Context: an optimization exercise on an open-source flow, tuned for small area, a short achievable clock period and few clock cycles per item. The choices shown serve that exercise and are no tape-out recipe. Where RTL was checked, it was by simulation tests only, not by an equivalence proof against the original. Not every run is shown, and edits may drop behaviour that the tests do not exercise. Function not checked in runs 5 to 10: the RTL went through the layout flow alone.

==> flow/design.v, too long to show whole: its modules and the start of the top module <==
// module PixelSolverMultiCore: 5612 lines
// module MandelFA: 4 lines
// module MandelHA: 4 lines
module PixelSolverMultiCore (
  input               io_cmd_valid,
  output              io_cmd_ready,
  input      [27:0]   io_cmd_payload_x,
  input      [27:0]   io_cmd_payload_y,
  output              io_rsp_valid,
  input               io_rsp_ready,
  output     [5:0]    io_rsp_payload_iteration,
  input               clk,
  input               reset
);
  // ...
==> flow/run.sh <==
#!/bin/bash
# synth_recipe.tcl (not shown) runs the flow's synth.tcl, then flattens the netlist and writes it again
# the make line also repeats each setting of config.mk as NAME=value (left out here)
make -C /OpenROAD-flow-scripts/flow DESIGN_CONFIG=/design/flow/config.mk WORK_HOME=/design/flow/orfs CLKGATE_MAP_FILE= SYNTH_SCRIPT=/design/flow/synth_recipe.tcl finish
==> flow/config.mk <==
export PLATFORM = sky130hd
export DESIGN_NAME = PixelSolverMultiCore
export DESIGN_NICKNAME = PixelSolverMultiCore
export VERILOG_FILES = /design/flow/design.v
export SDC_FILE = /design/flow/constraint.sdc
export NUM_CORES = 8
export LEC_CHECK = 0
export CAP_MARGIN = 20
export CORE_MARGIN = 2
export CORE_UTILIZATION = 50
export SLEW_MARGIN = 20
export SYNTH_HIERARCHICAL = 1
==> flow/constraint.sdc <==
create_clock -name core_clock -period 10.0 [get_ports {clk}]
set_input_delay 2.0000 -clock core_clock [delete_from_list [all_inputs] [get_ports {clk}]]
set_output_delay 2.0000 -clock core_clock [all_outputs]
set_load 0.01 [all_outputs]
==> run_1/final_worst_path.png <==
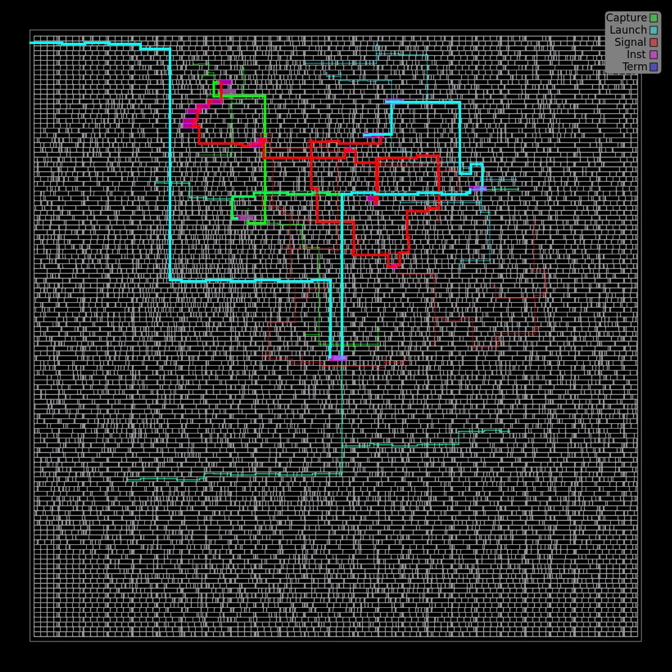
post-layout util: 0.544
final setup margin: 4300 ps
Finished Layout Cells: 6467
Tmin final: 5700 ps

==> run_1/clock_map.png <==
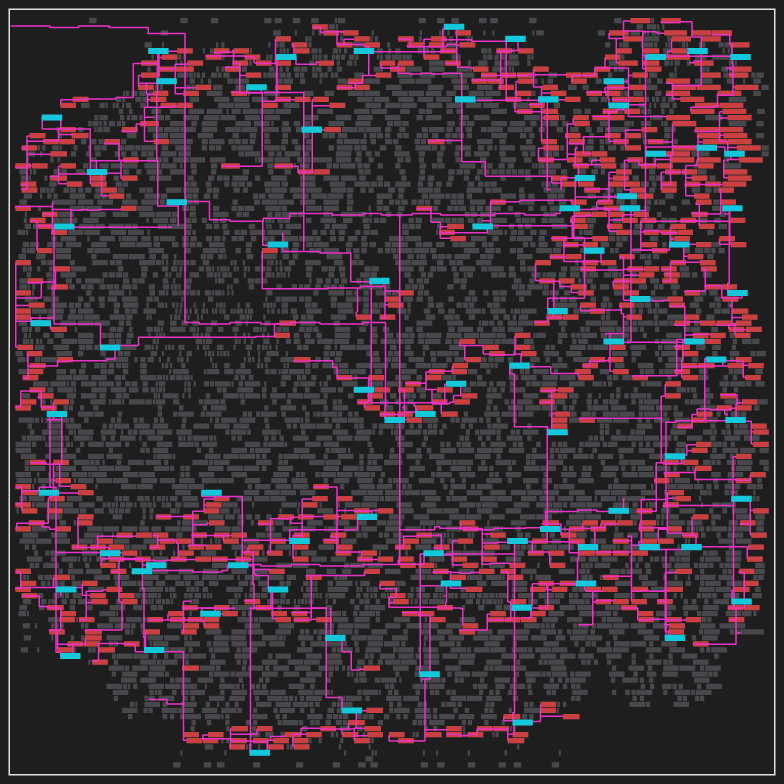
legend:
  cells driving clock nets:
    color: cyan
    count: 80
  flip-flops:
    color: red
    count: 674
  clock wires:
    color: magenta
    length: 9890 um
flops lie: all over the die
Clk Latency, worst-skew pair: 710 ps

==> run_1/metal_stack.png <==
The bar under the picture is 100 um long.
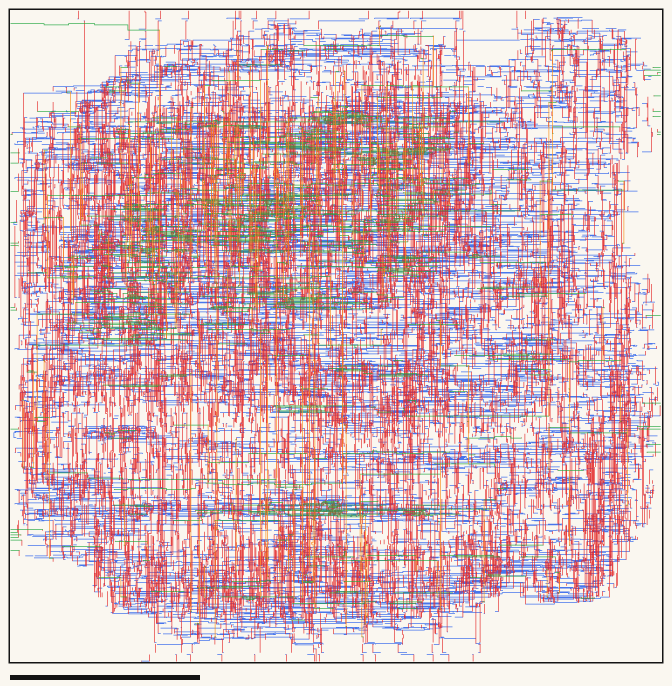
legend:
  met3:
    color: green
    wire_length: 10600 um
  met4:
    color: orange
    wire_length: 7550 um
  met1:
    color: blue
    wire_length: 65.2 mm
  met2:
    color: red
    wire_length: 76.2 mm
Routed WL: 160000 um
Tot GR Track Use: 0.280
routed via count: 37765

==> metrics.cfg, run 1 <==
[placed_design]
postPlaceCellArea_mm2 = 0.0595
place.gp.congestion = 0.876
dpl.cell_count = 6323
dp_slack_ps = 4440
hpwlAfterDp_um = 109000
port-buffer-count = 67

[floorplanning]
die_h_um = 343
core_area_mm2 = 0.114
row_count = 124
start_util = 0.504
die_w_um = 343
ioPinCount = 68
die_area_mm2 = 0.118

[worst_hold_path]
holdPathStages = 0
hold_class = register to register

[clocking]
cts_hold_buf = 0
clock_path_buffers = 3
clk_pin_slew_ps = 70
cts_resized = 0
cts_setup_buffers = 0
cts_buffers = 80
tritoncts = yes
htree_levels = 3
clockRootBuffer = clkbuf_16
cts_sinks = 674

[routing]
wire_per_inst_um = 24.7
postRouteAntennaNets = 0
vias_per_cell = 5.84
first_iter_violations = 2940
drc = 0
dr.pass1.iters = 6

[logic_synthesis]
synth_area_leaders = fa_1, dfxtp_1, and2_1
syn_area_per_cell_um2 = 11.4
netlist_area_mm2 = 0.0576
synth-main-ff-cell = dfxtp_1
ys_ff_latch = 674
async_flop_share = 0.0223
synth_seq_area_share = 0.241
synth-edff-count = 30
netlist_instances = 5075
synth_top_cell_by_area = fa_1
synth.top_cell.area_share = 0.377
yosys_warnings = 7
ys_types = 82

[worst_setup_path]
ff2ff_setup_slack_ps = 4300
arrival_ps = 6240
cpMostUsedCell = fa_1
slowest_stage = fa_1
endpoint_kind = register
setup.worst_path.start_class = register
worstPathCellList = buf_4, buf_4, nand2_1, o21ai_4, buf_4, o21ai_0, xor2_1, fa_1, fa_1, fa_1, fa_1, fa_1, fa_1
slowest_delay_ps = 640
reg2reg_depth = 13
crit_fanout = 36
crit_type = register to register
required_ps = 10540

[grt]
use_met3 = 0.0475
grt-ovfl-total = 0
grt_pass1_wl_um = 249000
grt_antenna_before_repair = 0
grt_pass1_vias = 41233
grt_max_degree = 82
busiest_layer = met2
grtUsageMet1 = 0.369
globalRouteMet2Util = 0.460

[timing]
hold_viol_final = 0
rsz0062_at_grt = no
slew_headroom = 0.208
worstMarginPinSlew_ps = 1180
period_share = 0.570
maxSlewViolCount = 0
clock.fmax_mhz = 175
hold_slack_ps = 315
setup_tns_ps = 0
setup_viol = 0
clock_skew_ps = 58.7

[layout]
area_growth_pct = 8.04
drive_above_1_share = 0.0793
nFillCells = 9906
design_area_mm2 = 0.0623
nNetsFinal = 6271

[flow_run]
maxCapViolCount = 0

[run_status]
run_status = finished clean

Testbench counts for the RTL of run 1, summed over its fixed seeds: cycles 260,505, pixels 8,192.
-- run 1: cell usage after synthesis, types with 30 or more instances --
cell type / number
edfxtp_1: 30
a21oi_1: 88
inv_1: 190
xnor2_1: 333
nand2_1: 246
a21o_1: 50
a221oi_1: 45
ha_1: 234
fa_1: 1084
and2_1: 683
xor2_1: 93
dfxtp_1: 629
clkbuf_1: 404
o21ai_0: 123
buf_1: 31
mux2_2: 68
a22o_1: 31
a22oi_1: 292
nor2_1: 90
-- run 1: worst max-delay path, delay by kind of cell, from the launching register on --
family | cells | cell delay [ps]
flip-flops | 1 | 310
buffers and inverters | 3 | 1330
AO/OA/AOI/OAI | 2 | 380
XOR/XNOR | 1 | 190
AND/OR/NAND/NOR | 1 | 180
adder cells (fa/ha/maj) | 6 | 3080
-- run 1: metal layers --
| layer | vias up | wire, um |
|---|---|---|
| li1 | 16181 | - |
| met1 | 19692 | 65200 |
| met2 | 1483 | 76200 |
| met3 | 409 | 10600 |
| met4 | 0 | 7550 |
| met5 | - | 0 |
-- run 1: cells by family after synthesis --
logic type,after synthesis,synth area share
xor gates and xnor gates,426,0.0648
and+or+nand+nor,1173,0.113
AOI/OAI and AO/OA,756,0.0928
DFF,674,0.241
adders and majority gates,1318,0.427
muxes,102,0.0207
buffers and inverters,626,0.0409
-- run 1: cell type report --
cell class,instances,area (um^2),area share
antenna,2,5.00,0.0000804
clock buffer,103,2200,0.0353
clock inverter,39,562,0.00902
inverter,190,713,0.0115
multi-input combinational,3775,41500,0.666
sequential,674,13900,0.224
tap,1512,1890,0.0304
timing repair buffer,172,1460,0.0234
-- run 1: cell usage in the layout, fill, tap and decap left out, types with 31 or more instances in the layout --
master,count
nor2_1,88
o21ai_0,123
mux2_2,68
and2_1,683
xnor2_1,333
nand2_1,246
fa_1,1084
clkbuf_16,81
a21o_1,50
a22o_1,31
dfxtp_2,38
xor2_1,93
dfxtp_1,587
a22oi_1,292
inv_1,190
a21oi_1,88
buf_4,105
a221oi_1,45
ha_1,233
clkdlybuf4s50_1,67
==> run 1 -> run 2 <==
--- a/flow/config.mk
+++ b/flow/config.mk
@@ -10,2 +10,3 @@
 export CORE_UTILIZATION = 50
+export SETUP_SLACK_MARGIN = 4
 export SLEW_MARGIN = 20
==> run_2/port_nets.png <==
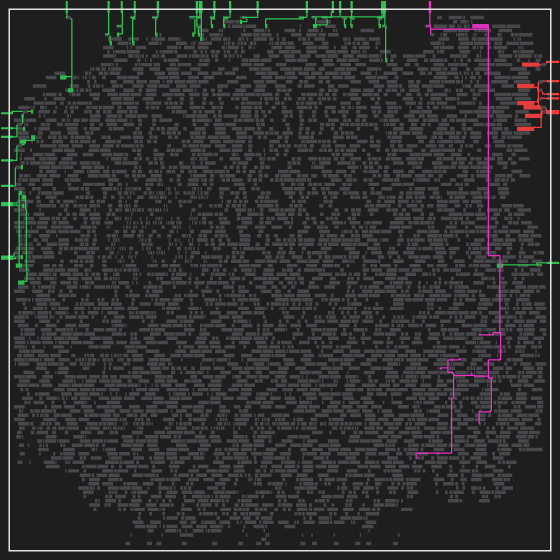
legend:
  io_cmd_ready:
    color: magenta
    direction: output
    edge: top
    end_cells: 1
    buffers: 1
    wire: 483 um
  io_cmd_payload_y:
    color: green
    direction: input
    edge: 18 top, 9 left, 1 right
    end_cells: 32
    buffers: 28
    wire: 673 um
  io_rsp_payload_iteration:
    color: red
    direction: output
    edge: right
    end_cells: 6
    buffers: 6
    wire: 67.5 um
IO buf count: 67
io pins: 68

==> run_2/cell_classes.png <==
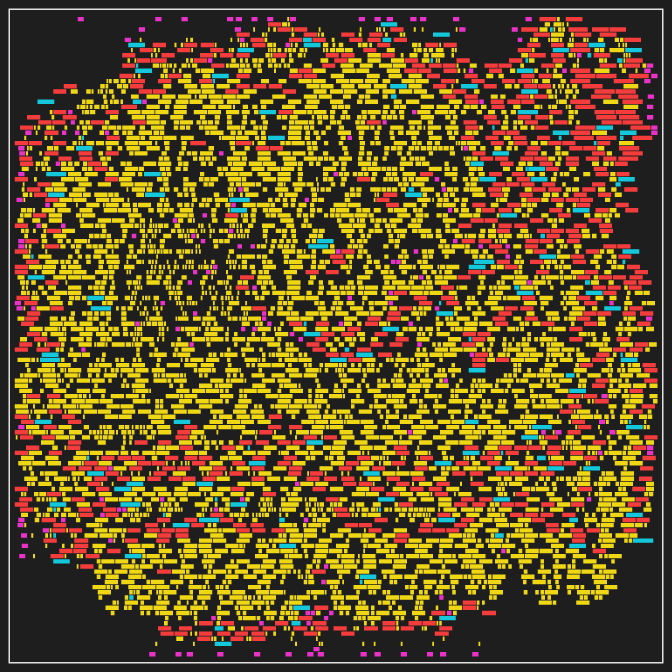
legend:
  other buffers and delay cells:
    color: magenta
    cells: 172
  clock drivers and dummy loads:
    color: cyan
    cells: 142
  flip-flops:
    color: red
    cells: 674
  all other logic:
    color: yellow
    cells: 3965

==> run 2 against run 1 <==
Net effect:
- fmax stayed put
- cell count stayed put
- critical endpoint unchanged
- critical path depth stayed put
- setup slack stayed put
- design area stayed put
- clock skew stayed put
- sequential share of layout area stayed put
- worst hold slack stayed put
- die area stayed put
- flip-flop and latch count stayed put
==> metrics.cfg, run 2 <==
[worst_setup_path]
setup.worst_path.start_class = register
crit_fanout = 36  ; unchanged
endpoint_kind = register
arrival_ps = 6240  ; about the same
ff2ff_setup_slack_ps = 4300  ; about the same
required_ps = 10540  ; about the same
reg2reg_depth = 13  ; unchanged

[logic_synthesis]
synth.top_cell.area_share = 0.377  ; unchanged
synth_area_leaders = fa_1, dfxtp_1, and2_1
netlist_instances = 5075  ; unchanged
synth-main-ff-cell = dfxtp_1
ys_types = 82  ; unchanged
async_flop_share = 0.0223  ; unchanged
netlist_area_mm2 = 0.0576  ; unchanged
synth-edff-count = 30  ; unchanged
ys_ff_latch = 674  ; unchanged
yosysMostFrequentCell = fa_1
synth_seq_area_share = 0.241  ; unchanged
yosys_warnings = 7  ; unchanged
yosys-top-cells-count = fa_1, and2_1, dfxtp_1

[clocking]
clk_pin_slew_ps = 70  ; about the same
cts_sinks = 674  ; unchanged
cts_hold_buf = 0  ; unchanged
cts_setup_buffers = 0  ; unchanged
tritoncts = yes
clock_latency_ps = 710  ; about the same
clockRootBuffer = clkbuf_16
cts_buffers = 80  ; unchanged

[worst_hold_path]
holdPathStages = 0  ; unchanged
hold_class = register to register

[routing]
wire_per_inst_um = 24.7  ; unchanged
wirelength_um = 160000  ; unchanged
vias_per_cell = 5.84  ; unchanged
first_iter_violations = 2940  ; unchanged
vias = 37765  ; unchanged
dr.pass1.iters = 6  ; unchanged
postRouteAntennaNets = 0  ; unchanged

[layout]
drive_above_1_share = 0.0793  ; unchanged
final_cell_mix = fa_1, and2_1, dfxtp_1, xnor2_1, a22oi_1
final_common_cell = fa_1
nNetsFinal = 6271  ; unchanged
fin_cells = 6467  ; unchanged
finish.utilization = 0.544  ; unchanged

[placed_design]
dp_slack_ps = 4440  ; unchanged
hpwlAfterDp_um = 109000  ; unchanged
dpl.cell_count = 6323  ; unchanged
place.gp.congestion = 0.876  ; unchanged

[timing]
worstMarginPinSlew_ps = 1180  ; unchanged
hold_viol_final = 0  ; unchanged
fin_crit_ps = 5700  ; unchanged
clock_skew_ps = 58.7  ; unchanged
setup_tns_ps = 0  ; unchanged
slew_headroom = 0.208  ; unchanged
maxSlewViolCount = 0  ; unchanged
clock.fmax_mhz = 175  ; unchanged
period_share = 0.570  ; unchanged
setup_ws_ps = 4300  ; unchanged

[floorplanning]
row_count = 124  ; unchanged
core_area_mm2 = 0.114  ; unchanged
die_w_um = 343  ; unchanged
die_area_mm2 = 0.118  ; unchanged

[grt]
grt_antenna_before_repair = 0  ; unchanged
grt-ovfl-total = 0  ; unchanged
grt_pass1_vias = 41233  ; unchanged
grt_max_degree = 82  ; unchanged
grtUsageTotal = 0.280  ; unchanged

[run_status]
run_status = finished clean

run 2: cell counts in the layout (fill, tap and decap cells not counted):
Identical to the previous run, type by type.
run 2: kinds of logic after synthesis:
group                      after synthesis  synth area share
buffers and inverters                  626            0.0409
adders and majority gates             1318             0.427
muxes                                  102            0.0207
DFF                                    674             0.241
AOI/OAI and AO/OA                      756            0.0928
xor gates and xnor gates               426            0.0648
and+or+nand+nor                       1173             0.113
run 2: area by class of cell:
| cell class | instances | area (um^2) |
|---|---|---|
| Antenna cell | 2 | 5.00 |
| Clock buffer | 103 | 2200 |
| Clock inverter | 39 | 562 |
| Fill cell | 9906 | 52100 |
| Inverter | 190 | 713 |
| Multi-Input combinational cell | 3775 | 41500 |
| Sequential cell | 674 | 13900 |
| Tap cell | 1512 | 1890 |
| Timing Repair Buffer | 172 | 1460 |
run 2: worst max-delay path: stages, from the launching register on:
cell     delay [ps]
dfxtp_2         310
buf_4           420
buf_4           570
nand2_1         180
o21ai_4         250
buf_4           340
o21ai_0         130
xor2_1          190
fa_1            640
fa_1            460
fa_1            550
fa_1            440
fa_1            570
fa_1            420
run 2: metrics by stage:
step	hold WS [ps]	cell area, um^2
final	315	62300
after global routing	329	62200
after CTS	322	62200
after detailed placement	312	59500
after global placement	310	59500
after floorplan	310	57600
run 2: layer usage:
metal  routed length [um]  GRT usage  vias to the layer above
met1                65200      0.369                    19692
met3                10600     0.0475                      409
met2                76200      0.460                     1483
met5                    0          0                        -
li1                     -          -                    16181
met4                 7550      0.115                        0
==> run 2 -> run 3 <==
--- a/flow/config.mk
+++ b/flow/config.mk
@@ -10,3 +10,3 @@
 export CORE_UTILIZATION = 50
-export SETUP_SLACK_MARGIN = 4
+export SETUP_SLACK_MARGIN = 5
 export SLEW_MARGIN = 20
==> run_3/port_nets.png <==
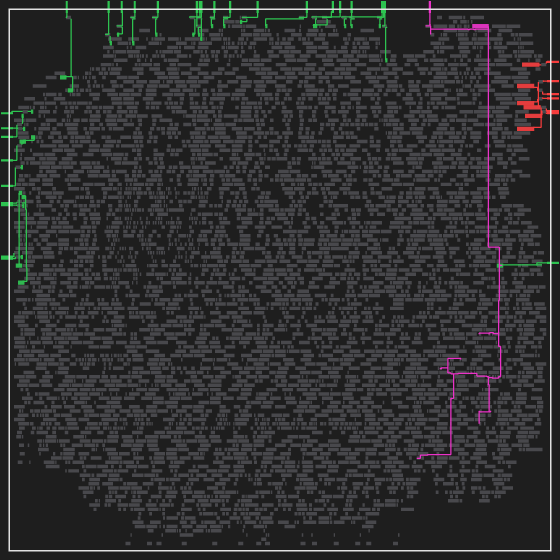
legend:
  io_cmd_payload_y:
    color: green
    direction: input
    edge: 18 top, 9 left, 1 right
    end_cells: 32
    buffers: 28
    wire: 674 um
  io_rsp_payload_iteration:
    color: red
    direction: output
    edge: right
    end_cells: 6
    buffers: 6
    wire: 67.5 um
  io_cmd_ready:
    color: magenta
    direction: output
    edge: top
    end_cells: 1
    buffers: 1
    wire: 483 um

==> run_3/clock_map.png <==
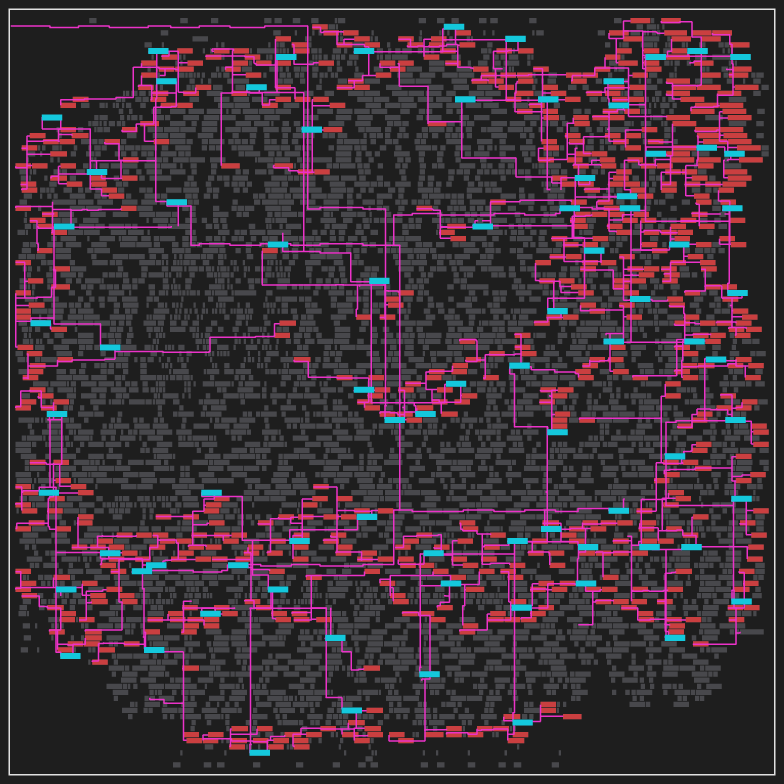
legend:
  clock wires:
    color: magenta
    length: 9890 um
  flip-flops:
    color: red
    count: 674
  cells driving clock nets:
    color: cyan
    count: 80
routed clock nets: 81
flops lie: all over the die

==> run_3/final_worst_path.png <==
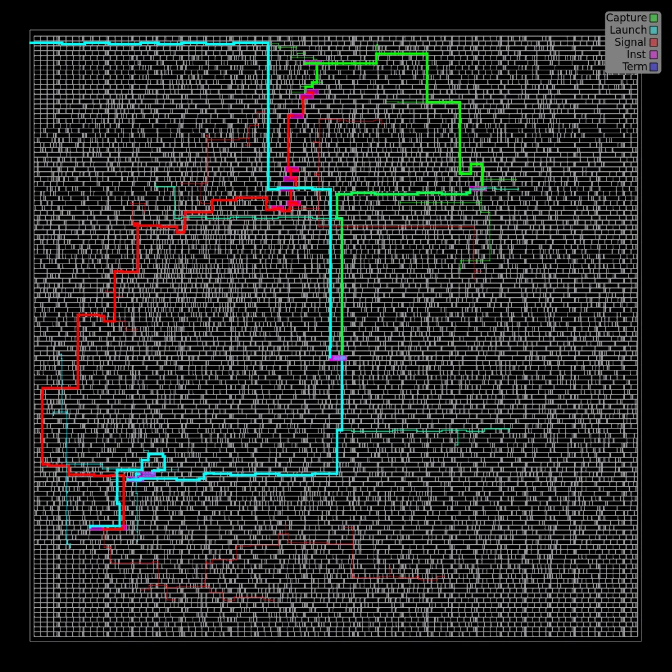
final setup margin: 5080 ps
Setup TNS Final: 0 ps
Tmin final: 4920 ps

==> run_3/cell_classes.png <==
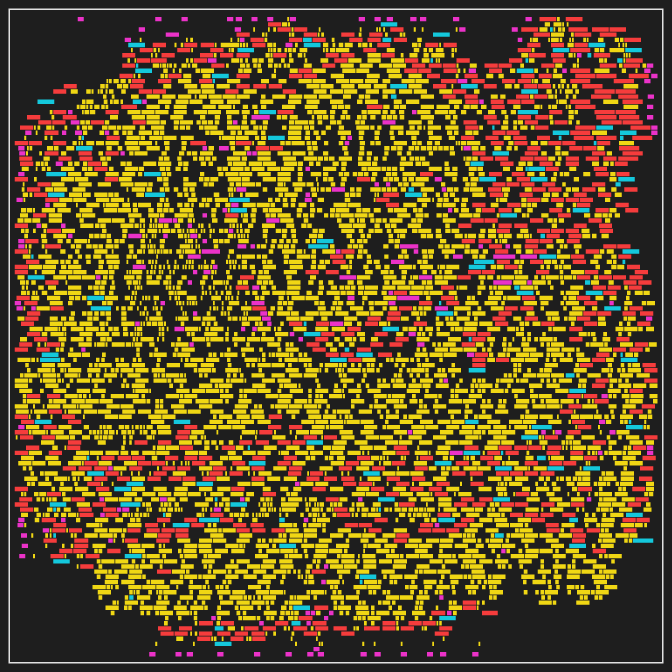
legend:
  other buffers and delay cells:
    color: magenta
    cells: 203
  clock drivers and dummy loads:
    color: cyan
    cells: 142
  all other logic:
    color: yellow
    cells: 3969
  flip-flops:
    color: red
    cells: 674
Core ar.: 0.114 mm^2
Seq/total area: 0.221
post-layout util: 0.553

==> run 3 against run 2 <==
Net effect:
- still clean on timing, DRC and antenna
- non-clock buffer count rose by 31
- setup slack improved by 780 ps
- core utilization rose by 0.85 points
- critical path depth fell by 4
- area after synthesis did not move
- flip-flop and latch count did not move
- count of clock-buffer cells in the layout did not move
- sequential share of layout area fell by 0.31 points
- die area did not move
- largest cell class unchanged
==> metrics.cfg, run 3 <==
[grt]
globalRouteMet2Util = 0.464  ; +0.00423
grtUsageMet1 = 0.371  ; +0.00217
use_met3 = 0.0528  ; +0.00531
grt_max_degree = 82  ; unchanged
grt_antenna_before_repair = 2  ; +2
grt_pass1_vias = 41580  ; +0.84%
grt-ovfl-total = 0  ; unchanged
grtUsageTotal = 0.284  ; +0.00459
busiest_layer = met2
grt_pass1_wl_um = 252000

[worst_setup_path]
required_ps = 10570  ; +30 ps
setup.worst_path.start_class = register
crit_fanout = 32  ; -11%
slowest_delay_ps = 650  ; about the same
ff2ff_setup_slack_ps = 5080  ; +780 ps
worstPathCellList = buf_4, a22oi_1, xnor2_1, fa_1, fa_1, fa_1, fa_1, fa_1, fa_1
reg2reg_depth = 9  ; -4
arrival_ps = 5500  ; -740 ps
crit_type = register to register
endpoint_kind = register
cpMostUsedCell = fa_1
slowest_stage = dfxtp_2

[logic_synthesis]
synth_seq_area_share = 0.241  ; unchanged
synth-main-ff-cell = dfxtp_1
async_flop_share = 0.0223  ; unchanged
synth_compound_area_frac = 0.0928  ; unchanged
yosysMostFrequentCell = fa_1
synth_area_leaders = fa_1, dfxtp_1, and2_1
synth-simple-area-share = 0.113  ; unchanged
yosys-mux-area-fraction = 0.0207  ; unchanged
synth-edff-count = 30  ; unchanged
syn_area_per_cell_um2 = 11.4
synth_top_cell_by_area = fa_1
netlist_area_mm2 = 0.0576  ; unchanged
yosys-top-cells-count = fa_1, and2_1, dfxtp_1
netlist_instances = 5075  ; unchanged
yosys_warnings = 7  ; unchanged
synthXorXnorAreaFrac = 0.0648  ; unchanged
synthAdderAreaFrac = 0.427  ; unchanged
ys_types = 82  ; unchanged
synth_top_family_by_area = adder cells
ys_ff_latch = 674  ; unchanged
synth.top_cell.area_share = 0.377  ; unchanged

[timing]
clock_skew_ps = 56.9  ; -1.85 ps
rsz0062_at_grt = yes
clock.fmax_mhz = 203  ; +16%
setup_viol = 0
hold_viol_final = 0  ; unchanged
worstMarginPinSlew_ps = 878  ; -306 ps
period_share = 0.492  ; -0.0778
maxSlewViolCount = 0  ; unchanged
slew_headroom = 0.415  ; +0.207
hold_slack_ps = 317  ; +2.29 ps

[placed_design]
port-buffer-count = 67  ; unchanged
place.gp.congestion = 0.876  ; unchanged
hpwlAfterDp_um = 109000  ; unchanged

[routing]
postRouteAntennaNets = 0  ; unchanged
vias = 38176  ; +1.1%
drc = 0
wire_per_inst_um = 25.2  ; +2.1%
wirelength_um = 164000  ; +2.6%
first_iter_violations = 3090  ; +5.1%
dr.pass1.iters = 7  ; +1
vias_per_cell = 5.87  ; +0.58%

[layout]
antenna_cells = 0  ; -2
final_common_cell = fa_1
area_growth_pct = 9.73
nNetsFinal = 6306  ; +0.56%
nFillCells = 9824  ; -0.83%
final_cell_mix = fa_1, and2_1, dfxtp_1, xnor2_1, a22oi_1
drive_above_1_share = 0.0908  ; +0.0115

[flow_run]
maxCapViolCount = 0

[clocking]
tritoncts = yes
clock_path_buffers = 3
cts_buffers = 80  ; unchanged
cts_sinks = 674  ; unchanged
clockRootBuffer = clkbuf_16
clock_latency_ps = 700  ; about the same
clk_pin_slew_ps = 70  ; about the same
cts_hold_buf = 0  ; unchanged

[floorplanning]
row_count = 124  ; unchanged
die_area_mm2 = 0.118  ; unchanged
start_util = 0.504
die_h_um = 343
ioPinCount = 68  ; unchanged
die_w_um = 343  ; unchanged

[run_status]
run_status = finished clean

[worst_hold_path]
holdPathStages = 0  ; unchanged
hold_class = register to register

run 3: timing repair:
action	CTS	global route
cloned	5	3
pin swaps	7	14
setup buffers	17	10
gates resized for setup	45	76
endpoints found under the setup margin	52	50
run 3: final cells by class:
class	instances	area [um^2]	area share
well taps	1512	1890	0.0299
inverters	190	713	0.0113
repair buffers	203	2170	0.0343
clock buffers	103	2200	0.0348
clock inverters	39	562	0.00889
multi-input cells	3779	41700	0.660
flip-flops and latches	674	14000	0.221
run 3: worst max-delay path: cells and delay by family (launching register included):
family | cells | cell delay, ps
AOI/OAI and AO/OA | 1 | 220
xor gates and xnor gates | 1 | 260
adders and majority gates | 6 | 3060
buffers and inverters | 1 | 580
DFF | 1 | 650
run 3: layer usage:
metal  vias up  wire (um)
met3       462      12400
li1      16262          -
met5         -         13
met4         2       8400
met1     19776      64900
met2      1674      78100
run 3: kinds of logic (layout without fill, tap and decap cells):
logic type	after synthesis	count (layout)
multiplexers	102	102
AND/OR/NAND/NOR	1173	1173
XOR/XNOR	426	426
buffers and inverters	626	535
AO/OA/AOI/OAI	756	760
adder cells (fa/ha/maj)	1318	1318
flip-flops	674	674
run 3: stage by stage:
step	instances	worst slack (ps)	area [um^2]
after floorplan	5075	5190	57600
after global placement	6323	4460	59500
after detailed placement	6323	4440	59500
after CTS	6487	5000	62700
after global routing	6500	4960	63200
final	6500	5080	63200
==> run 3 -> run 4 <==
==> flow/flow/run.sh (new file) <==
#!/bin/bash
set -euo pipefail
MARGIN=${MARGIN:-7}
sed "s/SETUP_SLACK_MARGIN=[0-9.]*/SETUP_SLACK_MARGIN=$MARGIN/" standard.sh > standard_margin.sh
bash standard_margin.sh > standard.log 2>&1
==> flow/standard.sh (new file) <==
#!/bin/bash
# synth_recipe.tcl (not shown) runs the flow's synth.tcl, then flattens the netlist and writes it again
# the make line also repeats each setting of config.mk as NAME=value (left out here)
make -C /OpenROAD-flow-scripts/flow DESIGN_CONFIG=/design/flow/config.mk WORK_HOME=/design/flow/orfs CLKGATE_MAP_FILE= SYNTH_SCRIPT=/design/flow/synth_recipe.tcl "${@:-finish}"
removed: flow/run.sh
==> run 4 against run 3 <==
Net effect:
- fmax increased by 6.5%
- core utilization increased by 9.2 points
- area after synthesis unchanged
- sequential share of layout area decreased by 3.0 points
- non-clock buffer count increased by 429
- count of clock-buffer cells in the layout increased by 14
- first-iteration DRC count increased by 44%
- global-route usage increased by 7.0 points
- critical endpoint is now q1_s3253
==> metrics.cfg, run 4 <==
[clocking]
clock_latency_ps = 720  ; +20 ps
cts_buffers = 81  ; +1.3%
tritoncts = yes
clock_path_buffers = 3  ; unchanged
clockRootBuffer = clkbuf_16
clk_pin_slew_ps = 60  ; about the same

[timing]
fin_crit_ps = 4620  ; -300 ps
worstMarginPinSlew_ps = 1080  ; +205 ps
slew_headroom = 0.272  ; -0.142
setup_viol = 0  ; unchanged
rsz0062_at_grt = yes
clock.fmax_mhz = 216  ; +6.5%
period_share = 0.462  ; -0.0300

[grt]
grtUsageTotal = 0.354  ; +0.0695
grt_pass1_wl_um = 301000  ; +20%
grt-ovfl-total = 0  ; unchanged
grt_antenna_before_repair = 15  ; +13

[logic_synthesis]
synth.top_cell.area_share = 0.377  ; unchanged
ys_ff_latch = 674  ; unchanged
async_flop_share = 0.0223  ; unchanged
synth_area_leaders = fa_1, dfxtp_1, and2_1
synth-main-ff-cell = dfxtp_1
netlist_instances = 5075  ; unchanged
yosys_warnings = 7  ; unchanged
netlist_area_mm2 = 0.0576  ; unchanged
yosys-top-cells-count = fa_1, and2_1, dfxtp_1
synth_seq_area_share = 0.241  ; unchanged
syn_area_per_cell_um2 = 11.4  ; unchanged
synth-edff-count = 30  ; unchanged
synth_top_cell_by_area = fa_1

[routing]
wirelength_um = 209000  ; +28%
dr.pass1.iters = 8  ; +1
vias = 42845  ; +12%
wire_per_inst_um = 30.1  ; +20%

[floorplanning]
die_h_um = 343  ; unchanged
row_count = 124  ; unchanged
core_area_mm2 = 0.114  ; unchanged
ioPinCount = 68  ; unchanged
die_w_um = 343  ; unchanged

[layout]
finish.utilization = 0.645  ; +0.0921
multiInputGateArea_mm2 = 0.0452  ; +8.2%
final_cell_mix = fa_1, dfxtp_1, and2_1, fa_2, xnor2_1
final_common_cell = fa_1
area_growth_pct = 28.0
nFillCells = 8414  ; -14%
regArea_mm2 = 0.0141  ; +0.87%
nNetsFinal = 6738  ; +6.9%

[worst_setup_path]
endpoint_kind = register
ff2ff_setup_slack_ps = 5380  ; +300 ps
reg2reg_depth = 10  ; +1
arrival_ps = 5200  ; -300 ps
crit_fanout = 7  ; -78%

[placed_design]
place.gp.congestion = 0.860  ; -1.8%
hpwlAfterDp_um = 110000  ; +0.23%
port-buffer-count = 67  ; unchanged

[run_status]
run_status = finished clean

[flow_run]
maxCapViolCount = 0  ; unchanged

[worst_hold_path]
hold_class = register to register

run 4: timing repair:
item                                    in CTS  in global routing
buffers inserted                           338                 71
pin swaps                                  501                357
endpoints found under the setup margin     353                336
gates resized for setup                    914                270
hold buffers                                 0                  0
cloned                                      70                  8
run 4: kinds of logic after synthesis:
kind of cell             after synthesis  share of synthesized area
AO/OA/AOI/OAI                        756                     0.0928
AND/OR/NAND/NOR                     1173                      0.113
adder cells (fa/ha/maj)             1318                      0.427
flip-flops                           674                      0.241
XOR/XNOR                             426                     0.0648
buffers and inverters                626                     0.0409
multiplexers                         102                     0.0207
run 4: routing by layer:
metal / part of all wire / routed length [um] / vias up / global-route usage
met4: 0.079 / 16600 / 16 / 0.219
met5: 0.0012 / 245 / - / 0.00521
met1: 0.36 / 74900 / 21934 / 0.436
met3: 0.12 / 24600 / 947 / 0.112
met2: 0.44 / 93100 / 2763 / 0.543
li1: - / - / 17185 / -
run 4: critical path: stages (launching register included):
cell,delay [ps]
dfxtp_4,520
ha_4,260
buf_12,150
a22oi_2,230
xnor2_1,160
fa_1,660
fa_2,490
fa_2,560
fa_2,460
fa_2,570
fa_2,430
run 4: metrics by stage:
stage,setup slack [ps],hold WS (ps),cells,instance area [um^2]
6_report,5380,322,6954,73800
5_1_grt,5280,324,6940,73700
4_1_cts,5380,322,6860,71900
3_5_place_dp,4610,312,6302,60500
3_3_place_gp,4670,310,6302,60500
2_1_floorplan,5780,310,5075,61000
run 4: cell type report:
cell class,count,share of cell area
repair buffers,632,0.121
multi-input cells,3781,0.612
flip-flops and latches,674,0.191
diodes,15,0.000509
well taps,1512,0.0256
clock buffers,117,0.0329
inverters,190,0.00970
clock inverters,33,0.00653
==> run_4/metal_stack.png <==
The bar under the picture is 100 um long.
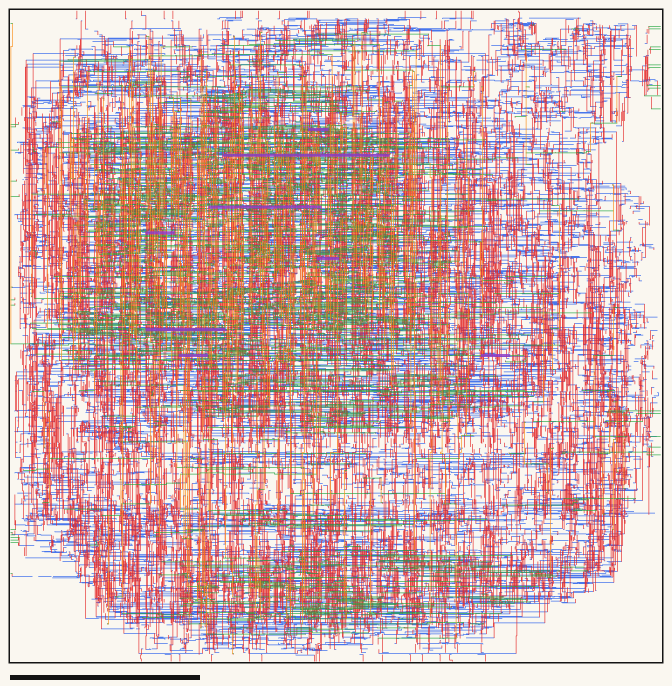
legend:
  met3:
    color: green
    wire_length: 24.6 mm
  met5:
    color: purple
    wire_length: 246 um
  met2:
    color: red
    wire_length: 93.1 mm
  met4:
    color: orange
    wire_length: 16600 um
  met1:
    color: blue
    wire_length: 74.9 mm

==> run_4/port_nets.png <==
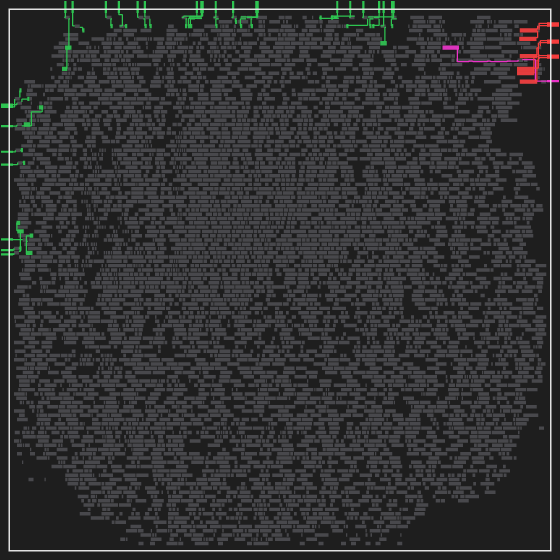
legend:
  io_cmd_ready:
    color: magenta
    direction: output
    edge: right
    end_cells: 1
    buffers: 1
    wire: 81.0 um
  io_rsp_payload_iteration:
    color: red
    direction: output
    edge: right
    end_cells: 6
    buffers: 6
    wire: 104 um
  io_cmd_payload_y:
    color: green
    direction: input
    edge: 20 top, 8 left
    end_cells: 32
    buffers: 28
    wire: 470 um

==> run_4/clock_map.png <==
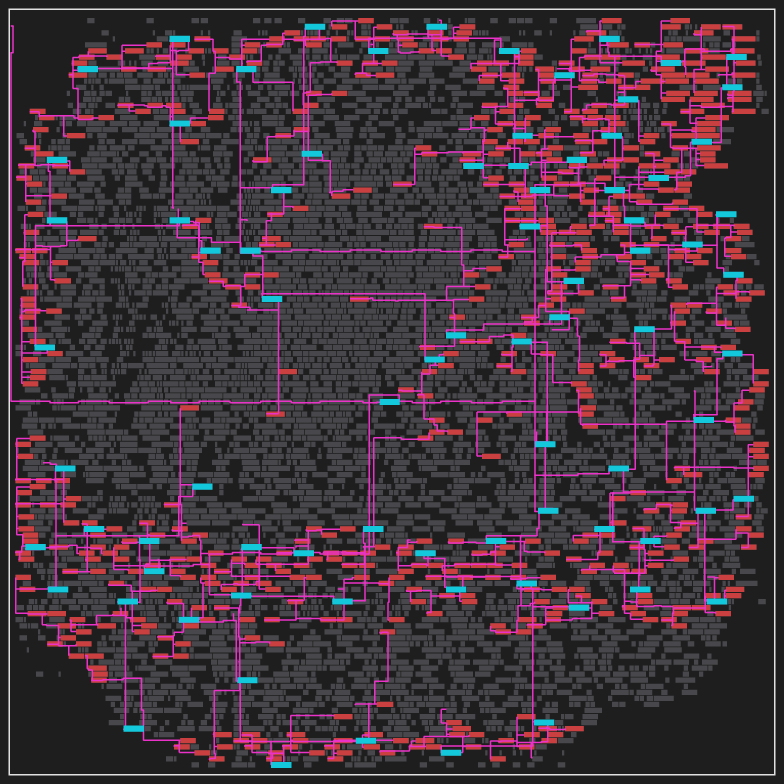
legend:
  flip-flops:
    color: red
    count: 674
  clock wires:
    color: magenta
    length: 10300 um
  cells driving clock nets:
    color: cyan
    count: 81
routed clock nets: 82
Worst Skew: 33.5 ps

==> run_4/cell_classes.png <==
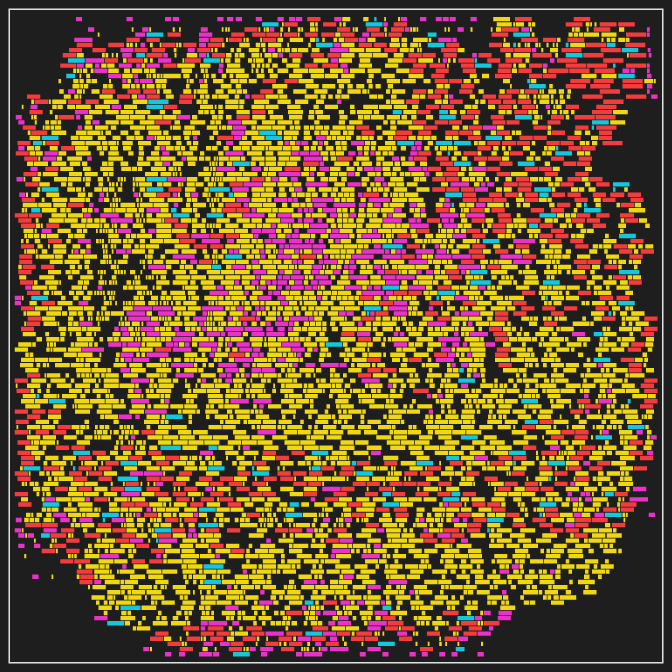
legend:
  other buffers and delay cells:
    color: magenta
    cells: 632
  flip-flops:
    color: red
    cells: 674
  clock drivers and dummy loads:
    color: cyan
    cells: 150
  all other logic:
    color: yellow
    cells: 3971

--- run 5: outline of the changes from run 4 ---
flow/design.v: 5620 -> 5779 lines; modules unchanged: 2
  PixelSolverMultiCore: edited, 5612 -> 5771 lines
==> flow/run.sh (new file) <==
#!/bin/bash
# synth_recipe.tcl (not shown) runs the flow's synth.tcl, then flattens the netlist and writes it again
# the make line also repeats each setting of config.mk as NAME=value (left out here)
make -C /OpenROAD-flow-scripts/flow DESIGN_CONFIG=/design/flow/config.mk WORK_HOME=/design/flow/orfs CLKGATE_MAP_FILE= SYNTH_SCRIPT=/design/flow/synth_recipe.tcl finish
--- a/flow/config.mk
+++ b/flow/config.mk
@@ -6,8 +6,8 @@
 export NUM_CORES = 8
 export LEC_CHECK = 0
+export ABC_CLOCK_PERIOD_IN_PS = 3000
 export CAP_MARGIN = 20
 export CORE_MARGIN = 2
 export CORE_UTILIZATION = 50
-export SETUP_SLACK_MARGIN = 5
 export SLEW_MARGIN = 20
 export SYNTH_HIERARCHICAL = 1
removed: flow/flow/run.sh
removed: flow/standard.sh
==> run_5/clock_map.png <==
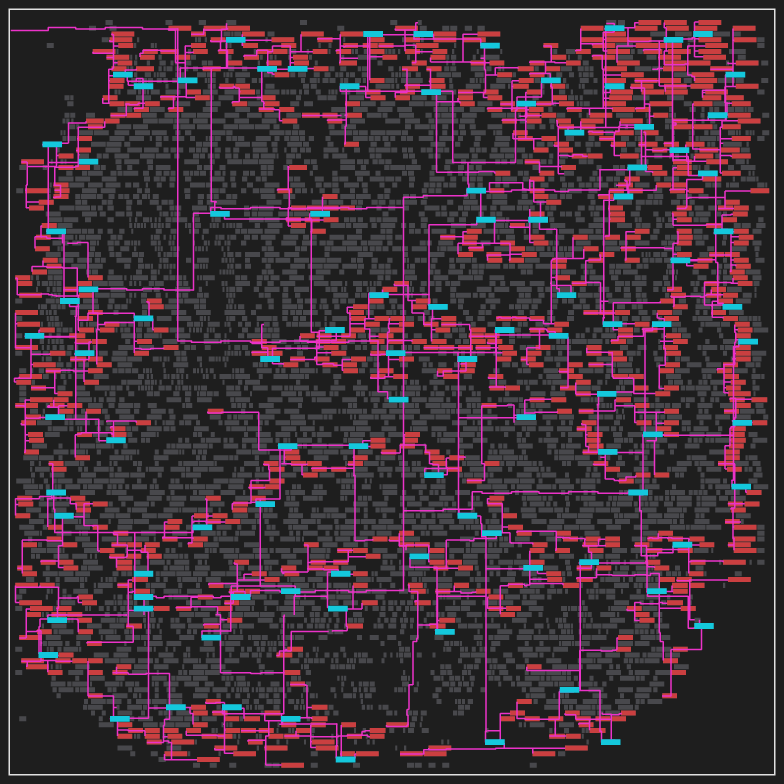
legend:
  flip-flops:
    color: red
    count: 837
  cells driving clock nets:
    color: cyan
    count: 97
  clock wires:
    color: magenta
    length: 11800 um
flops lie: all over the die
routed clock nets: 98

==> run_5/final_worst_path.png <==
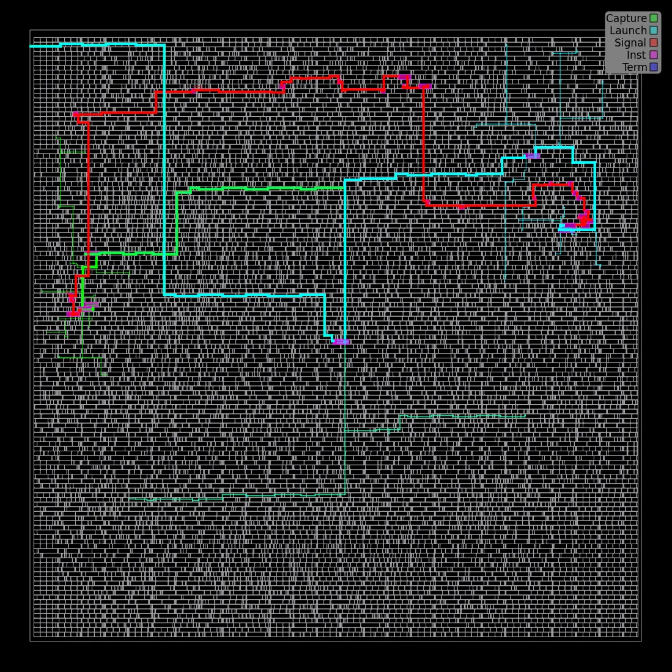
Finished Layout Cells: 6939
Tmin final: 6230 ps
post-layout util: 0.549

==> run_5/metal_stack.png <==
The bar under the picture is 100 um long.
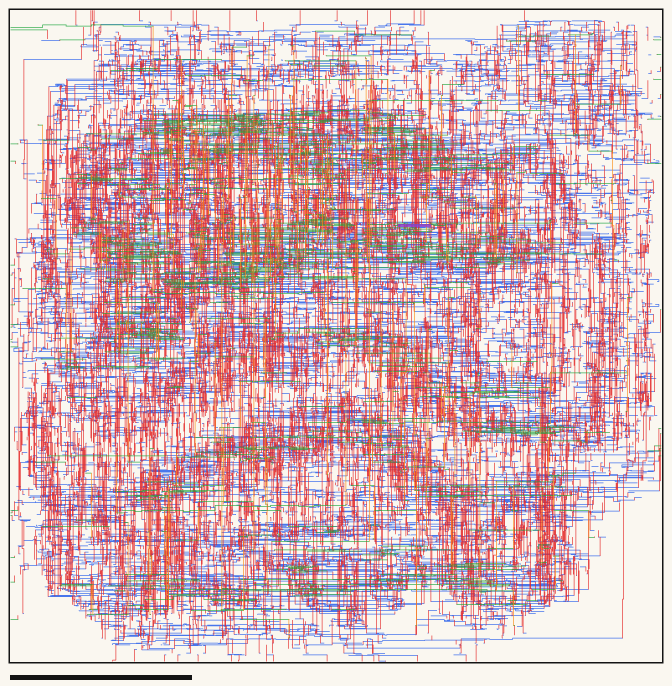
legend:
  met1:
    color: blue
    wire_length: 72.3 mm
  met5:
    color: purple
    wire_length: 16.6 um
  met2:
    color: red
    wire_length: 83.9 mm
  met4:
    color: orange
    wire_length: 7560 um
  met3:
    color: green
    wire_length: 13400 um
routed via count: 40550
Tot GR Track Use: 0.287
Routed WL: 177000 um

==> run_5/cell_classes.png <==
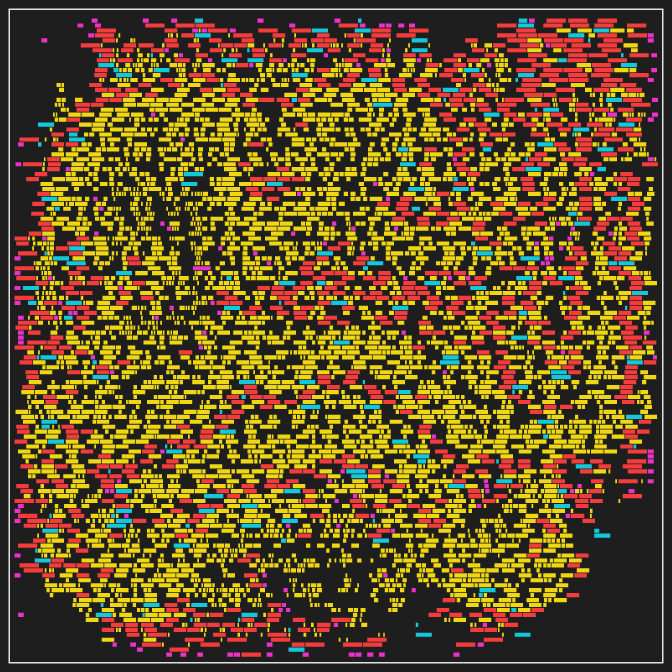
legend:
  other buffers and delay cells:
    color: magenta
    cells: 170
  all other logic:
    color: yellow
    cells: 4112
  flip-flops:
    color: red
    cells: 837
  clock drivers and dummy loads:
    color: cyan
    cells: 180
Seq/total area: 0.265
Finished Cell Area: 0.0681 mm^2
num rows: 129
Core ar.: 0.124 mm^2

==> run 5 against run 4 <==
Net effect:
- fmax is 26% lower
- still clean on timing, DRC and antenna
- global-route usage fell by 6.7 points
==> metrics.cfg, run 5 <==
[worst_setup_path]
ff2ff_setup_slack_ps = 3770  ; -1610 ps
setup.worst_path.start_class = register
slowest_delay_ps = 730  ; +70 ps
worstPathCellList = ha_1, ha_1, a41o_1, a21o_1, a21o_1, a21o_1, a21o_1, a21oi_1, o21ai_0, a221oi_1, o21ai_0, fa_1, inv_1, fa_1, nand2b_1, a21oi_1, o311ai_0, a21oi_1, nand3b_1, and2_1, a211oi_1, nor4bb_1, a211oi_1
crit_type = register to register
cpMostUsedCell = a21o_1
endpoint_kind = register
path_depth = 23  ; +13
crit_fanout = 4  ; -3
arrival_ps = 6840  ; +1640 ps
crit_buf_inv = 1  ; unchanged
required_ps = 10610
slowest_stage = o311ai_0
crit_family = compound AO/OA/AOI/OAI gates
reg2reg_depth = 23  ; +13

[clocking]
htree_levels = 3
clock_latency_ps = 750  ; +30 ps
clock_path_buffers = 3  ; unchanged
clockRootBuffer = clkbuf_16
tritoncts = yes
cts_setup_buffers = 0  ; -100%
clk_pin_slew_ps = 60  ; about the same
cts_buffers = 97  ; +20%
cts_resized = 0  ; -100%
cts_hold_buf = 0  ; unchanged
cts_sinks = 837

[timing]
hold_viol_final = 0
slew_headroom = 0.273  ; +0.000827
rsz0062_at_grt = no
setup_ws_ps = 3770  ; -1610 ps
worstMarginPinSlew_ps = 1090  ; +2.98 ps
clock.fmax_mhz = 160  ; -26%
period_share = 0.623  ; +0.161
clock_skew_ps = 52.2  ; +18.6 ps
setup_viol = 0  ; unchanged
hold_slack_ps = 300  ; -22.2 ps
maxSlewViolCount = 0
setup_tns_ps = 0

[logic_synthesis]
async_flop_share = 0.0275  ; +0.00522
synth-main-ff-cell = dfxtp_1
synth-edff-count = 110  ; +270%
netlist_instances = 5390  ; +6.2%
syn_area_per_cell_um2 = 11.6  ; +2.4%
synth_top_cell_by_area = fa_1
ys_ff_latch = 837  ; +24%
ys_types = 77
netlist_area_mm2 = 0.0627  ; +8.8%
yosys-top-cells-count = fa_1, dfxtp_1, and2_1
synth.top_cell.area_share = 0.347  ; -0.0301
synth_area_leaders = fa_1, dfxtp_1, and2_1
yosys_warnings = 7  ; unchanged
synth_seq_area_share = 0.287  ; +0.0461
yosysMostFrequentCell = fa_1

[floorplanning]
die_w_um = 358  ; +4.2%
start_util = 0.505
die_area_mm2 = 0.128
die_h_um = 358  ; +4.2%
ioPinCount = 68  ; unchanged

[grt]
grt_pass1_wl_um = 274000  ; -9.0%
grt_pass1_vias = 44495
grt_max_degree = 78
grt-ovfl-total = 0  ; unchanged
grt_antenna_before_repair = 6  ; -9

[placed_design]
port-buffer-count = 67  ; unchanged
dp_slack_ps = 3920  ; -697 ps
hpwlAfterDp_um = 119000  ; +8.2%
place.gp.congestion = 0.859  ; -0.13%

[layout]
drive_above_1_share = 0.0817
nFillCells = 10575  ; +26%
area_growth_pct = 8.67
final_common_cell = fa_1
nNetsFinal = 6601  ; -2.0%
final_cell_mix = fa_1, and2_1, dfxtp_1, xnor2_1, a22oi_1

[routing]
dr.pass1.iters = 7  ; -1
vias_per_cell = 5.84
drc = 0
wire_per_inst_um = 25.5  ; -15%
first_iter_violations = 3284
postRouteAntennaNets = 0

[worst_hold_path]
hold_class = register to register
holdPathStages = 0

[run_status]
run_status = finished clean

[flow_run]
maxCapViolCount = 0  ; unchanged

==> run 5: logic make-up (layout without fill, tap and decap cells) <==
group	count (synthesis)	in the layout	synth area share
AOI/OAI and AO/OA	820	820	0.0896
other	0	3	0
DFF	837	837	0.287
adders and majority gates	1323	1323	0.394
muxes	120	120	0.0235
xor gates and xnor gates	441	441	0.0616
buffers and inverters	638	547	0.0385
and+or+nand+nor	1211	1211	0.106
==> run 5: layout make-up <==
cell class	instances	area [um^2]	area share
clock inverters	43	571	0.00838
inverters	197	739	0.0109
repair buffers	170	1470	0.0216
diodes	3	7.51	0.000110
well taps	1637	2050	0.0301
flip-flops and latches	837	18000	0.265
multi-input cells	3915	42400	0.623
clock buffers	137	2800	0.0411
==> run 5: per-stage QoR <==
step / std cells / area (um^2)
3_3_place_gp: 6754 / 64700
2_1_floorplan: 5390 / 62700
5_1_grt: 6936 / 68100
6_report: 6939 / 68100
4_1_cts: 6934 / 68100
3_5_place_dp: 6754 / 64700
==> run 5: layer usage <==
layer / wire [um] / track usage
met4: 7560 / 0.115
met3: 13400 / 0.0614
met1: 72300 / 0.376
met5: 16 / 0
met2: 83900 / 0.465
--- run 6: outline of the changes from run 5 ---
flow/design.v: 5779 -> 5148 lines; modules unchanged: 2
  PixelSolverMultiCore: edited, 5771 -> 5140 lines
--- a/flow/config.mk
+++ b/flow/config.mk
@@ -10,4 +10,5 @@
 export CORE_MARGIN = 2
 export CORE_UTILIZATION = 50
+export SETUP_SLACK_MARGIN = 5
 export SLEW_MARGIN = 20
 export SYNTH_HIERARCHICAL = 1
==> run_6/port_nets.png <==
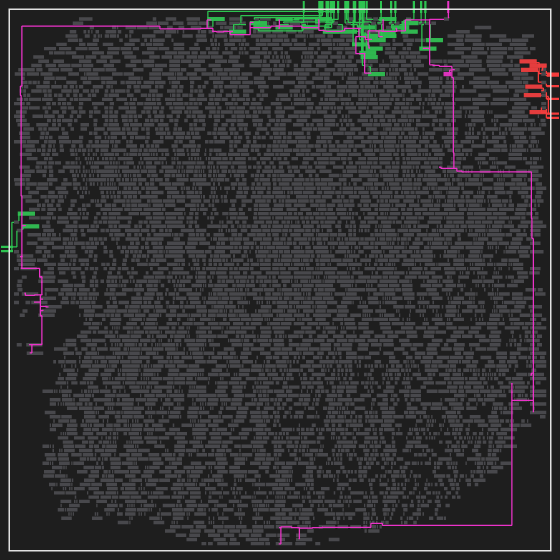
legend:
  io_cmd_payload_y:
    color: green
    direction: input
    edge: 26 top, 2 left
    end_cells: 28
    buffers: 28
    wire: 875 um
  io_cmd_ready:
    color: magenta
    direction: output
    edge: top
    end_cells: 1
    buffers: 2
    wire: 1300 um
  io_rsp_payload_iteration:
    color: red
    direction: output
    edge: right
    end_cells: 6
    buffers: 6
    wire: 70.1 um

==> run_6/cell_classes.png <==
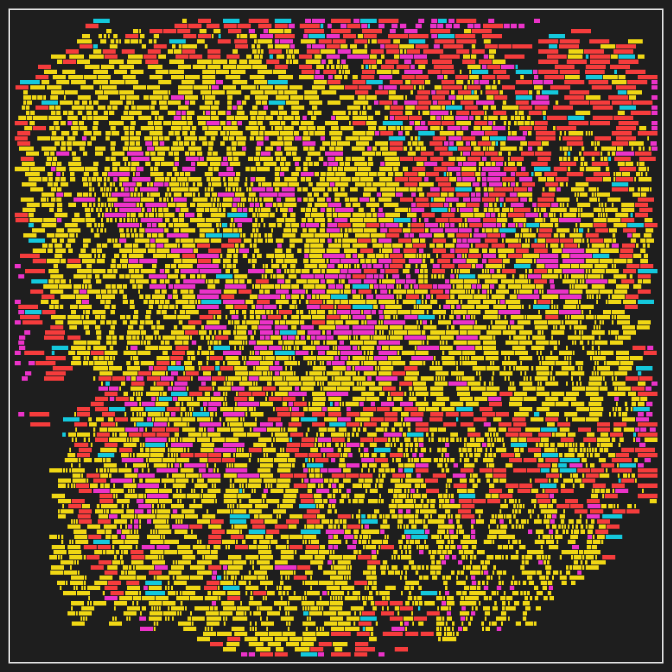
legend:
  other buffers and delay cells:
    color: magenta
    cells: 720
  all other logic:
    color: yellow
    cells: 4415
  flip-flops:
    color: red
    cells: 706
  clock drivers and dummy loads:
    color: cyan
    cells: 151

==> run_6/metal_stack.png <==
The bar under the picture is 100 um long.
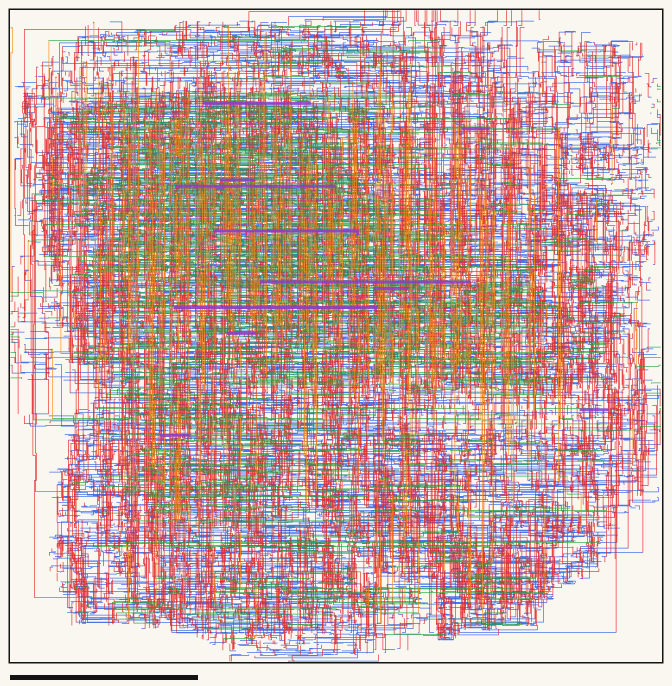
legend:
  met1:
    color: blue
    wire_length: 88.4 mm
  met3:
    color: green
    wire_length: 38.9 mm
  met5:
    color: purple
    wire_length: 523 um
  met4:
    color: orange
    wire_length: 22.3 mm
  met2:
    color: red
    wire_length: 99.6 mm

==> run_6/clock_map.png <==
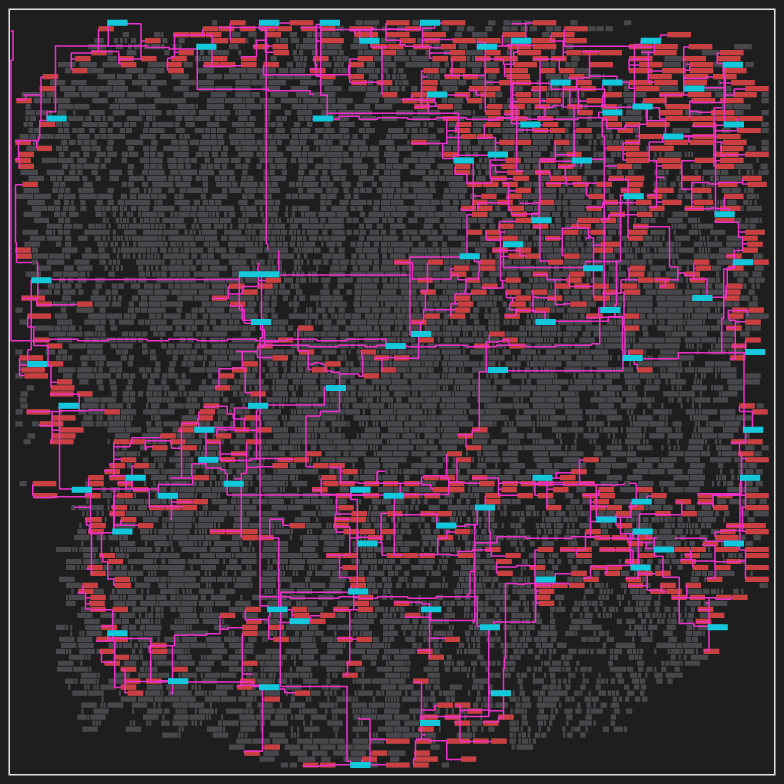
legend:
  cells driving clock nets:
    color: cyan
    count: 81
  flip-flops:
    color: red
    count: 706
  clock wires:
    color: magenta
    length: 10400 um
routed clock nets: 82
Clk Latency, worst-skew pair: 760 ps
Worst Skew: 74.5 ps

==> run 6 against run 5 <==
Net effect:
- routed wire length is 41% higher
- via count increased by 22%
- design area up 12%
- non-clock buffer count rose by 550
- first-iteration DRC count up 120%
- critical path type unchanged
- highest routed layer unchanged
==> metrics.cfg, run 6 <==
[logic_synthesis]
synth_area_leaders = fa_1, dfxtp_1, xnor2_1
synthXorXnorAreaFrac = 0.0727  ; +0.0111
async_flop_share = 0.0340  ; +0.00652
syn_area_per_cell_um2 = 10.7  ; -8.2%
synthAdderAreaFrac = 0.394  ; about the same
synth_compound_area_frac = 0.118  ; +0.0285
ys_types = 87  ; +13%
ys_ff_latch = 706  ; -16%
yosys-mux-area-fraction = 0.0220  ; -0.00150
netlist_area_mm2 = 0.0589  ; -6.1%
synth.top_cell.area_share = 0.334  ; -0.0130
synth_top_family_by_area = adder cells
synth-main-ff-cell = dfxtp_1
yosys-top-cells-count = fa_1, nor2_1, dfxtp_1
synth-simple-area-share = 0.0910  ; -0.0150
yosys_warnings = 7  ; unchanged

[clocking]
htree_levels = 3  ; unchanged
clockRootBuffer = clkbuf_16
clock_path_buffers = 3  ; unchanged
cts_sinks = 706  ; -16%

[floorplanning]
die_area_mm2 = 0.121  ; -6.0%
die_w_um = 347  ; -3.0%
row_count = 125  ; -3.1%
ioPinCount = 68  ; unchanged

[routing]
vias_per_cell = 6.55  ; +12%
wirelength_um = 250000  ; +41%
vias = 49330  ; +22%
first_iter_violations = 7284  ; +120%
drc = 0  ; unchanged
postRouteAntennaNets = 0  ; unchanged
dr.pass1.iters = 9  ; +2

[layout]
nFillCells = 8484  ; -20%
drive_above_1_share = 0.258  ; +0.176
nNetsFinal = 7248  ; +9.8%
final_common_cell = fa_1
area_growth_pct = 29.6

[worst_setup_path]
slowest_stage = o31a_4
crit_fanout = 5  ; +1
cpMostUsedCell = ha_4
arrival_ps = 6750  ; -90 ps
crit_buf_inv = 3  ; +2
crit_type = register to register
setup.worst_path.start_class = register

[grt]
grt_pass1_wl_um = 349000  ; +27%
grt_pass1_vias = 49345  ; +11%
grtUsageTotal = 0.406  ; +0.119
grt_max_degree = 72  ; -7.7%
grt-ovfl-total = 0  ; unchanged

[timing]
fin_crit_ps = 6130  ; -102 ps
maxSlewViolCount = 0  ; unchanged
hold_slack_ps = 311  ; +11.0 ps
period_share = 0.613  ; -0.0102
worstMarginPinSlew_ps = 1210  ; +122 ps
rsz0062_at_grt = yes
setup_tns_ps = 0  ; unchanged

[placed_design]
postPlaceCellArea_mm2 = 0.0614  ; -5.1%
dpl.cell_count = 6833  ; +1.2%
port-buffer-count = 67  ; unchanged

[worst_hold_path]
hold_class = register to register
holdPathStages = 0  ; unchanged

[run_status]
run_status = finished clean

-- run 6: cell count changes in the layout (fill, tap and decap cells not counted), sizes merged, moves of 81 or more --
| cell | before | now |
|---|---|---|
| nor2 | 114 | 821 |
| and2 | 683 | 10 |
| buf | 103 | 575 |
| dfxtp | 704 | 572 |
| fa | 1085 | 981 |
| a21oi | 102 | 205 |
| xnor2 | 339 | 420 |
-- run 6: timing repair --
item / in CTS / in global routing
endpoints found under the setup margin: 198 / 136
setup buffers: 313 / 119
cloned: 89 / 10
gates resized for setup: 917 / 327
pin swaps: 361 / 279
-- run 6: area by class of cell --
class,count,area (um^2),share of cell area
Clock buffer,106,2210,0.0290
Clock inverter,45,692,0.00907
Timing Repair Buffer,720,10200,0.134
Inverter,237,1080,0.0142
Sequential cell,706,15400,0.201
Multi-Input combinational cell,4176,44800,0.587
Timing Repair inverter,2,12.5,0.000164
Tap cell,1524,1910,0.0250
Antenna cell,10,25.0,0.000328
-- run 6: worst reg2reg max path, delay by kind of cell, from the launching register on --
kind,cells,cell delay [ps]
AO/OA/AOI/OAI,10,2150
XOR/XNOR,1,190
adder cells (fa/ha/maj),3,670
buffers and inverters,3,420
flip-flops,1,330
AND/OR/NAND/NOR,13,2210
-- run 6: kinds of logic after synthesis --
logic type      after synthesis
compound gates             1029
mux                         103
other cells                   1
buf+inv                     650
xor+xnor                    487
fa+ha+maj                  1264
simple gates               1277
flops                       706
-- run 6: routing by layer --
metal / vias up / routed length (um) / GRT usage
li1: 19300 / - / -
met3: 1348 / 38900 / 0.192
met1: 24523 / 88400 / 0.502
met5: - / 522 / 0.0176
met4: 22 / 22300 / 0.265
met2: 4137 / 99600 / 0.563
-- run 6: per-stage QoR --
step	setup WS, ps	util
floorplan	4490	-
global route	3710	0.655
detailed placement	2750	0.527
finish	3870	0.655
global placement	2770	0.526
CTS	3900	0.631
==> run 7: too many edits to list; what changed since run 6 <==
flow/design.v: 5148 -> 5582 lines; modules unchanged: 2
  PixelSolverMultiCore: edited, 5140 -> 5574 lines
--- a/flow/config.mk
+++ b/flow/config.mk
@@ -6,5 +6,4 @@
 export NUM_CORES = 8
 export LEC_CHECK = 0
-export ABC_CLOCK_PERIOD_IN_PS = 3000
 export CAP_MARGIN = 20
 export CORE_MARGIN = 2
==> run_7/cell_classes.png <==
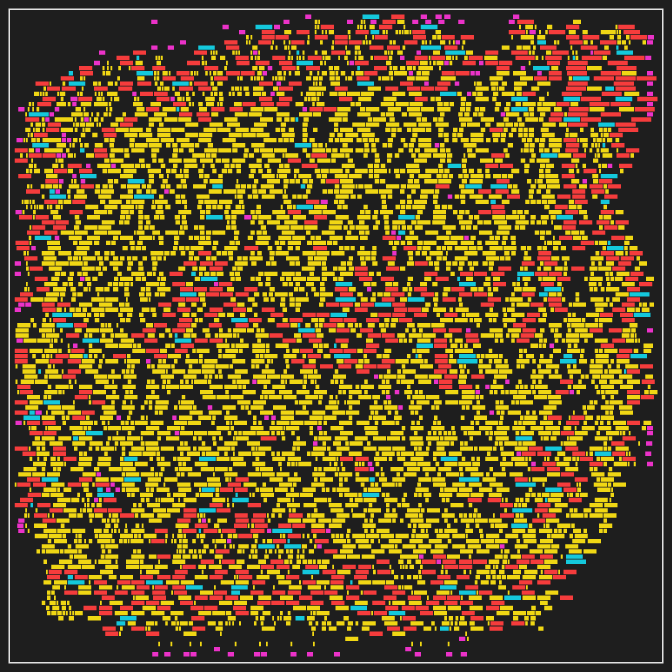
legend:
  flip-flops:
    color: red
    cells: 701
  other buffers and delay cells:
    color: magenta
    cells: 165
  clock drivers and dummy loads:
    color: cyan
    cells: 147
  all other logic:
    color: yellow
    cells: 3936

==> run_7/metal_stack.png <==
The bar under the picture is 100 um long.
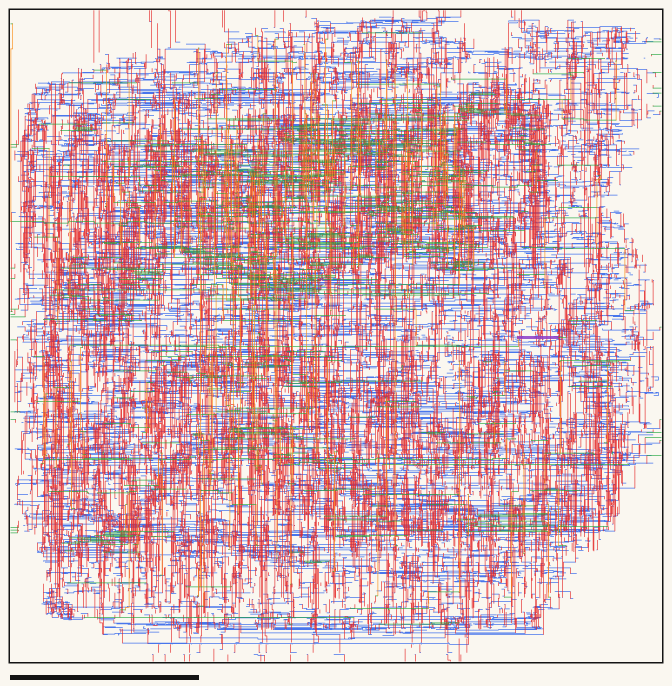
legend:
  met5:
    color: purple
    wire_length: 20.2 um
  met3:
    color: green
    wire_length: 11600 um
  met4:
    color: orange
    wire_length: 8040 um
  met1:
    color: blue
    wire_length: 64.7 mm
  met2:
    color: red
    wire_length: 79.9 mm

==> run 7 against run 6 <==
Net effect:
- critical path type unchanged
- still clean on timing, DRC and antenna
- critical endpoint is now q1_s3221
- die area decreased by 1.3%
==> metrics.cfg, run 7 <==
[run_status]
run_status = finished clean

[clocking]
htree_levels = 3  ; unchanged
cts_sinks = 701  ; -0.71%
clock_path_buffers = 3  ; unchanged
clock_latency_ps = 710  ; -50 ps
clockRootBuffer = clkbuf_16
cts_hold_buf = 0
cts_buffers = 82
tritoncts = yes
clk_pin_slew_ps = 60

[timing]
clock_skew_ps = 45.0  ; -29.5 ps
period_share = 0.493  ; -0.120
worstMarginPinSlew_ps = 1140  ; -71.7 ps
slew_headroom = 0.242
rsz0062_at_grt = yes
clock.fmax_mhz = 203
setup_viol = 0
hold_slack_ps = 315  ; +4.21 ps
maxSlewViolCount = 0  ; unchanged
setup_tns_ps = 0  ; unchanged

[worst_setup_path]
crit_type = register to register
crit_fanout = 32  ; +27
setup.worst_path.start_class = register
required_ps = 10580
ff2ff_setup_slack_ps = 5070
endpoint_kind = register
arrival_ps = 5510  ; -1240 ps

[routing]
dr.pass1.iters = 6  ; -3
drc = 0  ; unchanged
postRouteAntennaNets = 0  ; unchanged
vias = 37556  ; -24%
vias_per_cell = 5.80  ; -12%
first_iter_violations = 2829  ; -61%
wirelength_um = 164000  ; -34%

[layout]
nFillCells = 10078  ; +19%
area_growth_pct = 8.75
final_common_cell = fa_1
regArea_mm2 = 0.0145  ; -5.7%
multiInputGateArea_mm2 = 0.0417  ; -6.9%
final_cell_mix = fa_1, and2_1, dfxtp_1, xnor2_1, a22oi_1
drive_above_1_share = 0.0889  ; -0.169
nNetsFinal = 6253  ; -14%

[placed_design]
hpwlAfterDp_um = 109000
dp_slack_ps = 4310  ; +1560 ps
place.gp.congestion = 0.841
port-buffer-count = 67  ; unchanged

[logic_synthesis]
ys_types = 79  ; -9.2%
netlist_area_mm2 = 0.0581  ; -1.3%
yosysMostFrequentCell = fa_1
ys_ff_latch = 701  ; -0.71%
yosys_warnings = 7  ; unchanged
yosys-top-cells-count = fa_1, and2_1, dfxtp_1
synth_seq_area_share = 0.248
synth-edff-count = 30
synth.top_cell.area_share = 0.373  ; +0.0399
netlist_instances = 5042
async_flop_share = 0.0214  ; -0.0126
synth-main-ff-cell = dfxtp_1
syn_area_per_cell_um2 = 11.5  ; +8.0%
synth_area_leaders = fa_1, dfxtp_1, and2_1

[grt]
grt_pass1_vias = 41680  ; -16%
grt-ovfl-total = 0  ; unchanged
grt_max_degree = 73  ; +1.4%
grt_pass1_wl_um = 254000  ; -27%
grtUsageTotal = 0.286  ; -0.120

[floorplanning]
die_h_um = 345
ioPinCount = 68  ; unchanged
die_w_um = 345  ; -0.65%
die_area_mm2 = 0.119  ; -1.3%
start_util = 0.502
row_count = 125  ; unchanged
core_area_mm2 = 0.116

[worst_hold_path]
hold_class = register to register
holdPathStages = 0  ; unchanged

[flow_run]
maxCapViolCount = 0

==> run_7/port_nets.png <==
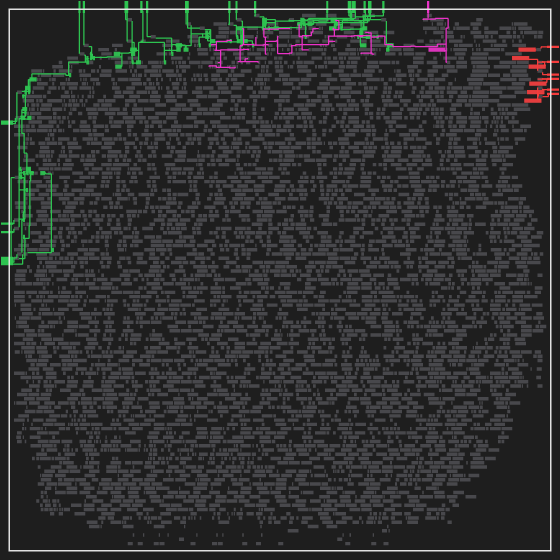
legend:
  io_cmd_ready:
    color: magenta
    direction: output
    edge: top
    end_cells: 1
    buffers: 1
    wire: 469 um
  io_rsp_payload_iteration:
    color: red
    direction: output
    edge: right
    end_cells: 6
    buffers: 6
    wire: 76.2 um
  io_cmd_payload_y:
    color: green
    direction: input
    edge: 20 top, 8 left
    end_cells: 91
    buffers: 28
    wire: 1620 um

==> run_7/final_worst_path.png <==
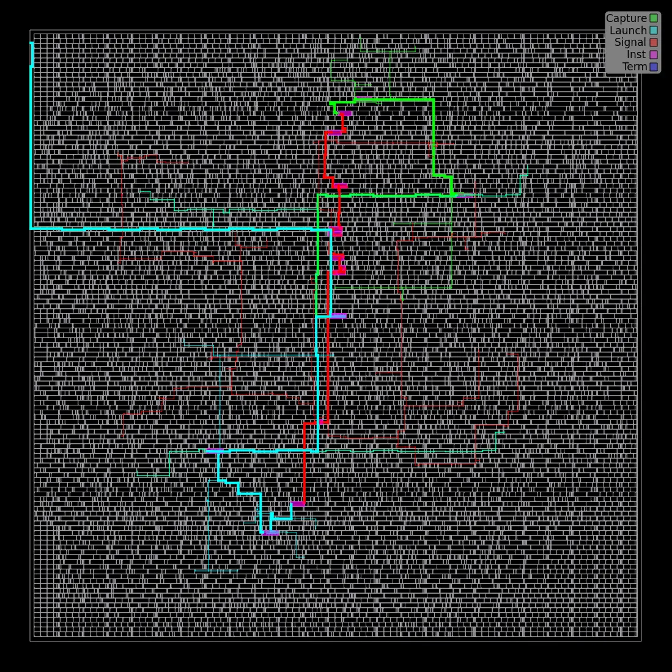
Finished Layout Cells: 6475
Tmin final: 4930 ps
post-layout util: 0.546
final setup margin: 5070 ps

run 7: cell count changes in the layout (fill, tap and decap cells not counted), sizes merged, moves of 63 or more:
cell and change:
o21a -84, bufbuf -64, edfxtp -80, dfxtp +84, nor2 -760, buf -477
a21oi -124, and2 +676, a22oi +63, fa +103
run 7: cell families after synthesis:
group | after synthesis | synth area share
AO/OA/AOI/OAI | 766 | 0.0914
XOR/XNOR | 524 | 0.0799
adder cells (fa/ha/maj) | 1307 | 0.421
buffers and inverters | 606 | 0.0392
flip-flops | 701 | 0.248
multiplexers | 78 | 0.0164
AND/OR/NAND/NOR | 1060 | 0.104
run 7: timing repair:
item                                    in CTS  in global routing
endpoints found under the setup margin      37                 39
pin swaps                                   31                 28
resized for setup                           33                 24
buffers inserted                             9                  3
run 7: layout make-up:
cell class | count | area share
clock buffers | 104 | 0.0360
diodes | 2 | 0.0000792
well taps | 1524 | 0.0302
clock inverters | 43 | 0.0102
flip-flops and latches | 701 | 0.229
inverters | 201 | 0.0119
repair buffers | 165 | 0.0224
multi-input cells | 3735 | 0.660
run 7: worst max-delay path, cell delays in order, from the launching register on:
cell and delay, ps:
dfxtp_2 860, buf_4 610, a22oi_1 170, xnor2_1 190
ha_1 340, fa_1 560, fa_1 460, fa_1 520
fa_1 630, fa_1 440
run 7: routing by layer:
layer | GRT usage | vias to the layer above | routed length, um
met4 | 0.127 | 2 | 8040
met3 | 0.0518 | 445 | 11600
met1 | 0.362 | 19508 | 64700
met2 | 0.478 | 1502 | 79900
met5 | 0 | - | 20
li1 | - | 16099 | -
run 7: per-stage QoR:
step                instances  cell area [um^2]
finish                   6475             63200
global route             6473             63200
CTS                      6469             63000
detailed placement       6313             59900
global placement         6313             59900
floorplan                5042             58100
## Run 8: large edit since run 7, in outline
flow/design.v: 5582 -> 6652 lines; modules unchanged: 2
  PixelSolverMultiCore: edited, 5574 -> 6644 lines
==> run 8 against run 7 <==
Net effect:
- highest routed layer unchanged
- flip-flop and latch count up 520
- design area up 21%
- global-route usage down 1.5 points
- routed wire length up 14%
- largest cell class unchanged
- still clean
- non-clock buffer count up 9
- cell count up 22%
- first-iteration DRC count up 25%
- clock skew down 11 ps
- synthesized cell count up 20%
- sequential share of layout area up 10 points
- critical path type is now register to output port
==> metrics.cfg, run 8 <==
[logic_synthesis]
netlist_instances = 6060  ; +20%
netlist_area_mm2 = 0.0693  ; +19%
synth_area_leaders = dfxtp_1, fa_1, xnor2_1
syn_area_per_cell_um2 = 11.4  ; -0.72%
async_flop_share = 0.0188  ; -0.00256
synth-edff-count = 54  ; +80%
synth_seq_area_share = 0.362  ; +0.114
synth_top_cell_by_area = dfxtp_1
ys_ff_latch = 1221  ; +74%
synth.top_cell.area_share = 0.330  ; -0.0431
yosysMostFrequentCell = dfxtp_1
yosys-top-cells-count = dfxtp_1, fa_1, nand2_1
ys_types = 71  ; -10%
yosys_warnings = 7  ; unchanged
synth-main-ff-cell = dfxtp_1

[floorplanning]
row_count = 136  ; +8.8%
ioPinCount = 68  ; unchanged
core_area_mm2 = 0.137  ; +19%
start_util = 0.504  ; +0.00222
die_h_um = 376  ; +9.1%
die_area_mm2 = 0.142  ; +19%
die_w_um = 376  ; +9.1%

[routing]
drc = 0  ; unchanged
vias_per_cell = 5.53  ; -4.7%
postRouteAntennaNets = 0  ; unchanged
wire_per_inst_um = 23.7
first_iter_violations = 3529  ; +25%
dr.pass1.iters = 6  ; unchanged
wirelength_um = 187000  ; +14%
vias = 43497  ; +16%

[worst_hold_path]
holdPathStages = 0  ; unchanged
hold_class = register to register

[clocking]
cts_setup_buffers = 0  ; -9
clockRootBuffer = clkbuf_16
cts_resized = 0  ; -100%
cts_sinks = 1221  ; +74%
htree_levels = 4  ; +1
cts_hold_buf = 0  ; unchanged
clk_pin_slew_ps = 60  ; about the same
clock_path_buffers = 3  ; unchanged
cts_buffers = 137  ; +67%
tritoncts = yes

[timing]
maxSlewViolCount = 0  ; unchanged
setup_tns_ps = 0  ; unchanged
clock.fmax_mhz = 247  ; +22%
slew_headroom = 0.258  ; +0.0154
worstMarginPinSlew_ps = 1110  ; -23.1 ps
hold_viol_final = 0
period_share = 0.405  ; -0.0880
setup_viol = 0  ; unchanged
rsz0062_at_grt = no

[worst_setup_path]
endpoint_kind = output port
crit_fanout = 17  ; -47%
required_ps = 8000  ; -2580 ps
slowest_stage = dfrtp_4
path_depth = 1  ; -8
crit_type = register to output port
setup.worst_path.start_class = register
reg2reg_depth = 8
arrival_ps = 2050  ; -3460 ps
ff2ff_setup_slack_ps = 5990  ; +920 ps
worstPathCellList = clkdlybuf4s50_1
crit_family = flip-flops
crit_buf_inv = 1  ; unchanged
slowest_delay_ps = 650  ; -210 ps

[grt]
grtUsageTotal = 0.270  ; -0.0152
grt_pass1_vias = 47137  ; +13%
grt_max_degree = 149  ; +100%
grt_pass1_wl_um = 286000  ; +13%
grt_antenna_before_repair = 1
grt-ovfl-total = 0  ; unchanged

[placed_design]
port-buffer-count = 67  ; unchanged
place.gp.congestion = 0.832  ; -1.2%
postPlaceCellArea_mm2 = 0.0716  ; +20%
hpwlAfterDp_um = 123000  ; +12%

[layout]
nFillCells = 11673  ; +16%
area_growth_pct = 10.1
nNetsFinal = 7340  ; +17%
final_common_cell = dfxtp_1
final_cell_mix = dfxtp_1, fa_1, nand2_1, inv_1, xnor2_1
drive_above_1_share = 0.0816  ; -0.00726

[run_status]
run_status = finished clean

[flow_run]
maxCapViolCount = 0  ; unchanged

run 8: metrics by stage:
step / setup slack (ps) / instances / hold WS, ps
3_3_place_gp: 5750 / 7623 / 309
6_report: 5950 / 7872 / 305
5_1_grt: 5840 / 7869 / 315
3_5_place_dp: 5810 / 7623 / 312
2_1_floorplan: 6490 / 6060 / 310
4_1_cts: 5870 / 7869 / 311
run 8: routing by layer:
metal | share of wire | wire (um) | GRT usage | vias to the layer above
met3 | 0.086 | 16000 | 0.0623 | 440
met2 | 0.47 | 88500 | 0.436 | 1970
met1 | 0.39 | 73200 | 0.347 | 22177
met4 | 0.048 | 8920 | 0.127 | 2
met5 | 0.000070 | 13 | 0 | -
li1 | - | - | - | 18908
run 8: cells by family after synthesis:
kind of cell / count (synthesis) / share of synthesized area
AOI/OAI and AO/OA: 751 / 0.0746
xor gates and xnor gates: 525 / 0.0664
adders and majority gates: 1312 / 0.354
buffers and inverters: 1067 / 0.0578
DFF: 1221 / 0.362
muxes: 92 / 0.0172
and+or+nand+nor: 1092 / 0.0680
run 8: final cells by class:
cell class	count	area (um^2)	area share
antenna	3	7.51	0.0000984
clock buffer	190	4020	0.0526
clock inverter	56	697	0.00913
inverter	662	2480	0.0326
multi-input combinational	3772	40200	0.527
sequential	1221	25200	0.330
tap	1794	2240	0.0294
timing repair buffer	174	1490	0.0195
==> run_8/cell_classes.png <==
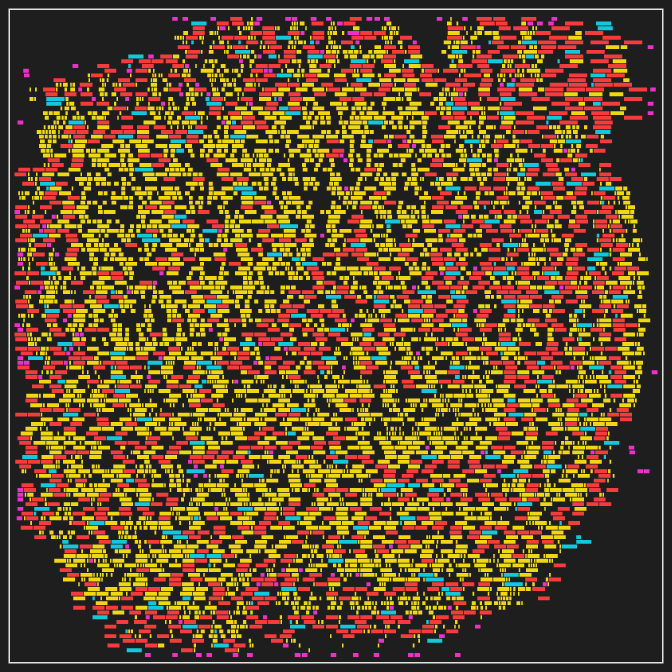
legend:
  all other logic:
    color: yellow
    cells: 4434
  flip-flops:
    color: red
    cells: 1221
  other buffers and delay cells:
    color: magenta
    cells: 174
  clock drivers and dummy loads:
    color: cyan
    cells: 246
Finished Cell Area: 0.0763 mm^2
Seq/total area: 0.330

==> run_8/clock_map.png <==
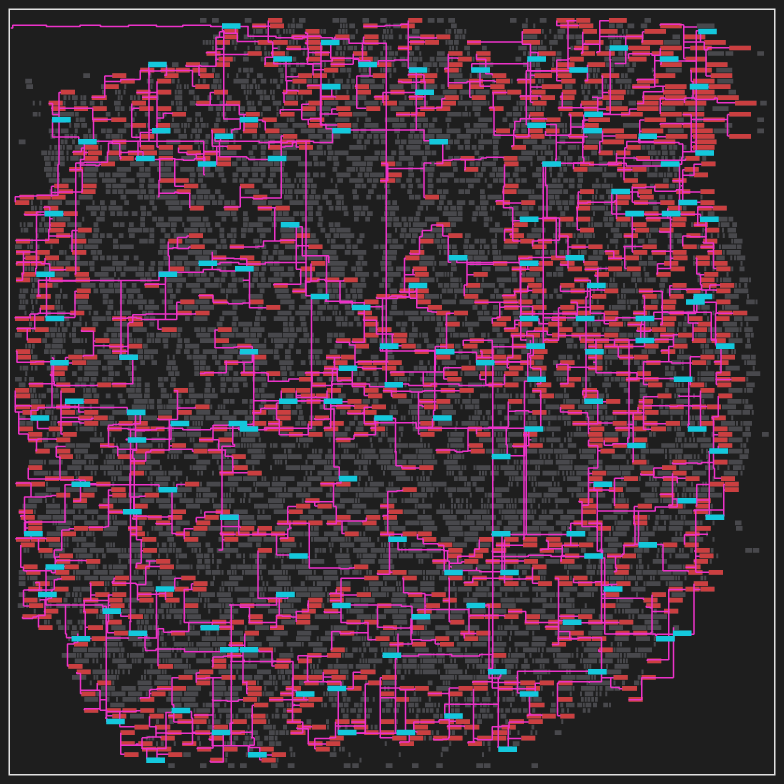
legend:
  flip-flops:
    color: red
    count: 1221
  cells driving clock nets:
    color: cyan
    count: 137
  clock wires:
    color: magenta
    length: 16000 um
routed clock nets: 138
Clk Latency, worst-skew pair: 790 ps
Worst Skew: 34.3 ps

==> run_8/metal_stack.png <==
The bar under the picture is 100 um long.
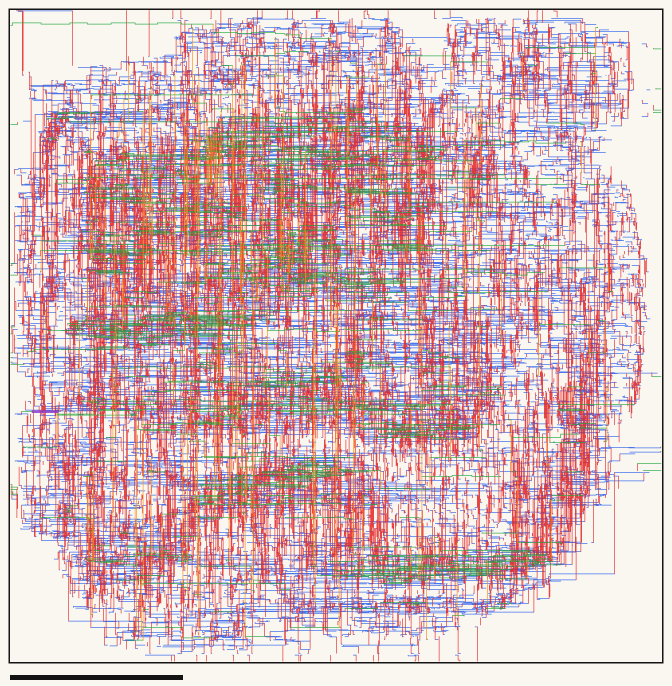
legend:
  met3:
    color: green
    wire_length: 16000 um
  met1:
    color: blue
    wire_length: 73.2 mm
  met4:
    color: orange
    wire_length: 8920 um
  met5:
    color: purple
    wire_length: 13.8 um
  met2:
    color: red
    wire_length: 88.5 mm

==> run_8/final_worst_path.png <==
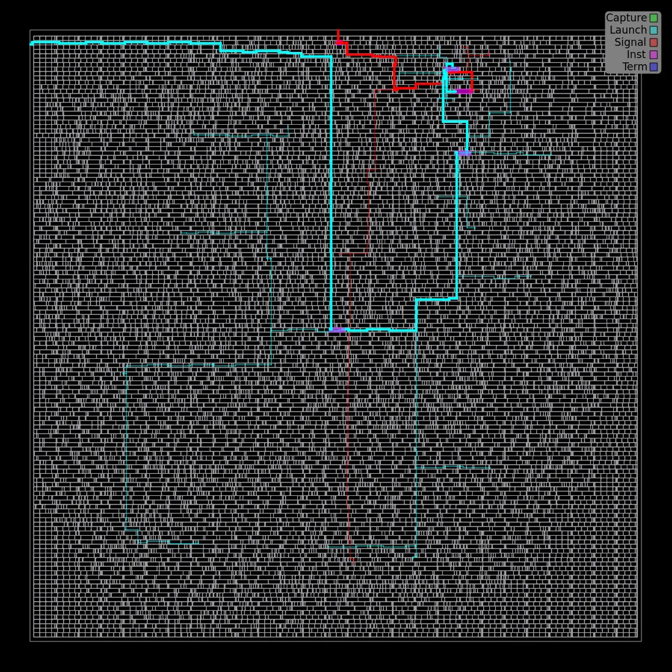
final setup margin: 5950 ps
Tmin final: 4050 ps
post-layout util: 0.555
Finished Layout Cells: 7872

==> run 8 -> run 9 <==
==> flow/flow/run.sh (new file) <==
#!/bin/bash
set -euo pipefail
MARGIN=${MARGIN:-6}
sed "s/SETUP_SLACK_MARGIN=[0-9.]*/SETUP_SLACK_MARGIN=$MARGIN/" standard.sh > standard_margin.sh
bash standard_margin.sh > standard.log 2>&1
==> flow/standard.sh (new file) <==
#!/bin/bash
# synth_recipe.tcl (not shown) runs the flow's synth.tcl, then flattens the netlist and writes it again
# the make line also repeats each setting of config.mk as NAME=value (left out here)
make -C /OpenROAD-flow-scripts/flow DESIGN_CONFIG=/design/flow/config.mk WORK_HOME=/design/flow/orfs CLKGATE_MAP_FILE= SYNTH_SCRIPT=/design/flow/synth_recipe.tcl "${@:-finish}"
removed: flow/run.sh
==> run 9 against run 8 <==
Net effect:
- setup slack better by 120 ps
- still clean
- sequential share of layout area about the same
- count of clock-buffer cells in the layout unchanged
- worst hold slack hardly changed
- area after synthesis did not move
- die area unchanged
- core utilization about the same
- flip-flop and latch count did not move
- global-route usage about the same
- first-iteration DRC count up 2.2%
- non-clock buffer count increased by 2
- synthesized cell count unchanged
==> metrics.cfg, run 9 <==
[run_status]
run_status = finished clean

[worst_hold_path]
holdPathStages = 0  ; unchanged
hold_class = register to register

[worst_setup_path]
reg2reg_depth = 8  ; unchanged
slowest_delay_ps = 600  ; -50 ps
worstPathCellList = buf_4, clkinvlp_4, buf_4, xnor2_1, fa_1, fa_1, fa_1, fa_1
required_ps = 10660  ; +2660 ps
ff2ff_setup_slack_ps = 6070  ; +80 ps
endpoint_kind = register
setup.worst_path.start_class = register
crit_fanout = 30  ; +13
cpMostUsedCell = fa_1
arrival_ps = 4590  ; +2540 ps
crit_type = register to register
slowest_stage = fa_1

[layout]
drive_above_1_share = 0.0826  ; +0.000960
nFillCells = 11671  ; -0.017%
final_common_cell = dfxtp_1
final_cell_mix = dfxtp_1, fa_1, nand2_1, inv_1, xnor2_1
area_growth_pct = 10.1  ; about the same
nNetsFinal = 7342  ; +0.027%
design_area_mm2 = 0.0764  ; about the same

[grt]
grt_antenna_before_repair = 1  ; unchanged
grt_max_degree = 149  ; unchanged
grt_pass1_vias = 47141  ; +0.0085%
grt-ovfl-total = 0  ; unchanged
grtUsageTotal = 0.271  ; about the same
grt_pass1_wl_um = 286000  ; about the same

[timing]
period_share = 0.393  ; -0.0123
slew_headroom = 0.269  ; +0.0117
clock.fmax_mhz = 255  ; +3.1%
maxSlewViolCount = 0  ; unchanged
hold_slack_ps = 305  ; -0.154 ps
worstMarginPinSlew_ps = 1100  ; -17.5 ps
rsz0062_at_grt = no
fin_crit_ps = 3930  ; -123 ps
setup_tns_ps = 0  ; unchanged
setup_viol = 0  ; unchanged
hold_viol_final = 0  ; unchanged

[routing]
wire_per_inst_um = 23.7  ; about the same
first_iter_violations = 3606  ; +2.2%
vias_per_cell = 5.52  ; about the same
dr.pass1.iters = 7  ; +1
vias = 43489  ; -0.018%
drc = 0  ; unchanged
wirelength_um = 187000  ; about the same
postRouteAntennaNets = 0  ; unchanged

[placed_design]
place.gp.congestion = 0.832  ; unchanged
hpwlAfterDp_um = 123000  ; unchanged
port-buffer-count = 67  ; unchanged
postPlaceCellArea_mm2 = 0.0716  ; unchanged

[floorplanning]
die_h_um = 376  ; unchanged
start_util = 0.504  ; unchanged
die_w_um = 376  ; unchanged
ioPinCount = 68  ; unchanged
row_count = 136  ; unchanged
core_area_mm2 = 0.137  ; unchanged
die_area_mm2 = 0.142  ; unchanged

[clocking]
clk_pin_slew_ps = 60  ; about the same
htree_levels = 4  ; unchanged
clock_path_buffers = 3  ; unchanged
cts_sinks = 1221  ; unchanged
tritoncts = yes
clockRootBuffer = clkbuf_16
cts_buffers = 137  ; unchanged
clock_latency_ps = 790  ; about the same

[logic_synthesis]
yosysMostFrequentCell = dfxtp_1
synth-edff-count = 54  ; unchanged
ys_ff_latch = 1221  ; unchanged
netlist_instances = 6060  ; unchanged
ys_types = 71  ; unchanged
syn_area_per_cell_um2 = 11.4  ; unchanged
synth_area_leaders = dfxtp_1, fa_1, xnor2_1
synth_top_cell_by_area = dfxtp_1
netlist_area_mm2 = 0.0693  ; unchanged
yosys-top-cells-count = dfxtp_1, fa_1, nand2_1
async_flop_share = 0.0188  ; unchanged
synth.top_cell.area_share = 0.330  ; unchanged
yosys_warnings = 7  ; unchanged
synth_seq_area_share = 0.362  ; unchanged
synth-main-ff-cell = dfxtp_1

[flow_run]
maxCapViolCount = 0  ; unchanged

==> run 9: final cells by class <==
type	instances	area, um^2	area share
Multi-Input combinational cell	3772	40300	0.527
Sequential cell	1221	25200	0.329
Clock buffer	190	4020	0.0526
Inverter	662	2490	0.0326
Tap cell	1794	2240	0.0294
Timing Repair Buffer	176	1510	0.0198
Clock inverter	56	697	0.00913
Antenna cell	2	5.00	0.0000655
==> run 9: per-layer routing <==
metal | up-vias | global-route usage | routed length [um]
met4 | 2 | 0.127 | 9180
met2 | 1901 | 0.436 | 88400
met3 | 456 | 0.0623 | 15500
met1 | 22224 | 0.347 | 73700
met5 | - | 0 | 13
li1 | 18906 | - | -
==> run 9: logic make-up after synthesis <==
family                     Yosys count  synth area share
muxes                               92            0.0172
and+or+nand+nor                   1092            0.0680
buffers and inverters             1067            0.0578
adders and majority gates         1312             0.354
xor gates and xnor gates           525            0.0664
DFF                               1221             0.362
AOI/OAI and AO/OA                  751            0.0746
==> run 9: repair_timing <==
| action | 4_1_cts | 5_1_grt |
|---|---|---|
| buffers inserted | 1 | 1 |
| resized for setup | 0 | 6 |
| pin swaps | 0 | 4 |
| endpoints found under the setup margin | 1 | 9 |
| hold buffers | 0 | 0 |
==> run 9: stage by stage <==
stage | util | worst slack [ps] | cells
after floorplan | - | 6490 | 6060
final | 0.555 | 6070 | 7873
after detailed placement | 0.521 | 5810 | 7623
after global routing | 0.555 | 6000 | 7871
after global placement | 0.521 | 5750 | 7623
after CTS | 0.555 | 6010 | 7870
==> run 9: worst max-delay path, delay by kind of cell, from the launching register on <==
family | cells | cell delay, ps
xor+xnor | 1 | 280
flops | 1 | 310
fa+ha+maj | 4 | 2030
buf+inv | 3 | 1120
==> run_9/cell_classes.png <==
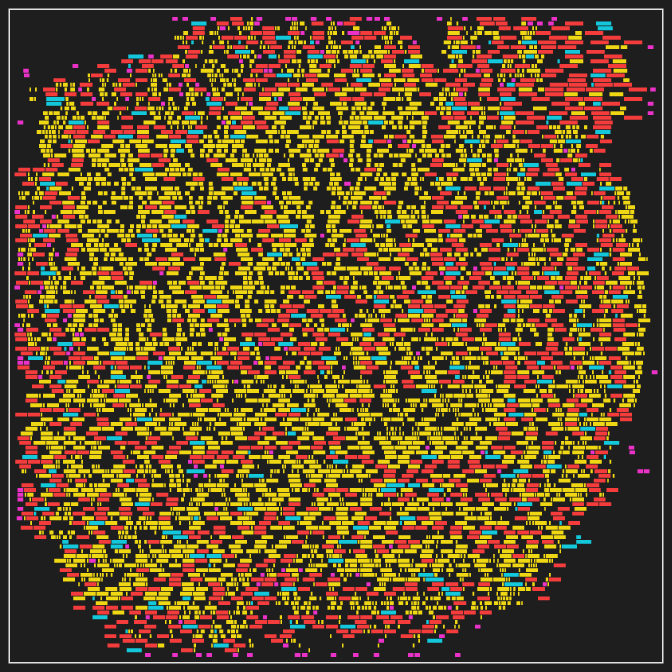
legend:
  clock drivers and dummy loads:
    color: cyan
    cells: 246
  other buffers and delay cells:
    color: magenta
    cells: 176
  flip-flops:
    color: red
    cells: 1221
  all other logic:
    color: yellow
    cells: 4434

==> run_9/port_nets.png <==
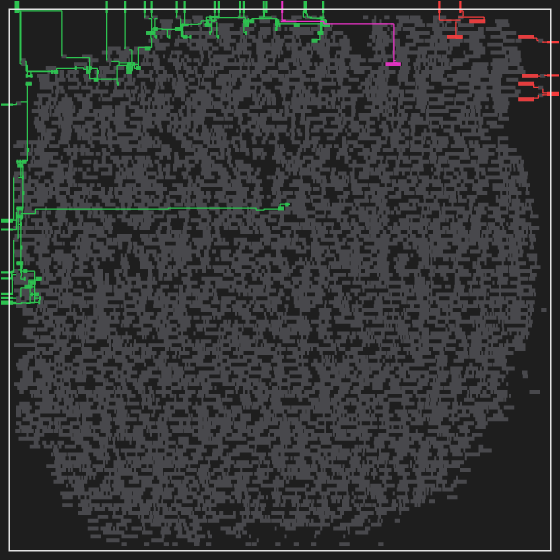
legend:
  io_rsp_payload_iteration:
    color: red
    direction: output
    edge: 4 right, 2 top
    end_cells: 6
    buffers: 6
    wire: 102 um
  io_cmd_ready:
    color: magenta
    direction: output
    edge: top
    end_cells: 1
    buffers: 1
    wire: 123 um
  io_cmd_payload_y:
    color: green
    direction: input
    edge: 18 top, 10 left
    end_cells: 93
    buffers: 28
    wire: 1600 um

==> run_9/metal_stack.png <==
The bar under the picture is 100 um long.
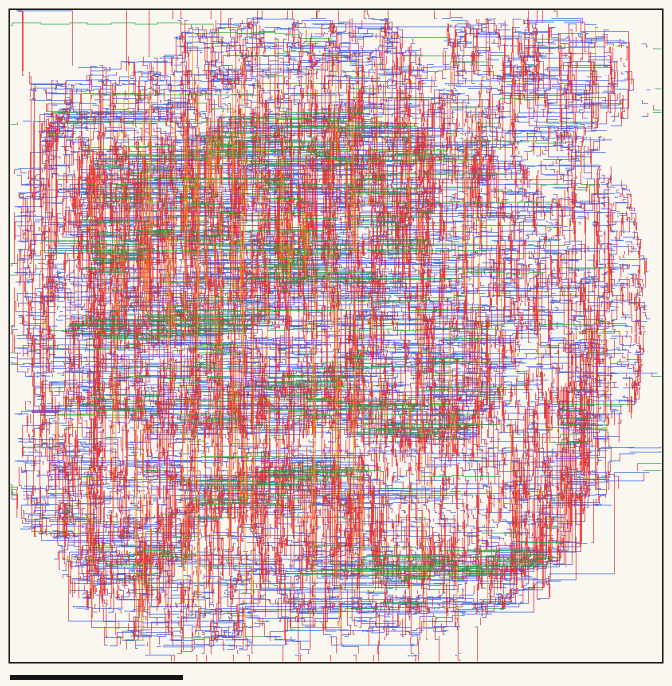
legend:
  met5:
    color: purple
    wire_length: 13.8 um
  met4:
    color: orange
    wire_length: 9180 um
  met2:
    color: red
    wire_length: 88.4 mm
  met3:
    color: green
    wire_length: 15500 um
  met1:
    color: blue
    wire_length: 73.7 mm

==> run_9/clock_map.png <==
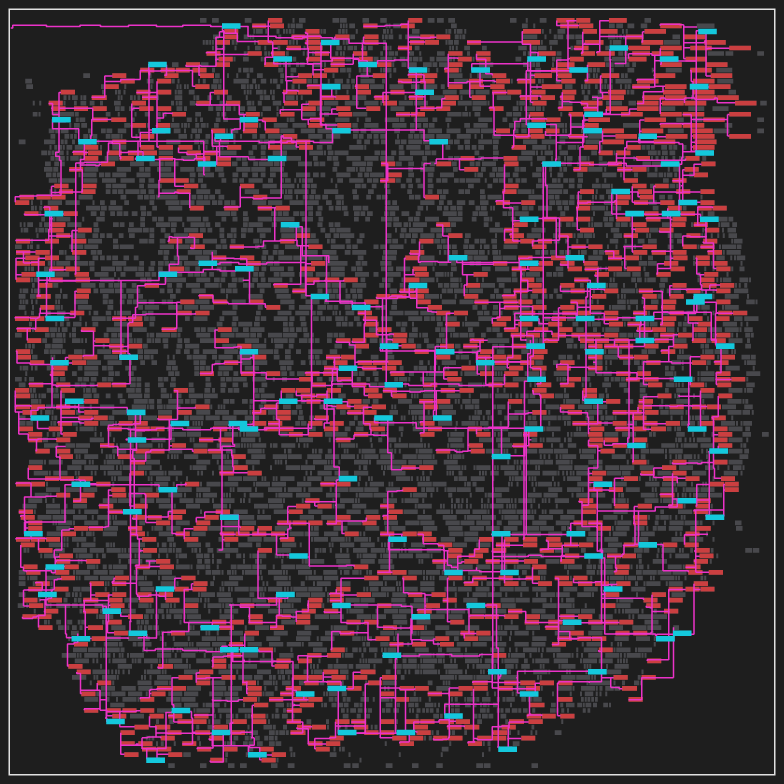
legend:
  flip-flops:
    color: red
    count: 1221
  clock wires:
    color: magenta
    length: 16000 um
  cells driving clock nets:
    color: cyan
    count: 137
routed clock nets: 138
flops lie: all over the die
Worst Skew: 35.4 ps

==> run 9 -> run 10 <==
==> flow/flow/run.sh (replaced) <==
#!/bin/bash
set -euo pipefail
MARGIN=${MARGIN:-7}
sed "s/SETUP_SLACK_MARGIN=[0-9.]*/SETUP_SLACK_MARGIN=$MARGIN/" standard.sh > standard_margin.sh
bash standard_margin.sh > standard.log 2>&1
==> run 10 against run 9 <==
Net effect:
- still clean on timing, DRC and antenna
- routed wire length is 7.4% higher
- cell count is 2.1% higher
- die area stayed put
- area after synthesis stayed put
- register-to-register slack better by 350 ps
- highest routed layer unchanged
==> metrics.cfg, run 10 <==
[run_status]
run_status = finished clean

[logic_synthesis]
synth-edff-count = 54  ; unchanged
synthXorXnorAreaFrac = 0.0664  ; unchanged
netlist_instances = 6060  ; unchanged
ys_types = 71  ; unchanged
synth_seq_area_share = 0.362  ; unchanged
yosys-mux-area-fraction = 0.0172  ; unchanged
synthAdderAreaFrac = 0.354  ; unchanged
synth.top_cell.area_share = 0.330  ; unchanged
yosys_warnings = 7  ; unchanged
synth_compound_area_frac = 0.0746  ; unchanged
synth-main-ff-cell = dfxtp_1
yosys-top-cells-count = dfxtp_1, fa_1, nand2_1
async_flop_share = 0.0188  ; unchanged
ys_ff_latch = 1221  ; unchanged
syn_area_per_cell_um2 = 11.4  ; unchanged
synth_top_family_by_area = adder cells
synth_area_leaders = dfxtp_1, fa_1, xnor2_1
synth_top_cell_by_area = dfxtp_1
yosysMostFrequentCell = dfxtp_1
netlist_area_mm2 = 0.0693  ; unchanged
synth-simple-area-share = 0.0680  ; unchanged

[timing]
setup_ws_ps = 6420  ; +353 ps
clock_skew_ps = 37.9  ; +2.50 ps
slew_headroom = 0.310  ; +0.0403
worstMarginPinSlew_ps = 1030  ; -69.8 ps
setup_viol = 0  ; unchanged
hold_slack_ps = 305  ; +0.613 ps
rsz0062_at_grt = yes
maxSlewViolCount = 0  ; unchanged
clock.fmax_mhz = 280  ; +9.9%
hold_viol_final = 0  ; unchanged
setup_tns_ps = 0  ; unchanged
period_share = 0.358  ; -0.0353

[layout]
design_area_mm2 = 0.0807  ; +5.7%
final_common_cell = dfxtp_1
drive_above_1_share = 0.144  ; +0.0614
nNetsFinal = 7505  ; +2.2%
final_cell_mix = dfxtp_1, fa_1, nand2_1, inv_1, xnor2_1
area_growth_pct = 16.4

[worst_setup_path]
crit_fanout = 5  ; -83%
required_ps = 10670  ; about the same
crit_buf_inv = 2  ; -1
arrival_ps = 4250  ; -340 ps
path_depth = 13  ; +5
setup.worst_path.start_class = register
reg2reg_depth = 13  ; +5
slowest_stage = a2111o_1
crit_family = compound AO/OA/AOI/OAI gates
endpoint_kind = register
cpMostUsedCell = fa_2
slowest_delay_ps = 510  ; -90 ps
ff2ff_setup_slack_ps = 6420  ; +350 ps
crit_type = register to register
worstPathCellList = inv_2, fa_2, fa_2, a211oi_4, o211ai_4, a31oi_4, o211ai_2, a2111o_1, a41oi_2, xor2_2, buf_4, and3_4, o31a_1

[clocking]
tritoncts = yes
htree_levels = 4  ; unchanged
cts_sinks = 1221  ; unchanged
clockRootBuffer = clkbuf_16
clock_path_buffers = 3  ; unchanged
clock_latency_ps = 790  ; about the same
cts_buffers = 135  ; -1.5%
clk_pin_slew_ps = 60  ; about the same

[floorplanning]
row_count = 136  ; unchanged
ioPinCount = 68  ; unchanged
core_area_mm2 = 0.137  ; unchanged
die_w_um = 376  ; unchanged
die_area_mm2 = 0.142  ; unchanged
die_h_um = 376  ; unchanged
start_util = 0.504  ; unchanged

[grt]
grt_pass1_wl_um = 301000  ; +5.1%
grt_max_degree = 82  ; -45%
grt_pass1_vias = 48426  ; +2.7%
grt_antenna_before_repair = 3  ; +2
grt-ovfl-total = 0  ; unchanged
grtUsageTotal = 0.287  ; +0.0162

[routing]
drc = 0  ; unchanged
dr.pass1.iters = 7  ; unchanged
wirelength_um = 201000  ; +7.4%
postRouteAntennaNets = 0  ; unchanged
vias_per_cell = 5.60  ; +1.3%
vias = 44975  ; +3.4%
wire_per_inst_um = 25.0  ; +5.2%
first_iter_violations = 4106  ; +14%

[worst_hold_path]
holdPathStages = 0  ; unchanged
hold_class = register to register

[placed_design]
dp_slack_ps = 5950  ; +140 ps
place.gp.congestion = 0.840  ; +0.99%
hpwlAfterDp_um = 124000  ; +0.84%
port-buffer-count = 67  ; unchanged
postPlaceCellArea_mm2 = 0.0718  ; +0.20%

[flow_run]
maxCapViolCount = 0  ; unchanged

-- run 10: cell counts after synthesis --
Identical to the previous run, type by type.
-- run 10: cell families after synthesis --
| group | count (synthesis) |
|---|---|
| buf+inv | 1067 |
| fa+ha+maj | 1312 |
| compound gates | 751 |
| simple gates | 1092 |
| flops | 1221 |
| mux | 92 |
| xor+xnor | 525 |
-- run 10: per-stage QoR --
| stage | cells | util |
|---|---|---|
| 3_3_place_gp | 7633 | 0.522 |
| 3_5_place_dp | 7633 | 0.522 |
| 5_1_grt | 8035 | 0.587 |
| 2_1_floorplan | 6060 | - |
| 6_report | 8037 | 0.587 |
| 4_1_cts | 7994 | 0.578 |
-- run 10: cell type report --
class                   count  area (um^2)
flip-flops and latches   1221        25300
diodes                      2         5.00
repair buffers            341         4560
inverters                 662         2540
fillers                 11177        56800
well taps                1794         2240
clock inverters            64          870
multi-input cells        3772        41500
clock buffers             181         3760
-- run 10: layer usage --
| layer | share of wire | vias up | GRT usage |
|---|---|---|---|
| met5 | 0.000055 | - | 0 |
| met4 | 0.062 | 2 | 0.145 |
| met3 | 0.092 | 676 | 0.0660 |
| met2 | 0.46 | 2214 | 0.459 |
| met1 | 0.38 | 22822 | 0.366 |
| li1 | - | 19261 | - |
-- run 10: worst register-to-register path, stage by stage, from the launching register on --
cell      delay [ps]
dfxtp_2          320
inv_2             40
fa_2             370
fa_2             380
a211oi_4         300
o211ai_4         150
a31oi_4          240
o211ai_2         160
a2111o_1         510
a41oi_2          270
xor2_2           150
buf_4            170
and3_4           140
o31a_1           270
-- run 10: timing repair --
action,4_1_cts,5_1_grt
hold buffers,0,0
buffers inserted,89,34
setup endpoints to repair,323,144
resized for setup,385,206
cloned,27,7
pin swaps,102,150
==> run_10/port_nets.png <==
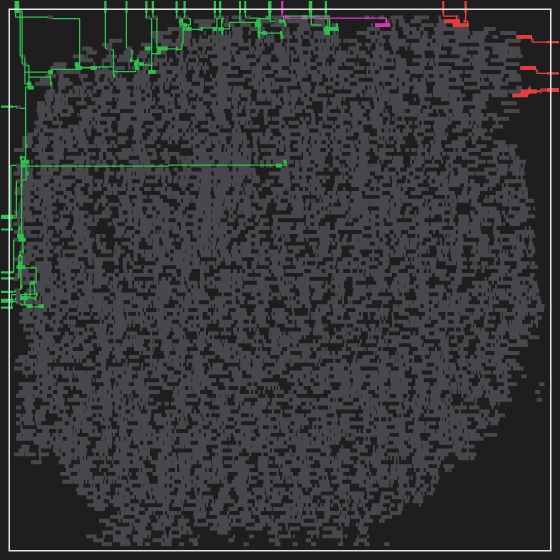
legend:
  io_cmd_ready:
    color: magenta
    direction: output
    edge: top
    end_cells: 1
    buffers: 1
    wire: 87.4 um
  io_rsp_payload_iteration:
    color: red
    direction: output
    edge: 4 right, 2 top
    end_cells: 6
    buffers: 6
    wire: 84.8 um
  io_cmd_payload_y:
    color: green
    direction: input
    edge: 18 top, 10 left
    end_cells: 93
    buffers: 28
    wire: 1580 um

==> run_10/metal_stack.png <==
The bar under the picture is 100 um long.
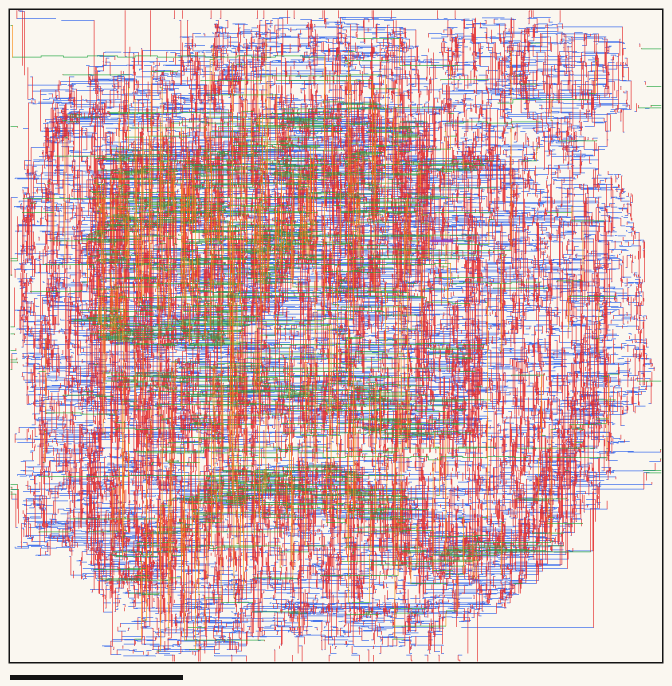
legend:
  met1:
    color: blue
    wire_length: 76.5 mm
  met4:
    color: orange
    wire_length: 12400 um
  met2:
    color: red
    wire_length: 93.1 mm
  met5:
    color: purple
    wire_length: 12.0 um
  met3:
    color: green
    wire_length: 18500 um

==> run_10/final_worst_path.png <==
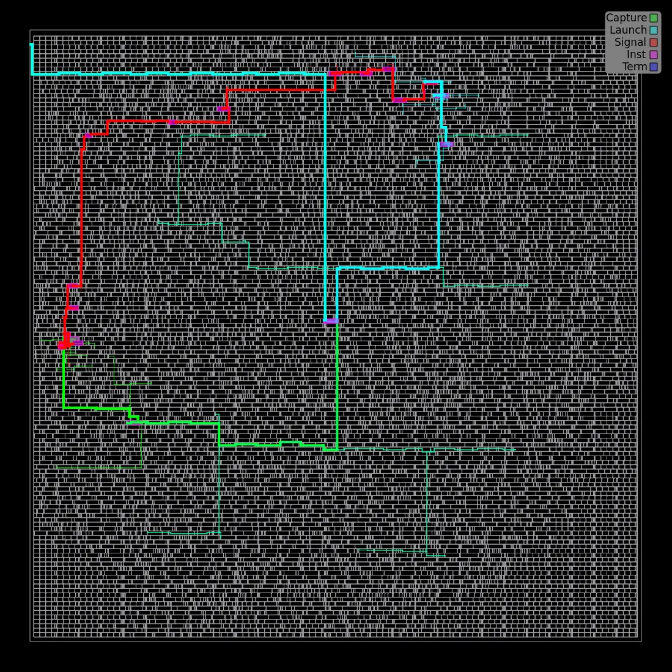
post-layout util: 0.587
Tmin final: 3580 ps

==> run_10/clock_map.png <==
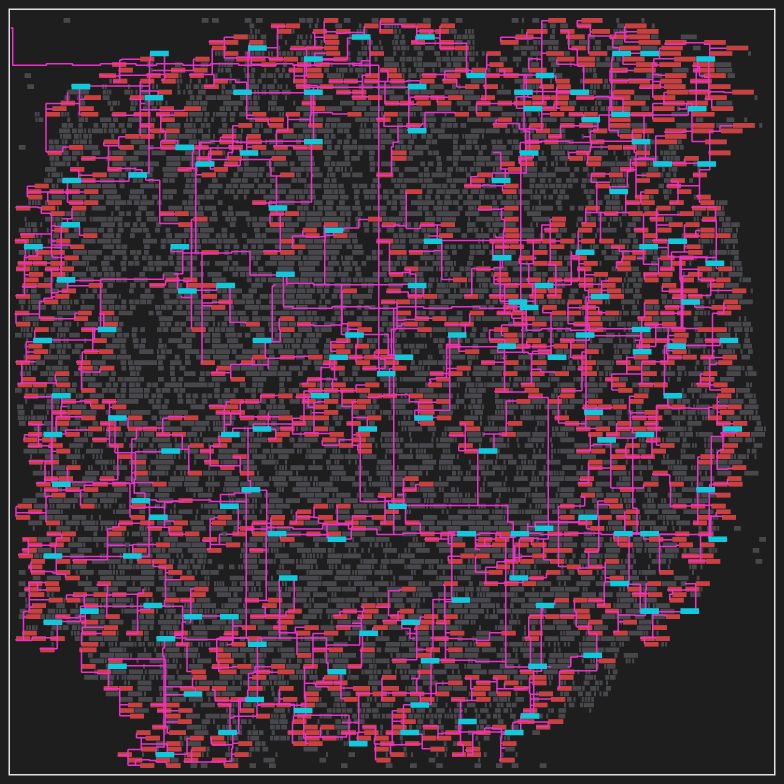
legend:
  clock wires:
    color: magenta
    length: 15700 um
  cells driving clock nets:
    color: cyan
    count: 135
  flip-flops:
    color: red
    count: 1221
routed clock nets: 136

==> re-timing with driven ports <==
In the flow no input, the clock included, has a driving cell. The finished layouts below were timed again as built, in two steps.
Step 1 sets driving cells, clkbuf_16 on the clock port and buf_2 on the other inputs (assumed; they add their load-dependent delay and slew).
Step 2 times the ports against the registers' clock, not the clock port: input delays grow and output delays shrink by t, the midpoint of the rising clock arrivals with the driver on.
a / b / c = no drivers / after step 1 / after step 2; a / b = the first two.
run | t (ns) | setup slack, ns | hold slack, ns | clock arrival spread, ns | pins driven straight from the clock port
run 1 | 0.757 | 4.300 / 4.300 / 4.300 | 0.315 / 0.315 / 0.315 | 0.060 / 0.060 | 1
run 2 | 0.757 | 4.300 / 4.300 / 4.300 | 0.315 / 0.315 / 0.315 | 0.060 / 0.060 | 1
run 3 | 0.753 | 5.077 / 5.077 / 5.077 | 0.317 / 0.317 / 0.317 | 0.057 / 0.058 | 1
run 4 | 0.771 | 5.377 / 5.377 / 5.377 | 0.322 / 0.322 / 0.322 | 0.039 / 0.038 | 1
run 5 | 0.801 | 3.769 / 3.769 / 3.769 | 0.300 / 0.300 / 0.300 | 0.054 / 0.054 | 1
run 6 | 0.796 | 3.871 / 3.871 / 3.871 | 0.311 / 0.311 / 0.311 | 0.076 / 0.076 | 1
run 7 | 0.764 | 5.068 / 5.068 / 5.068 | 0.315 / 0.315 / 0.315 | 0.045 / 0.045 | 1
run 8 | 0.851 | 5.948 / 5.866 / 5.798 | 0.305 / 0.305 / 0.305 | 0.034 / 0.034 | 1
run 9 | 0.852 | 6.071 / 6.071 / 5.809 | 0.305 / 0.305 / 0.305 | 0.036 / 0.036 | 1
run 10 | 0.853 | 6.423 / 6.423 / 6.238 | 0.305 / 0.305 / 0.305 | 0.041 / 0.040 | 1
After both steps every run listed still meets setup and hold. The setup slack of run 9, which loses most, moves by 0.000 ns with the drivers and by -0.262 ns with both steps.
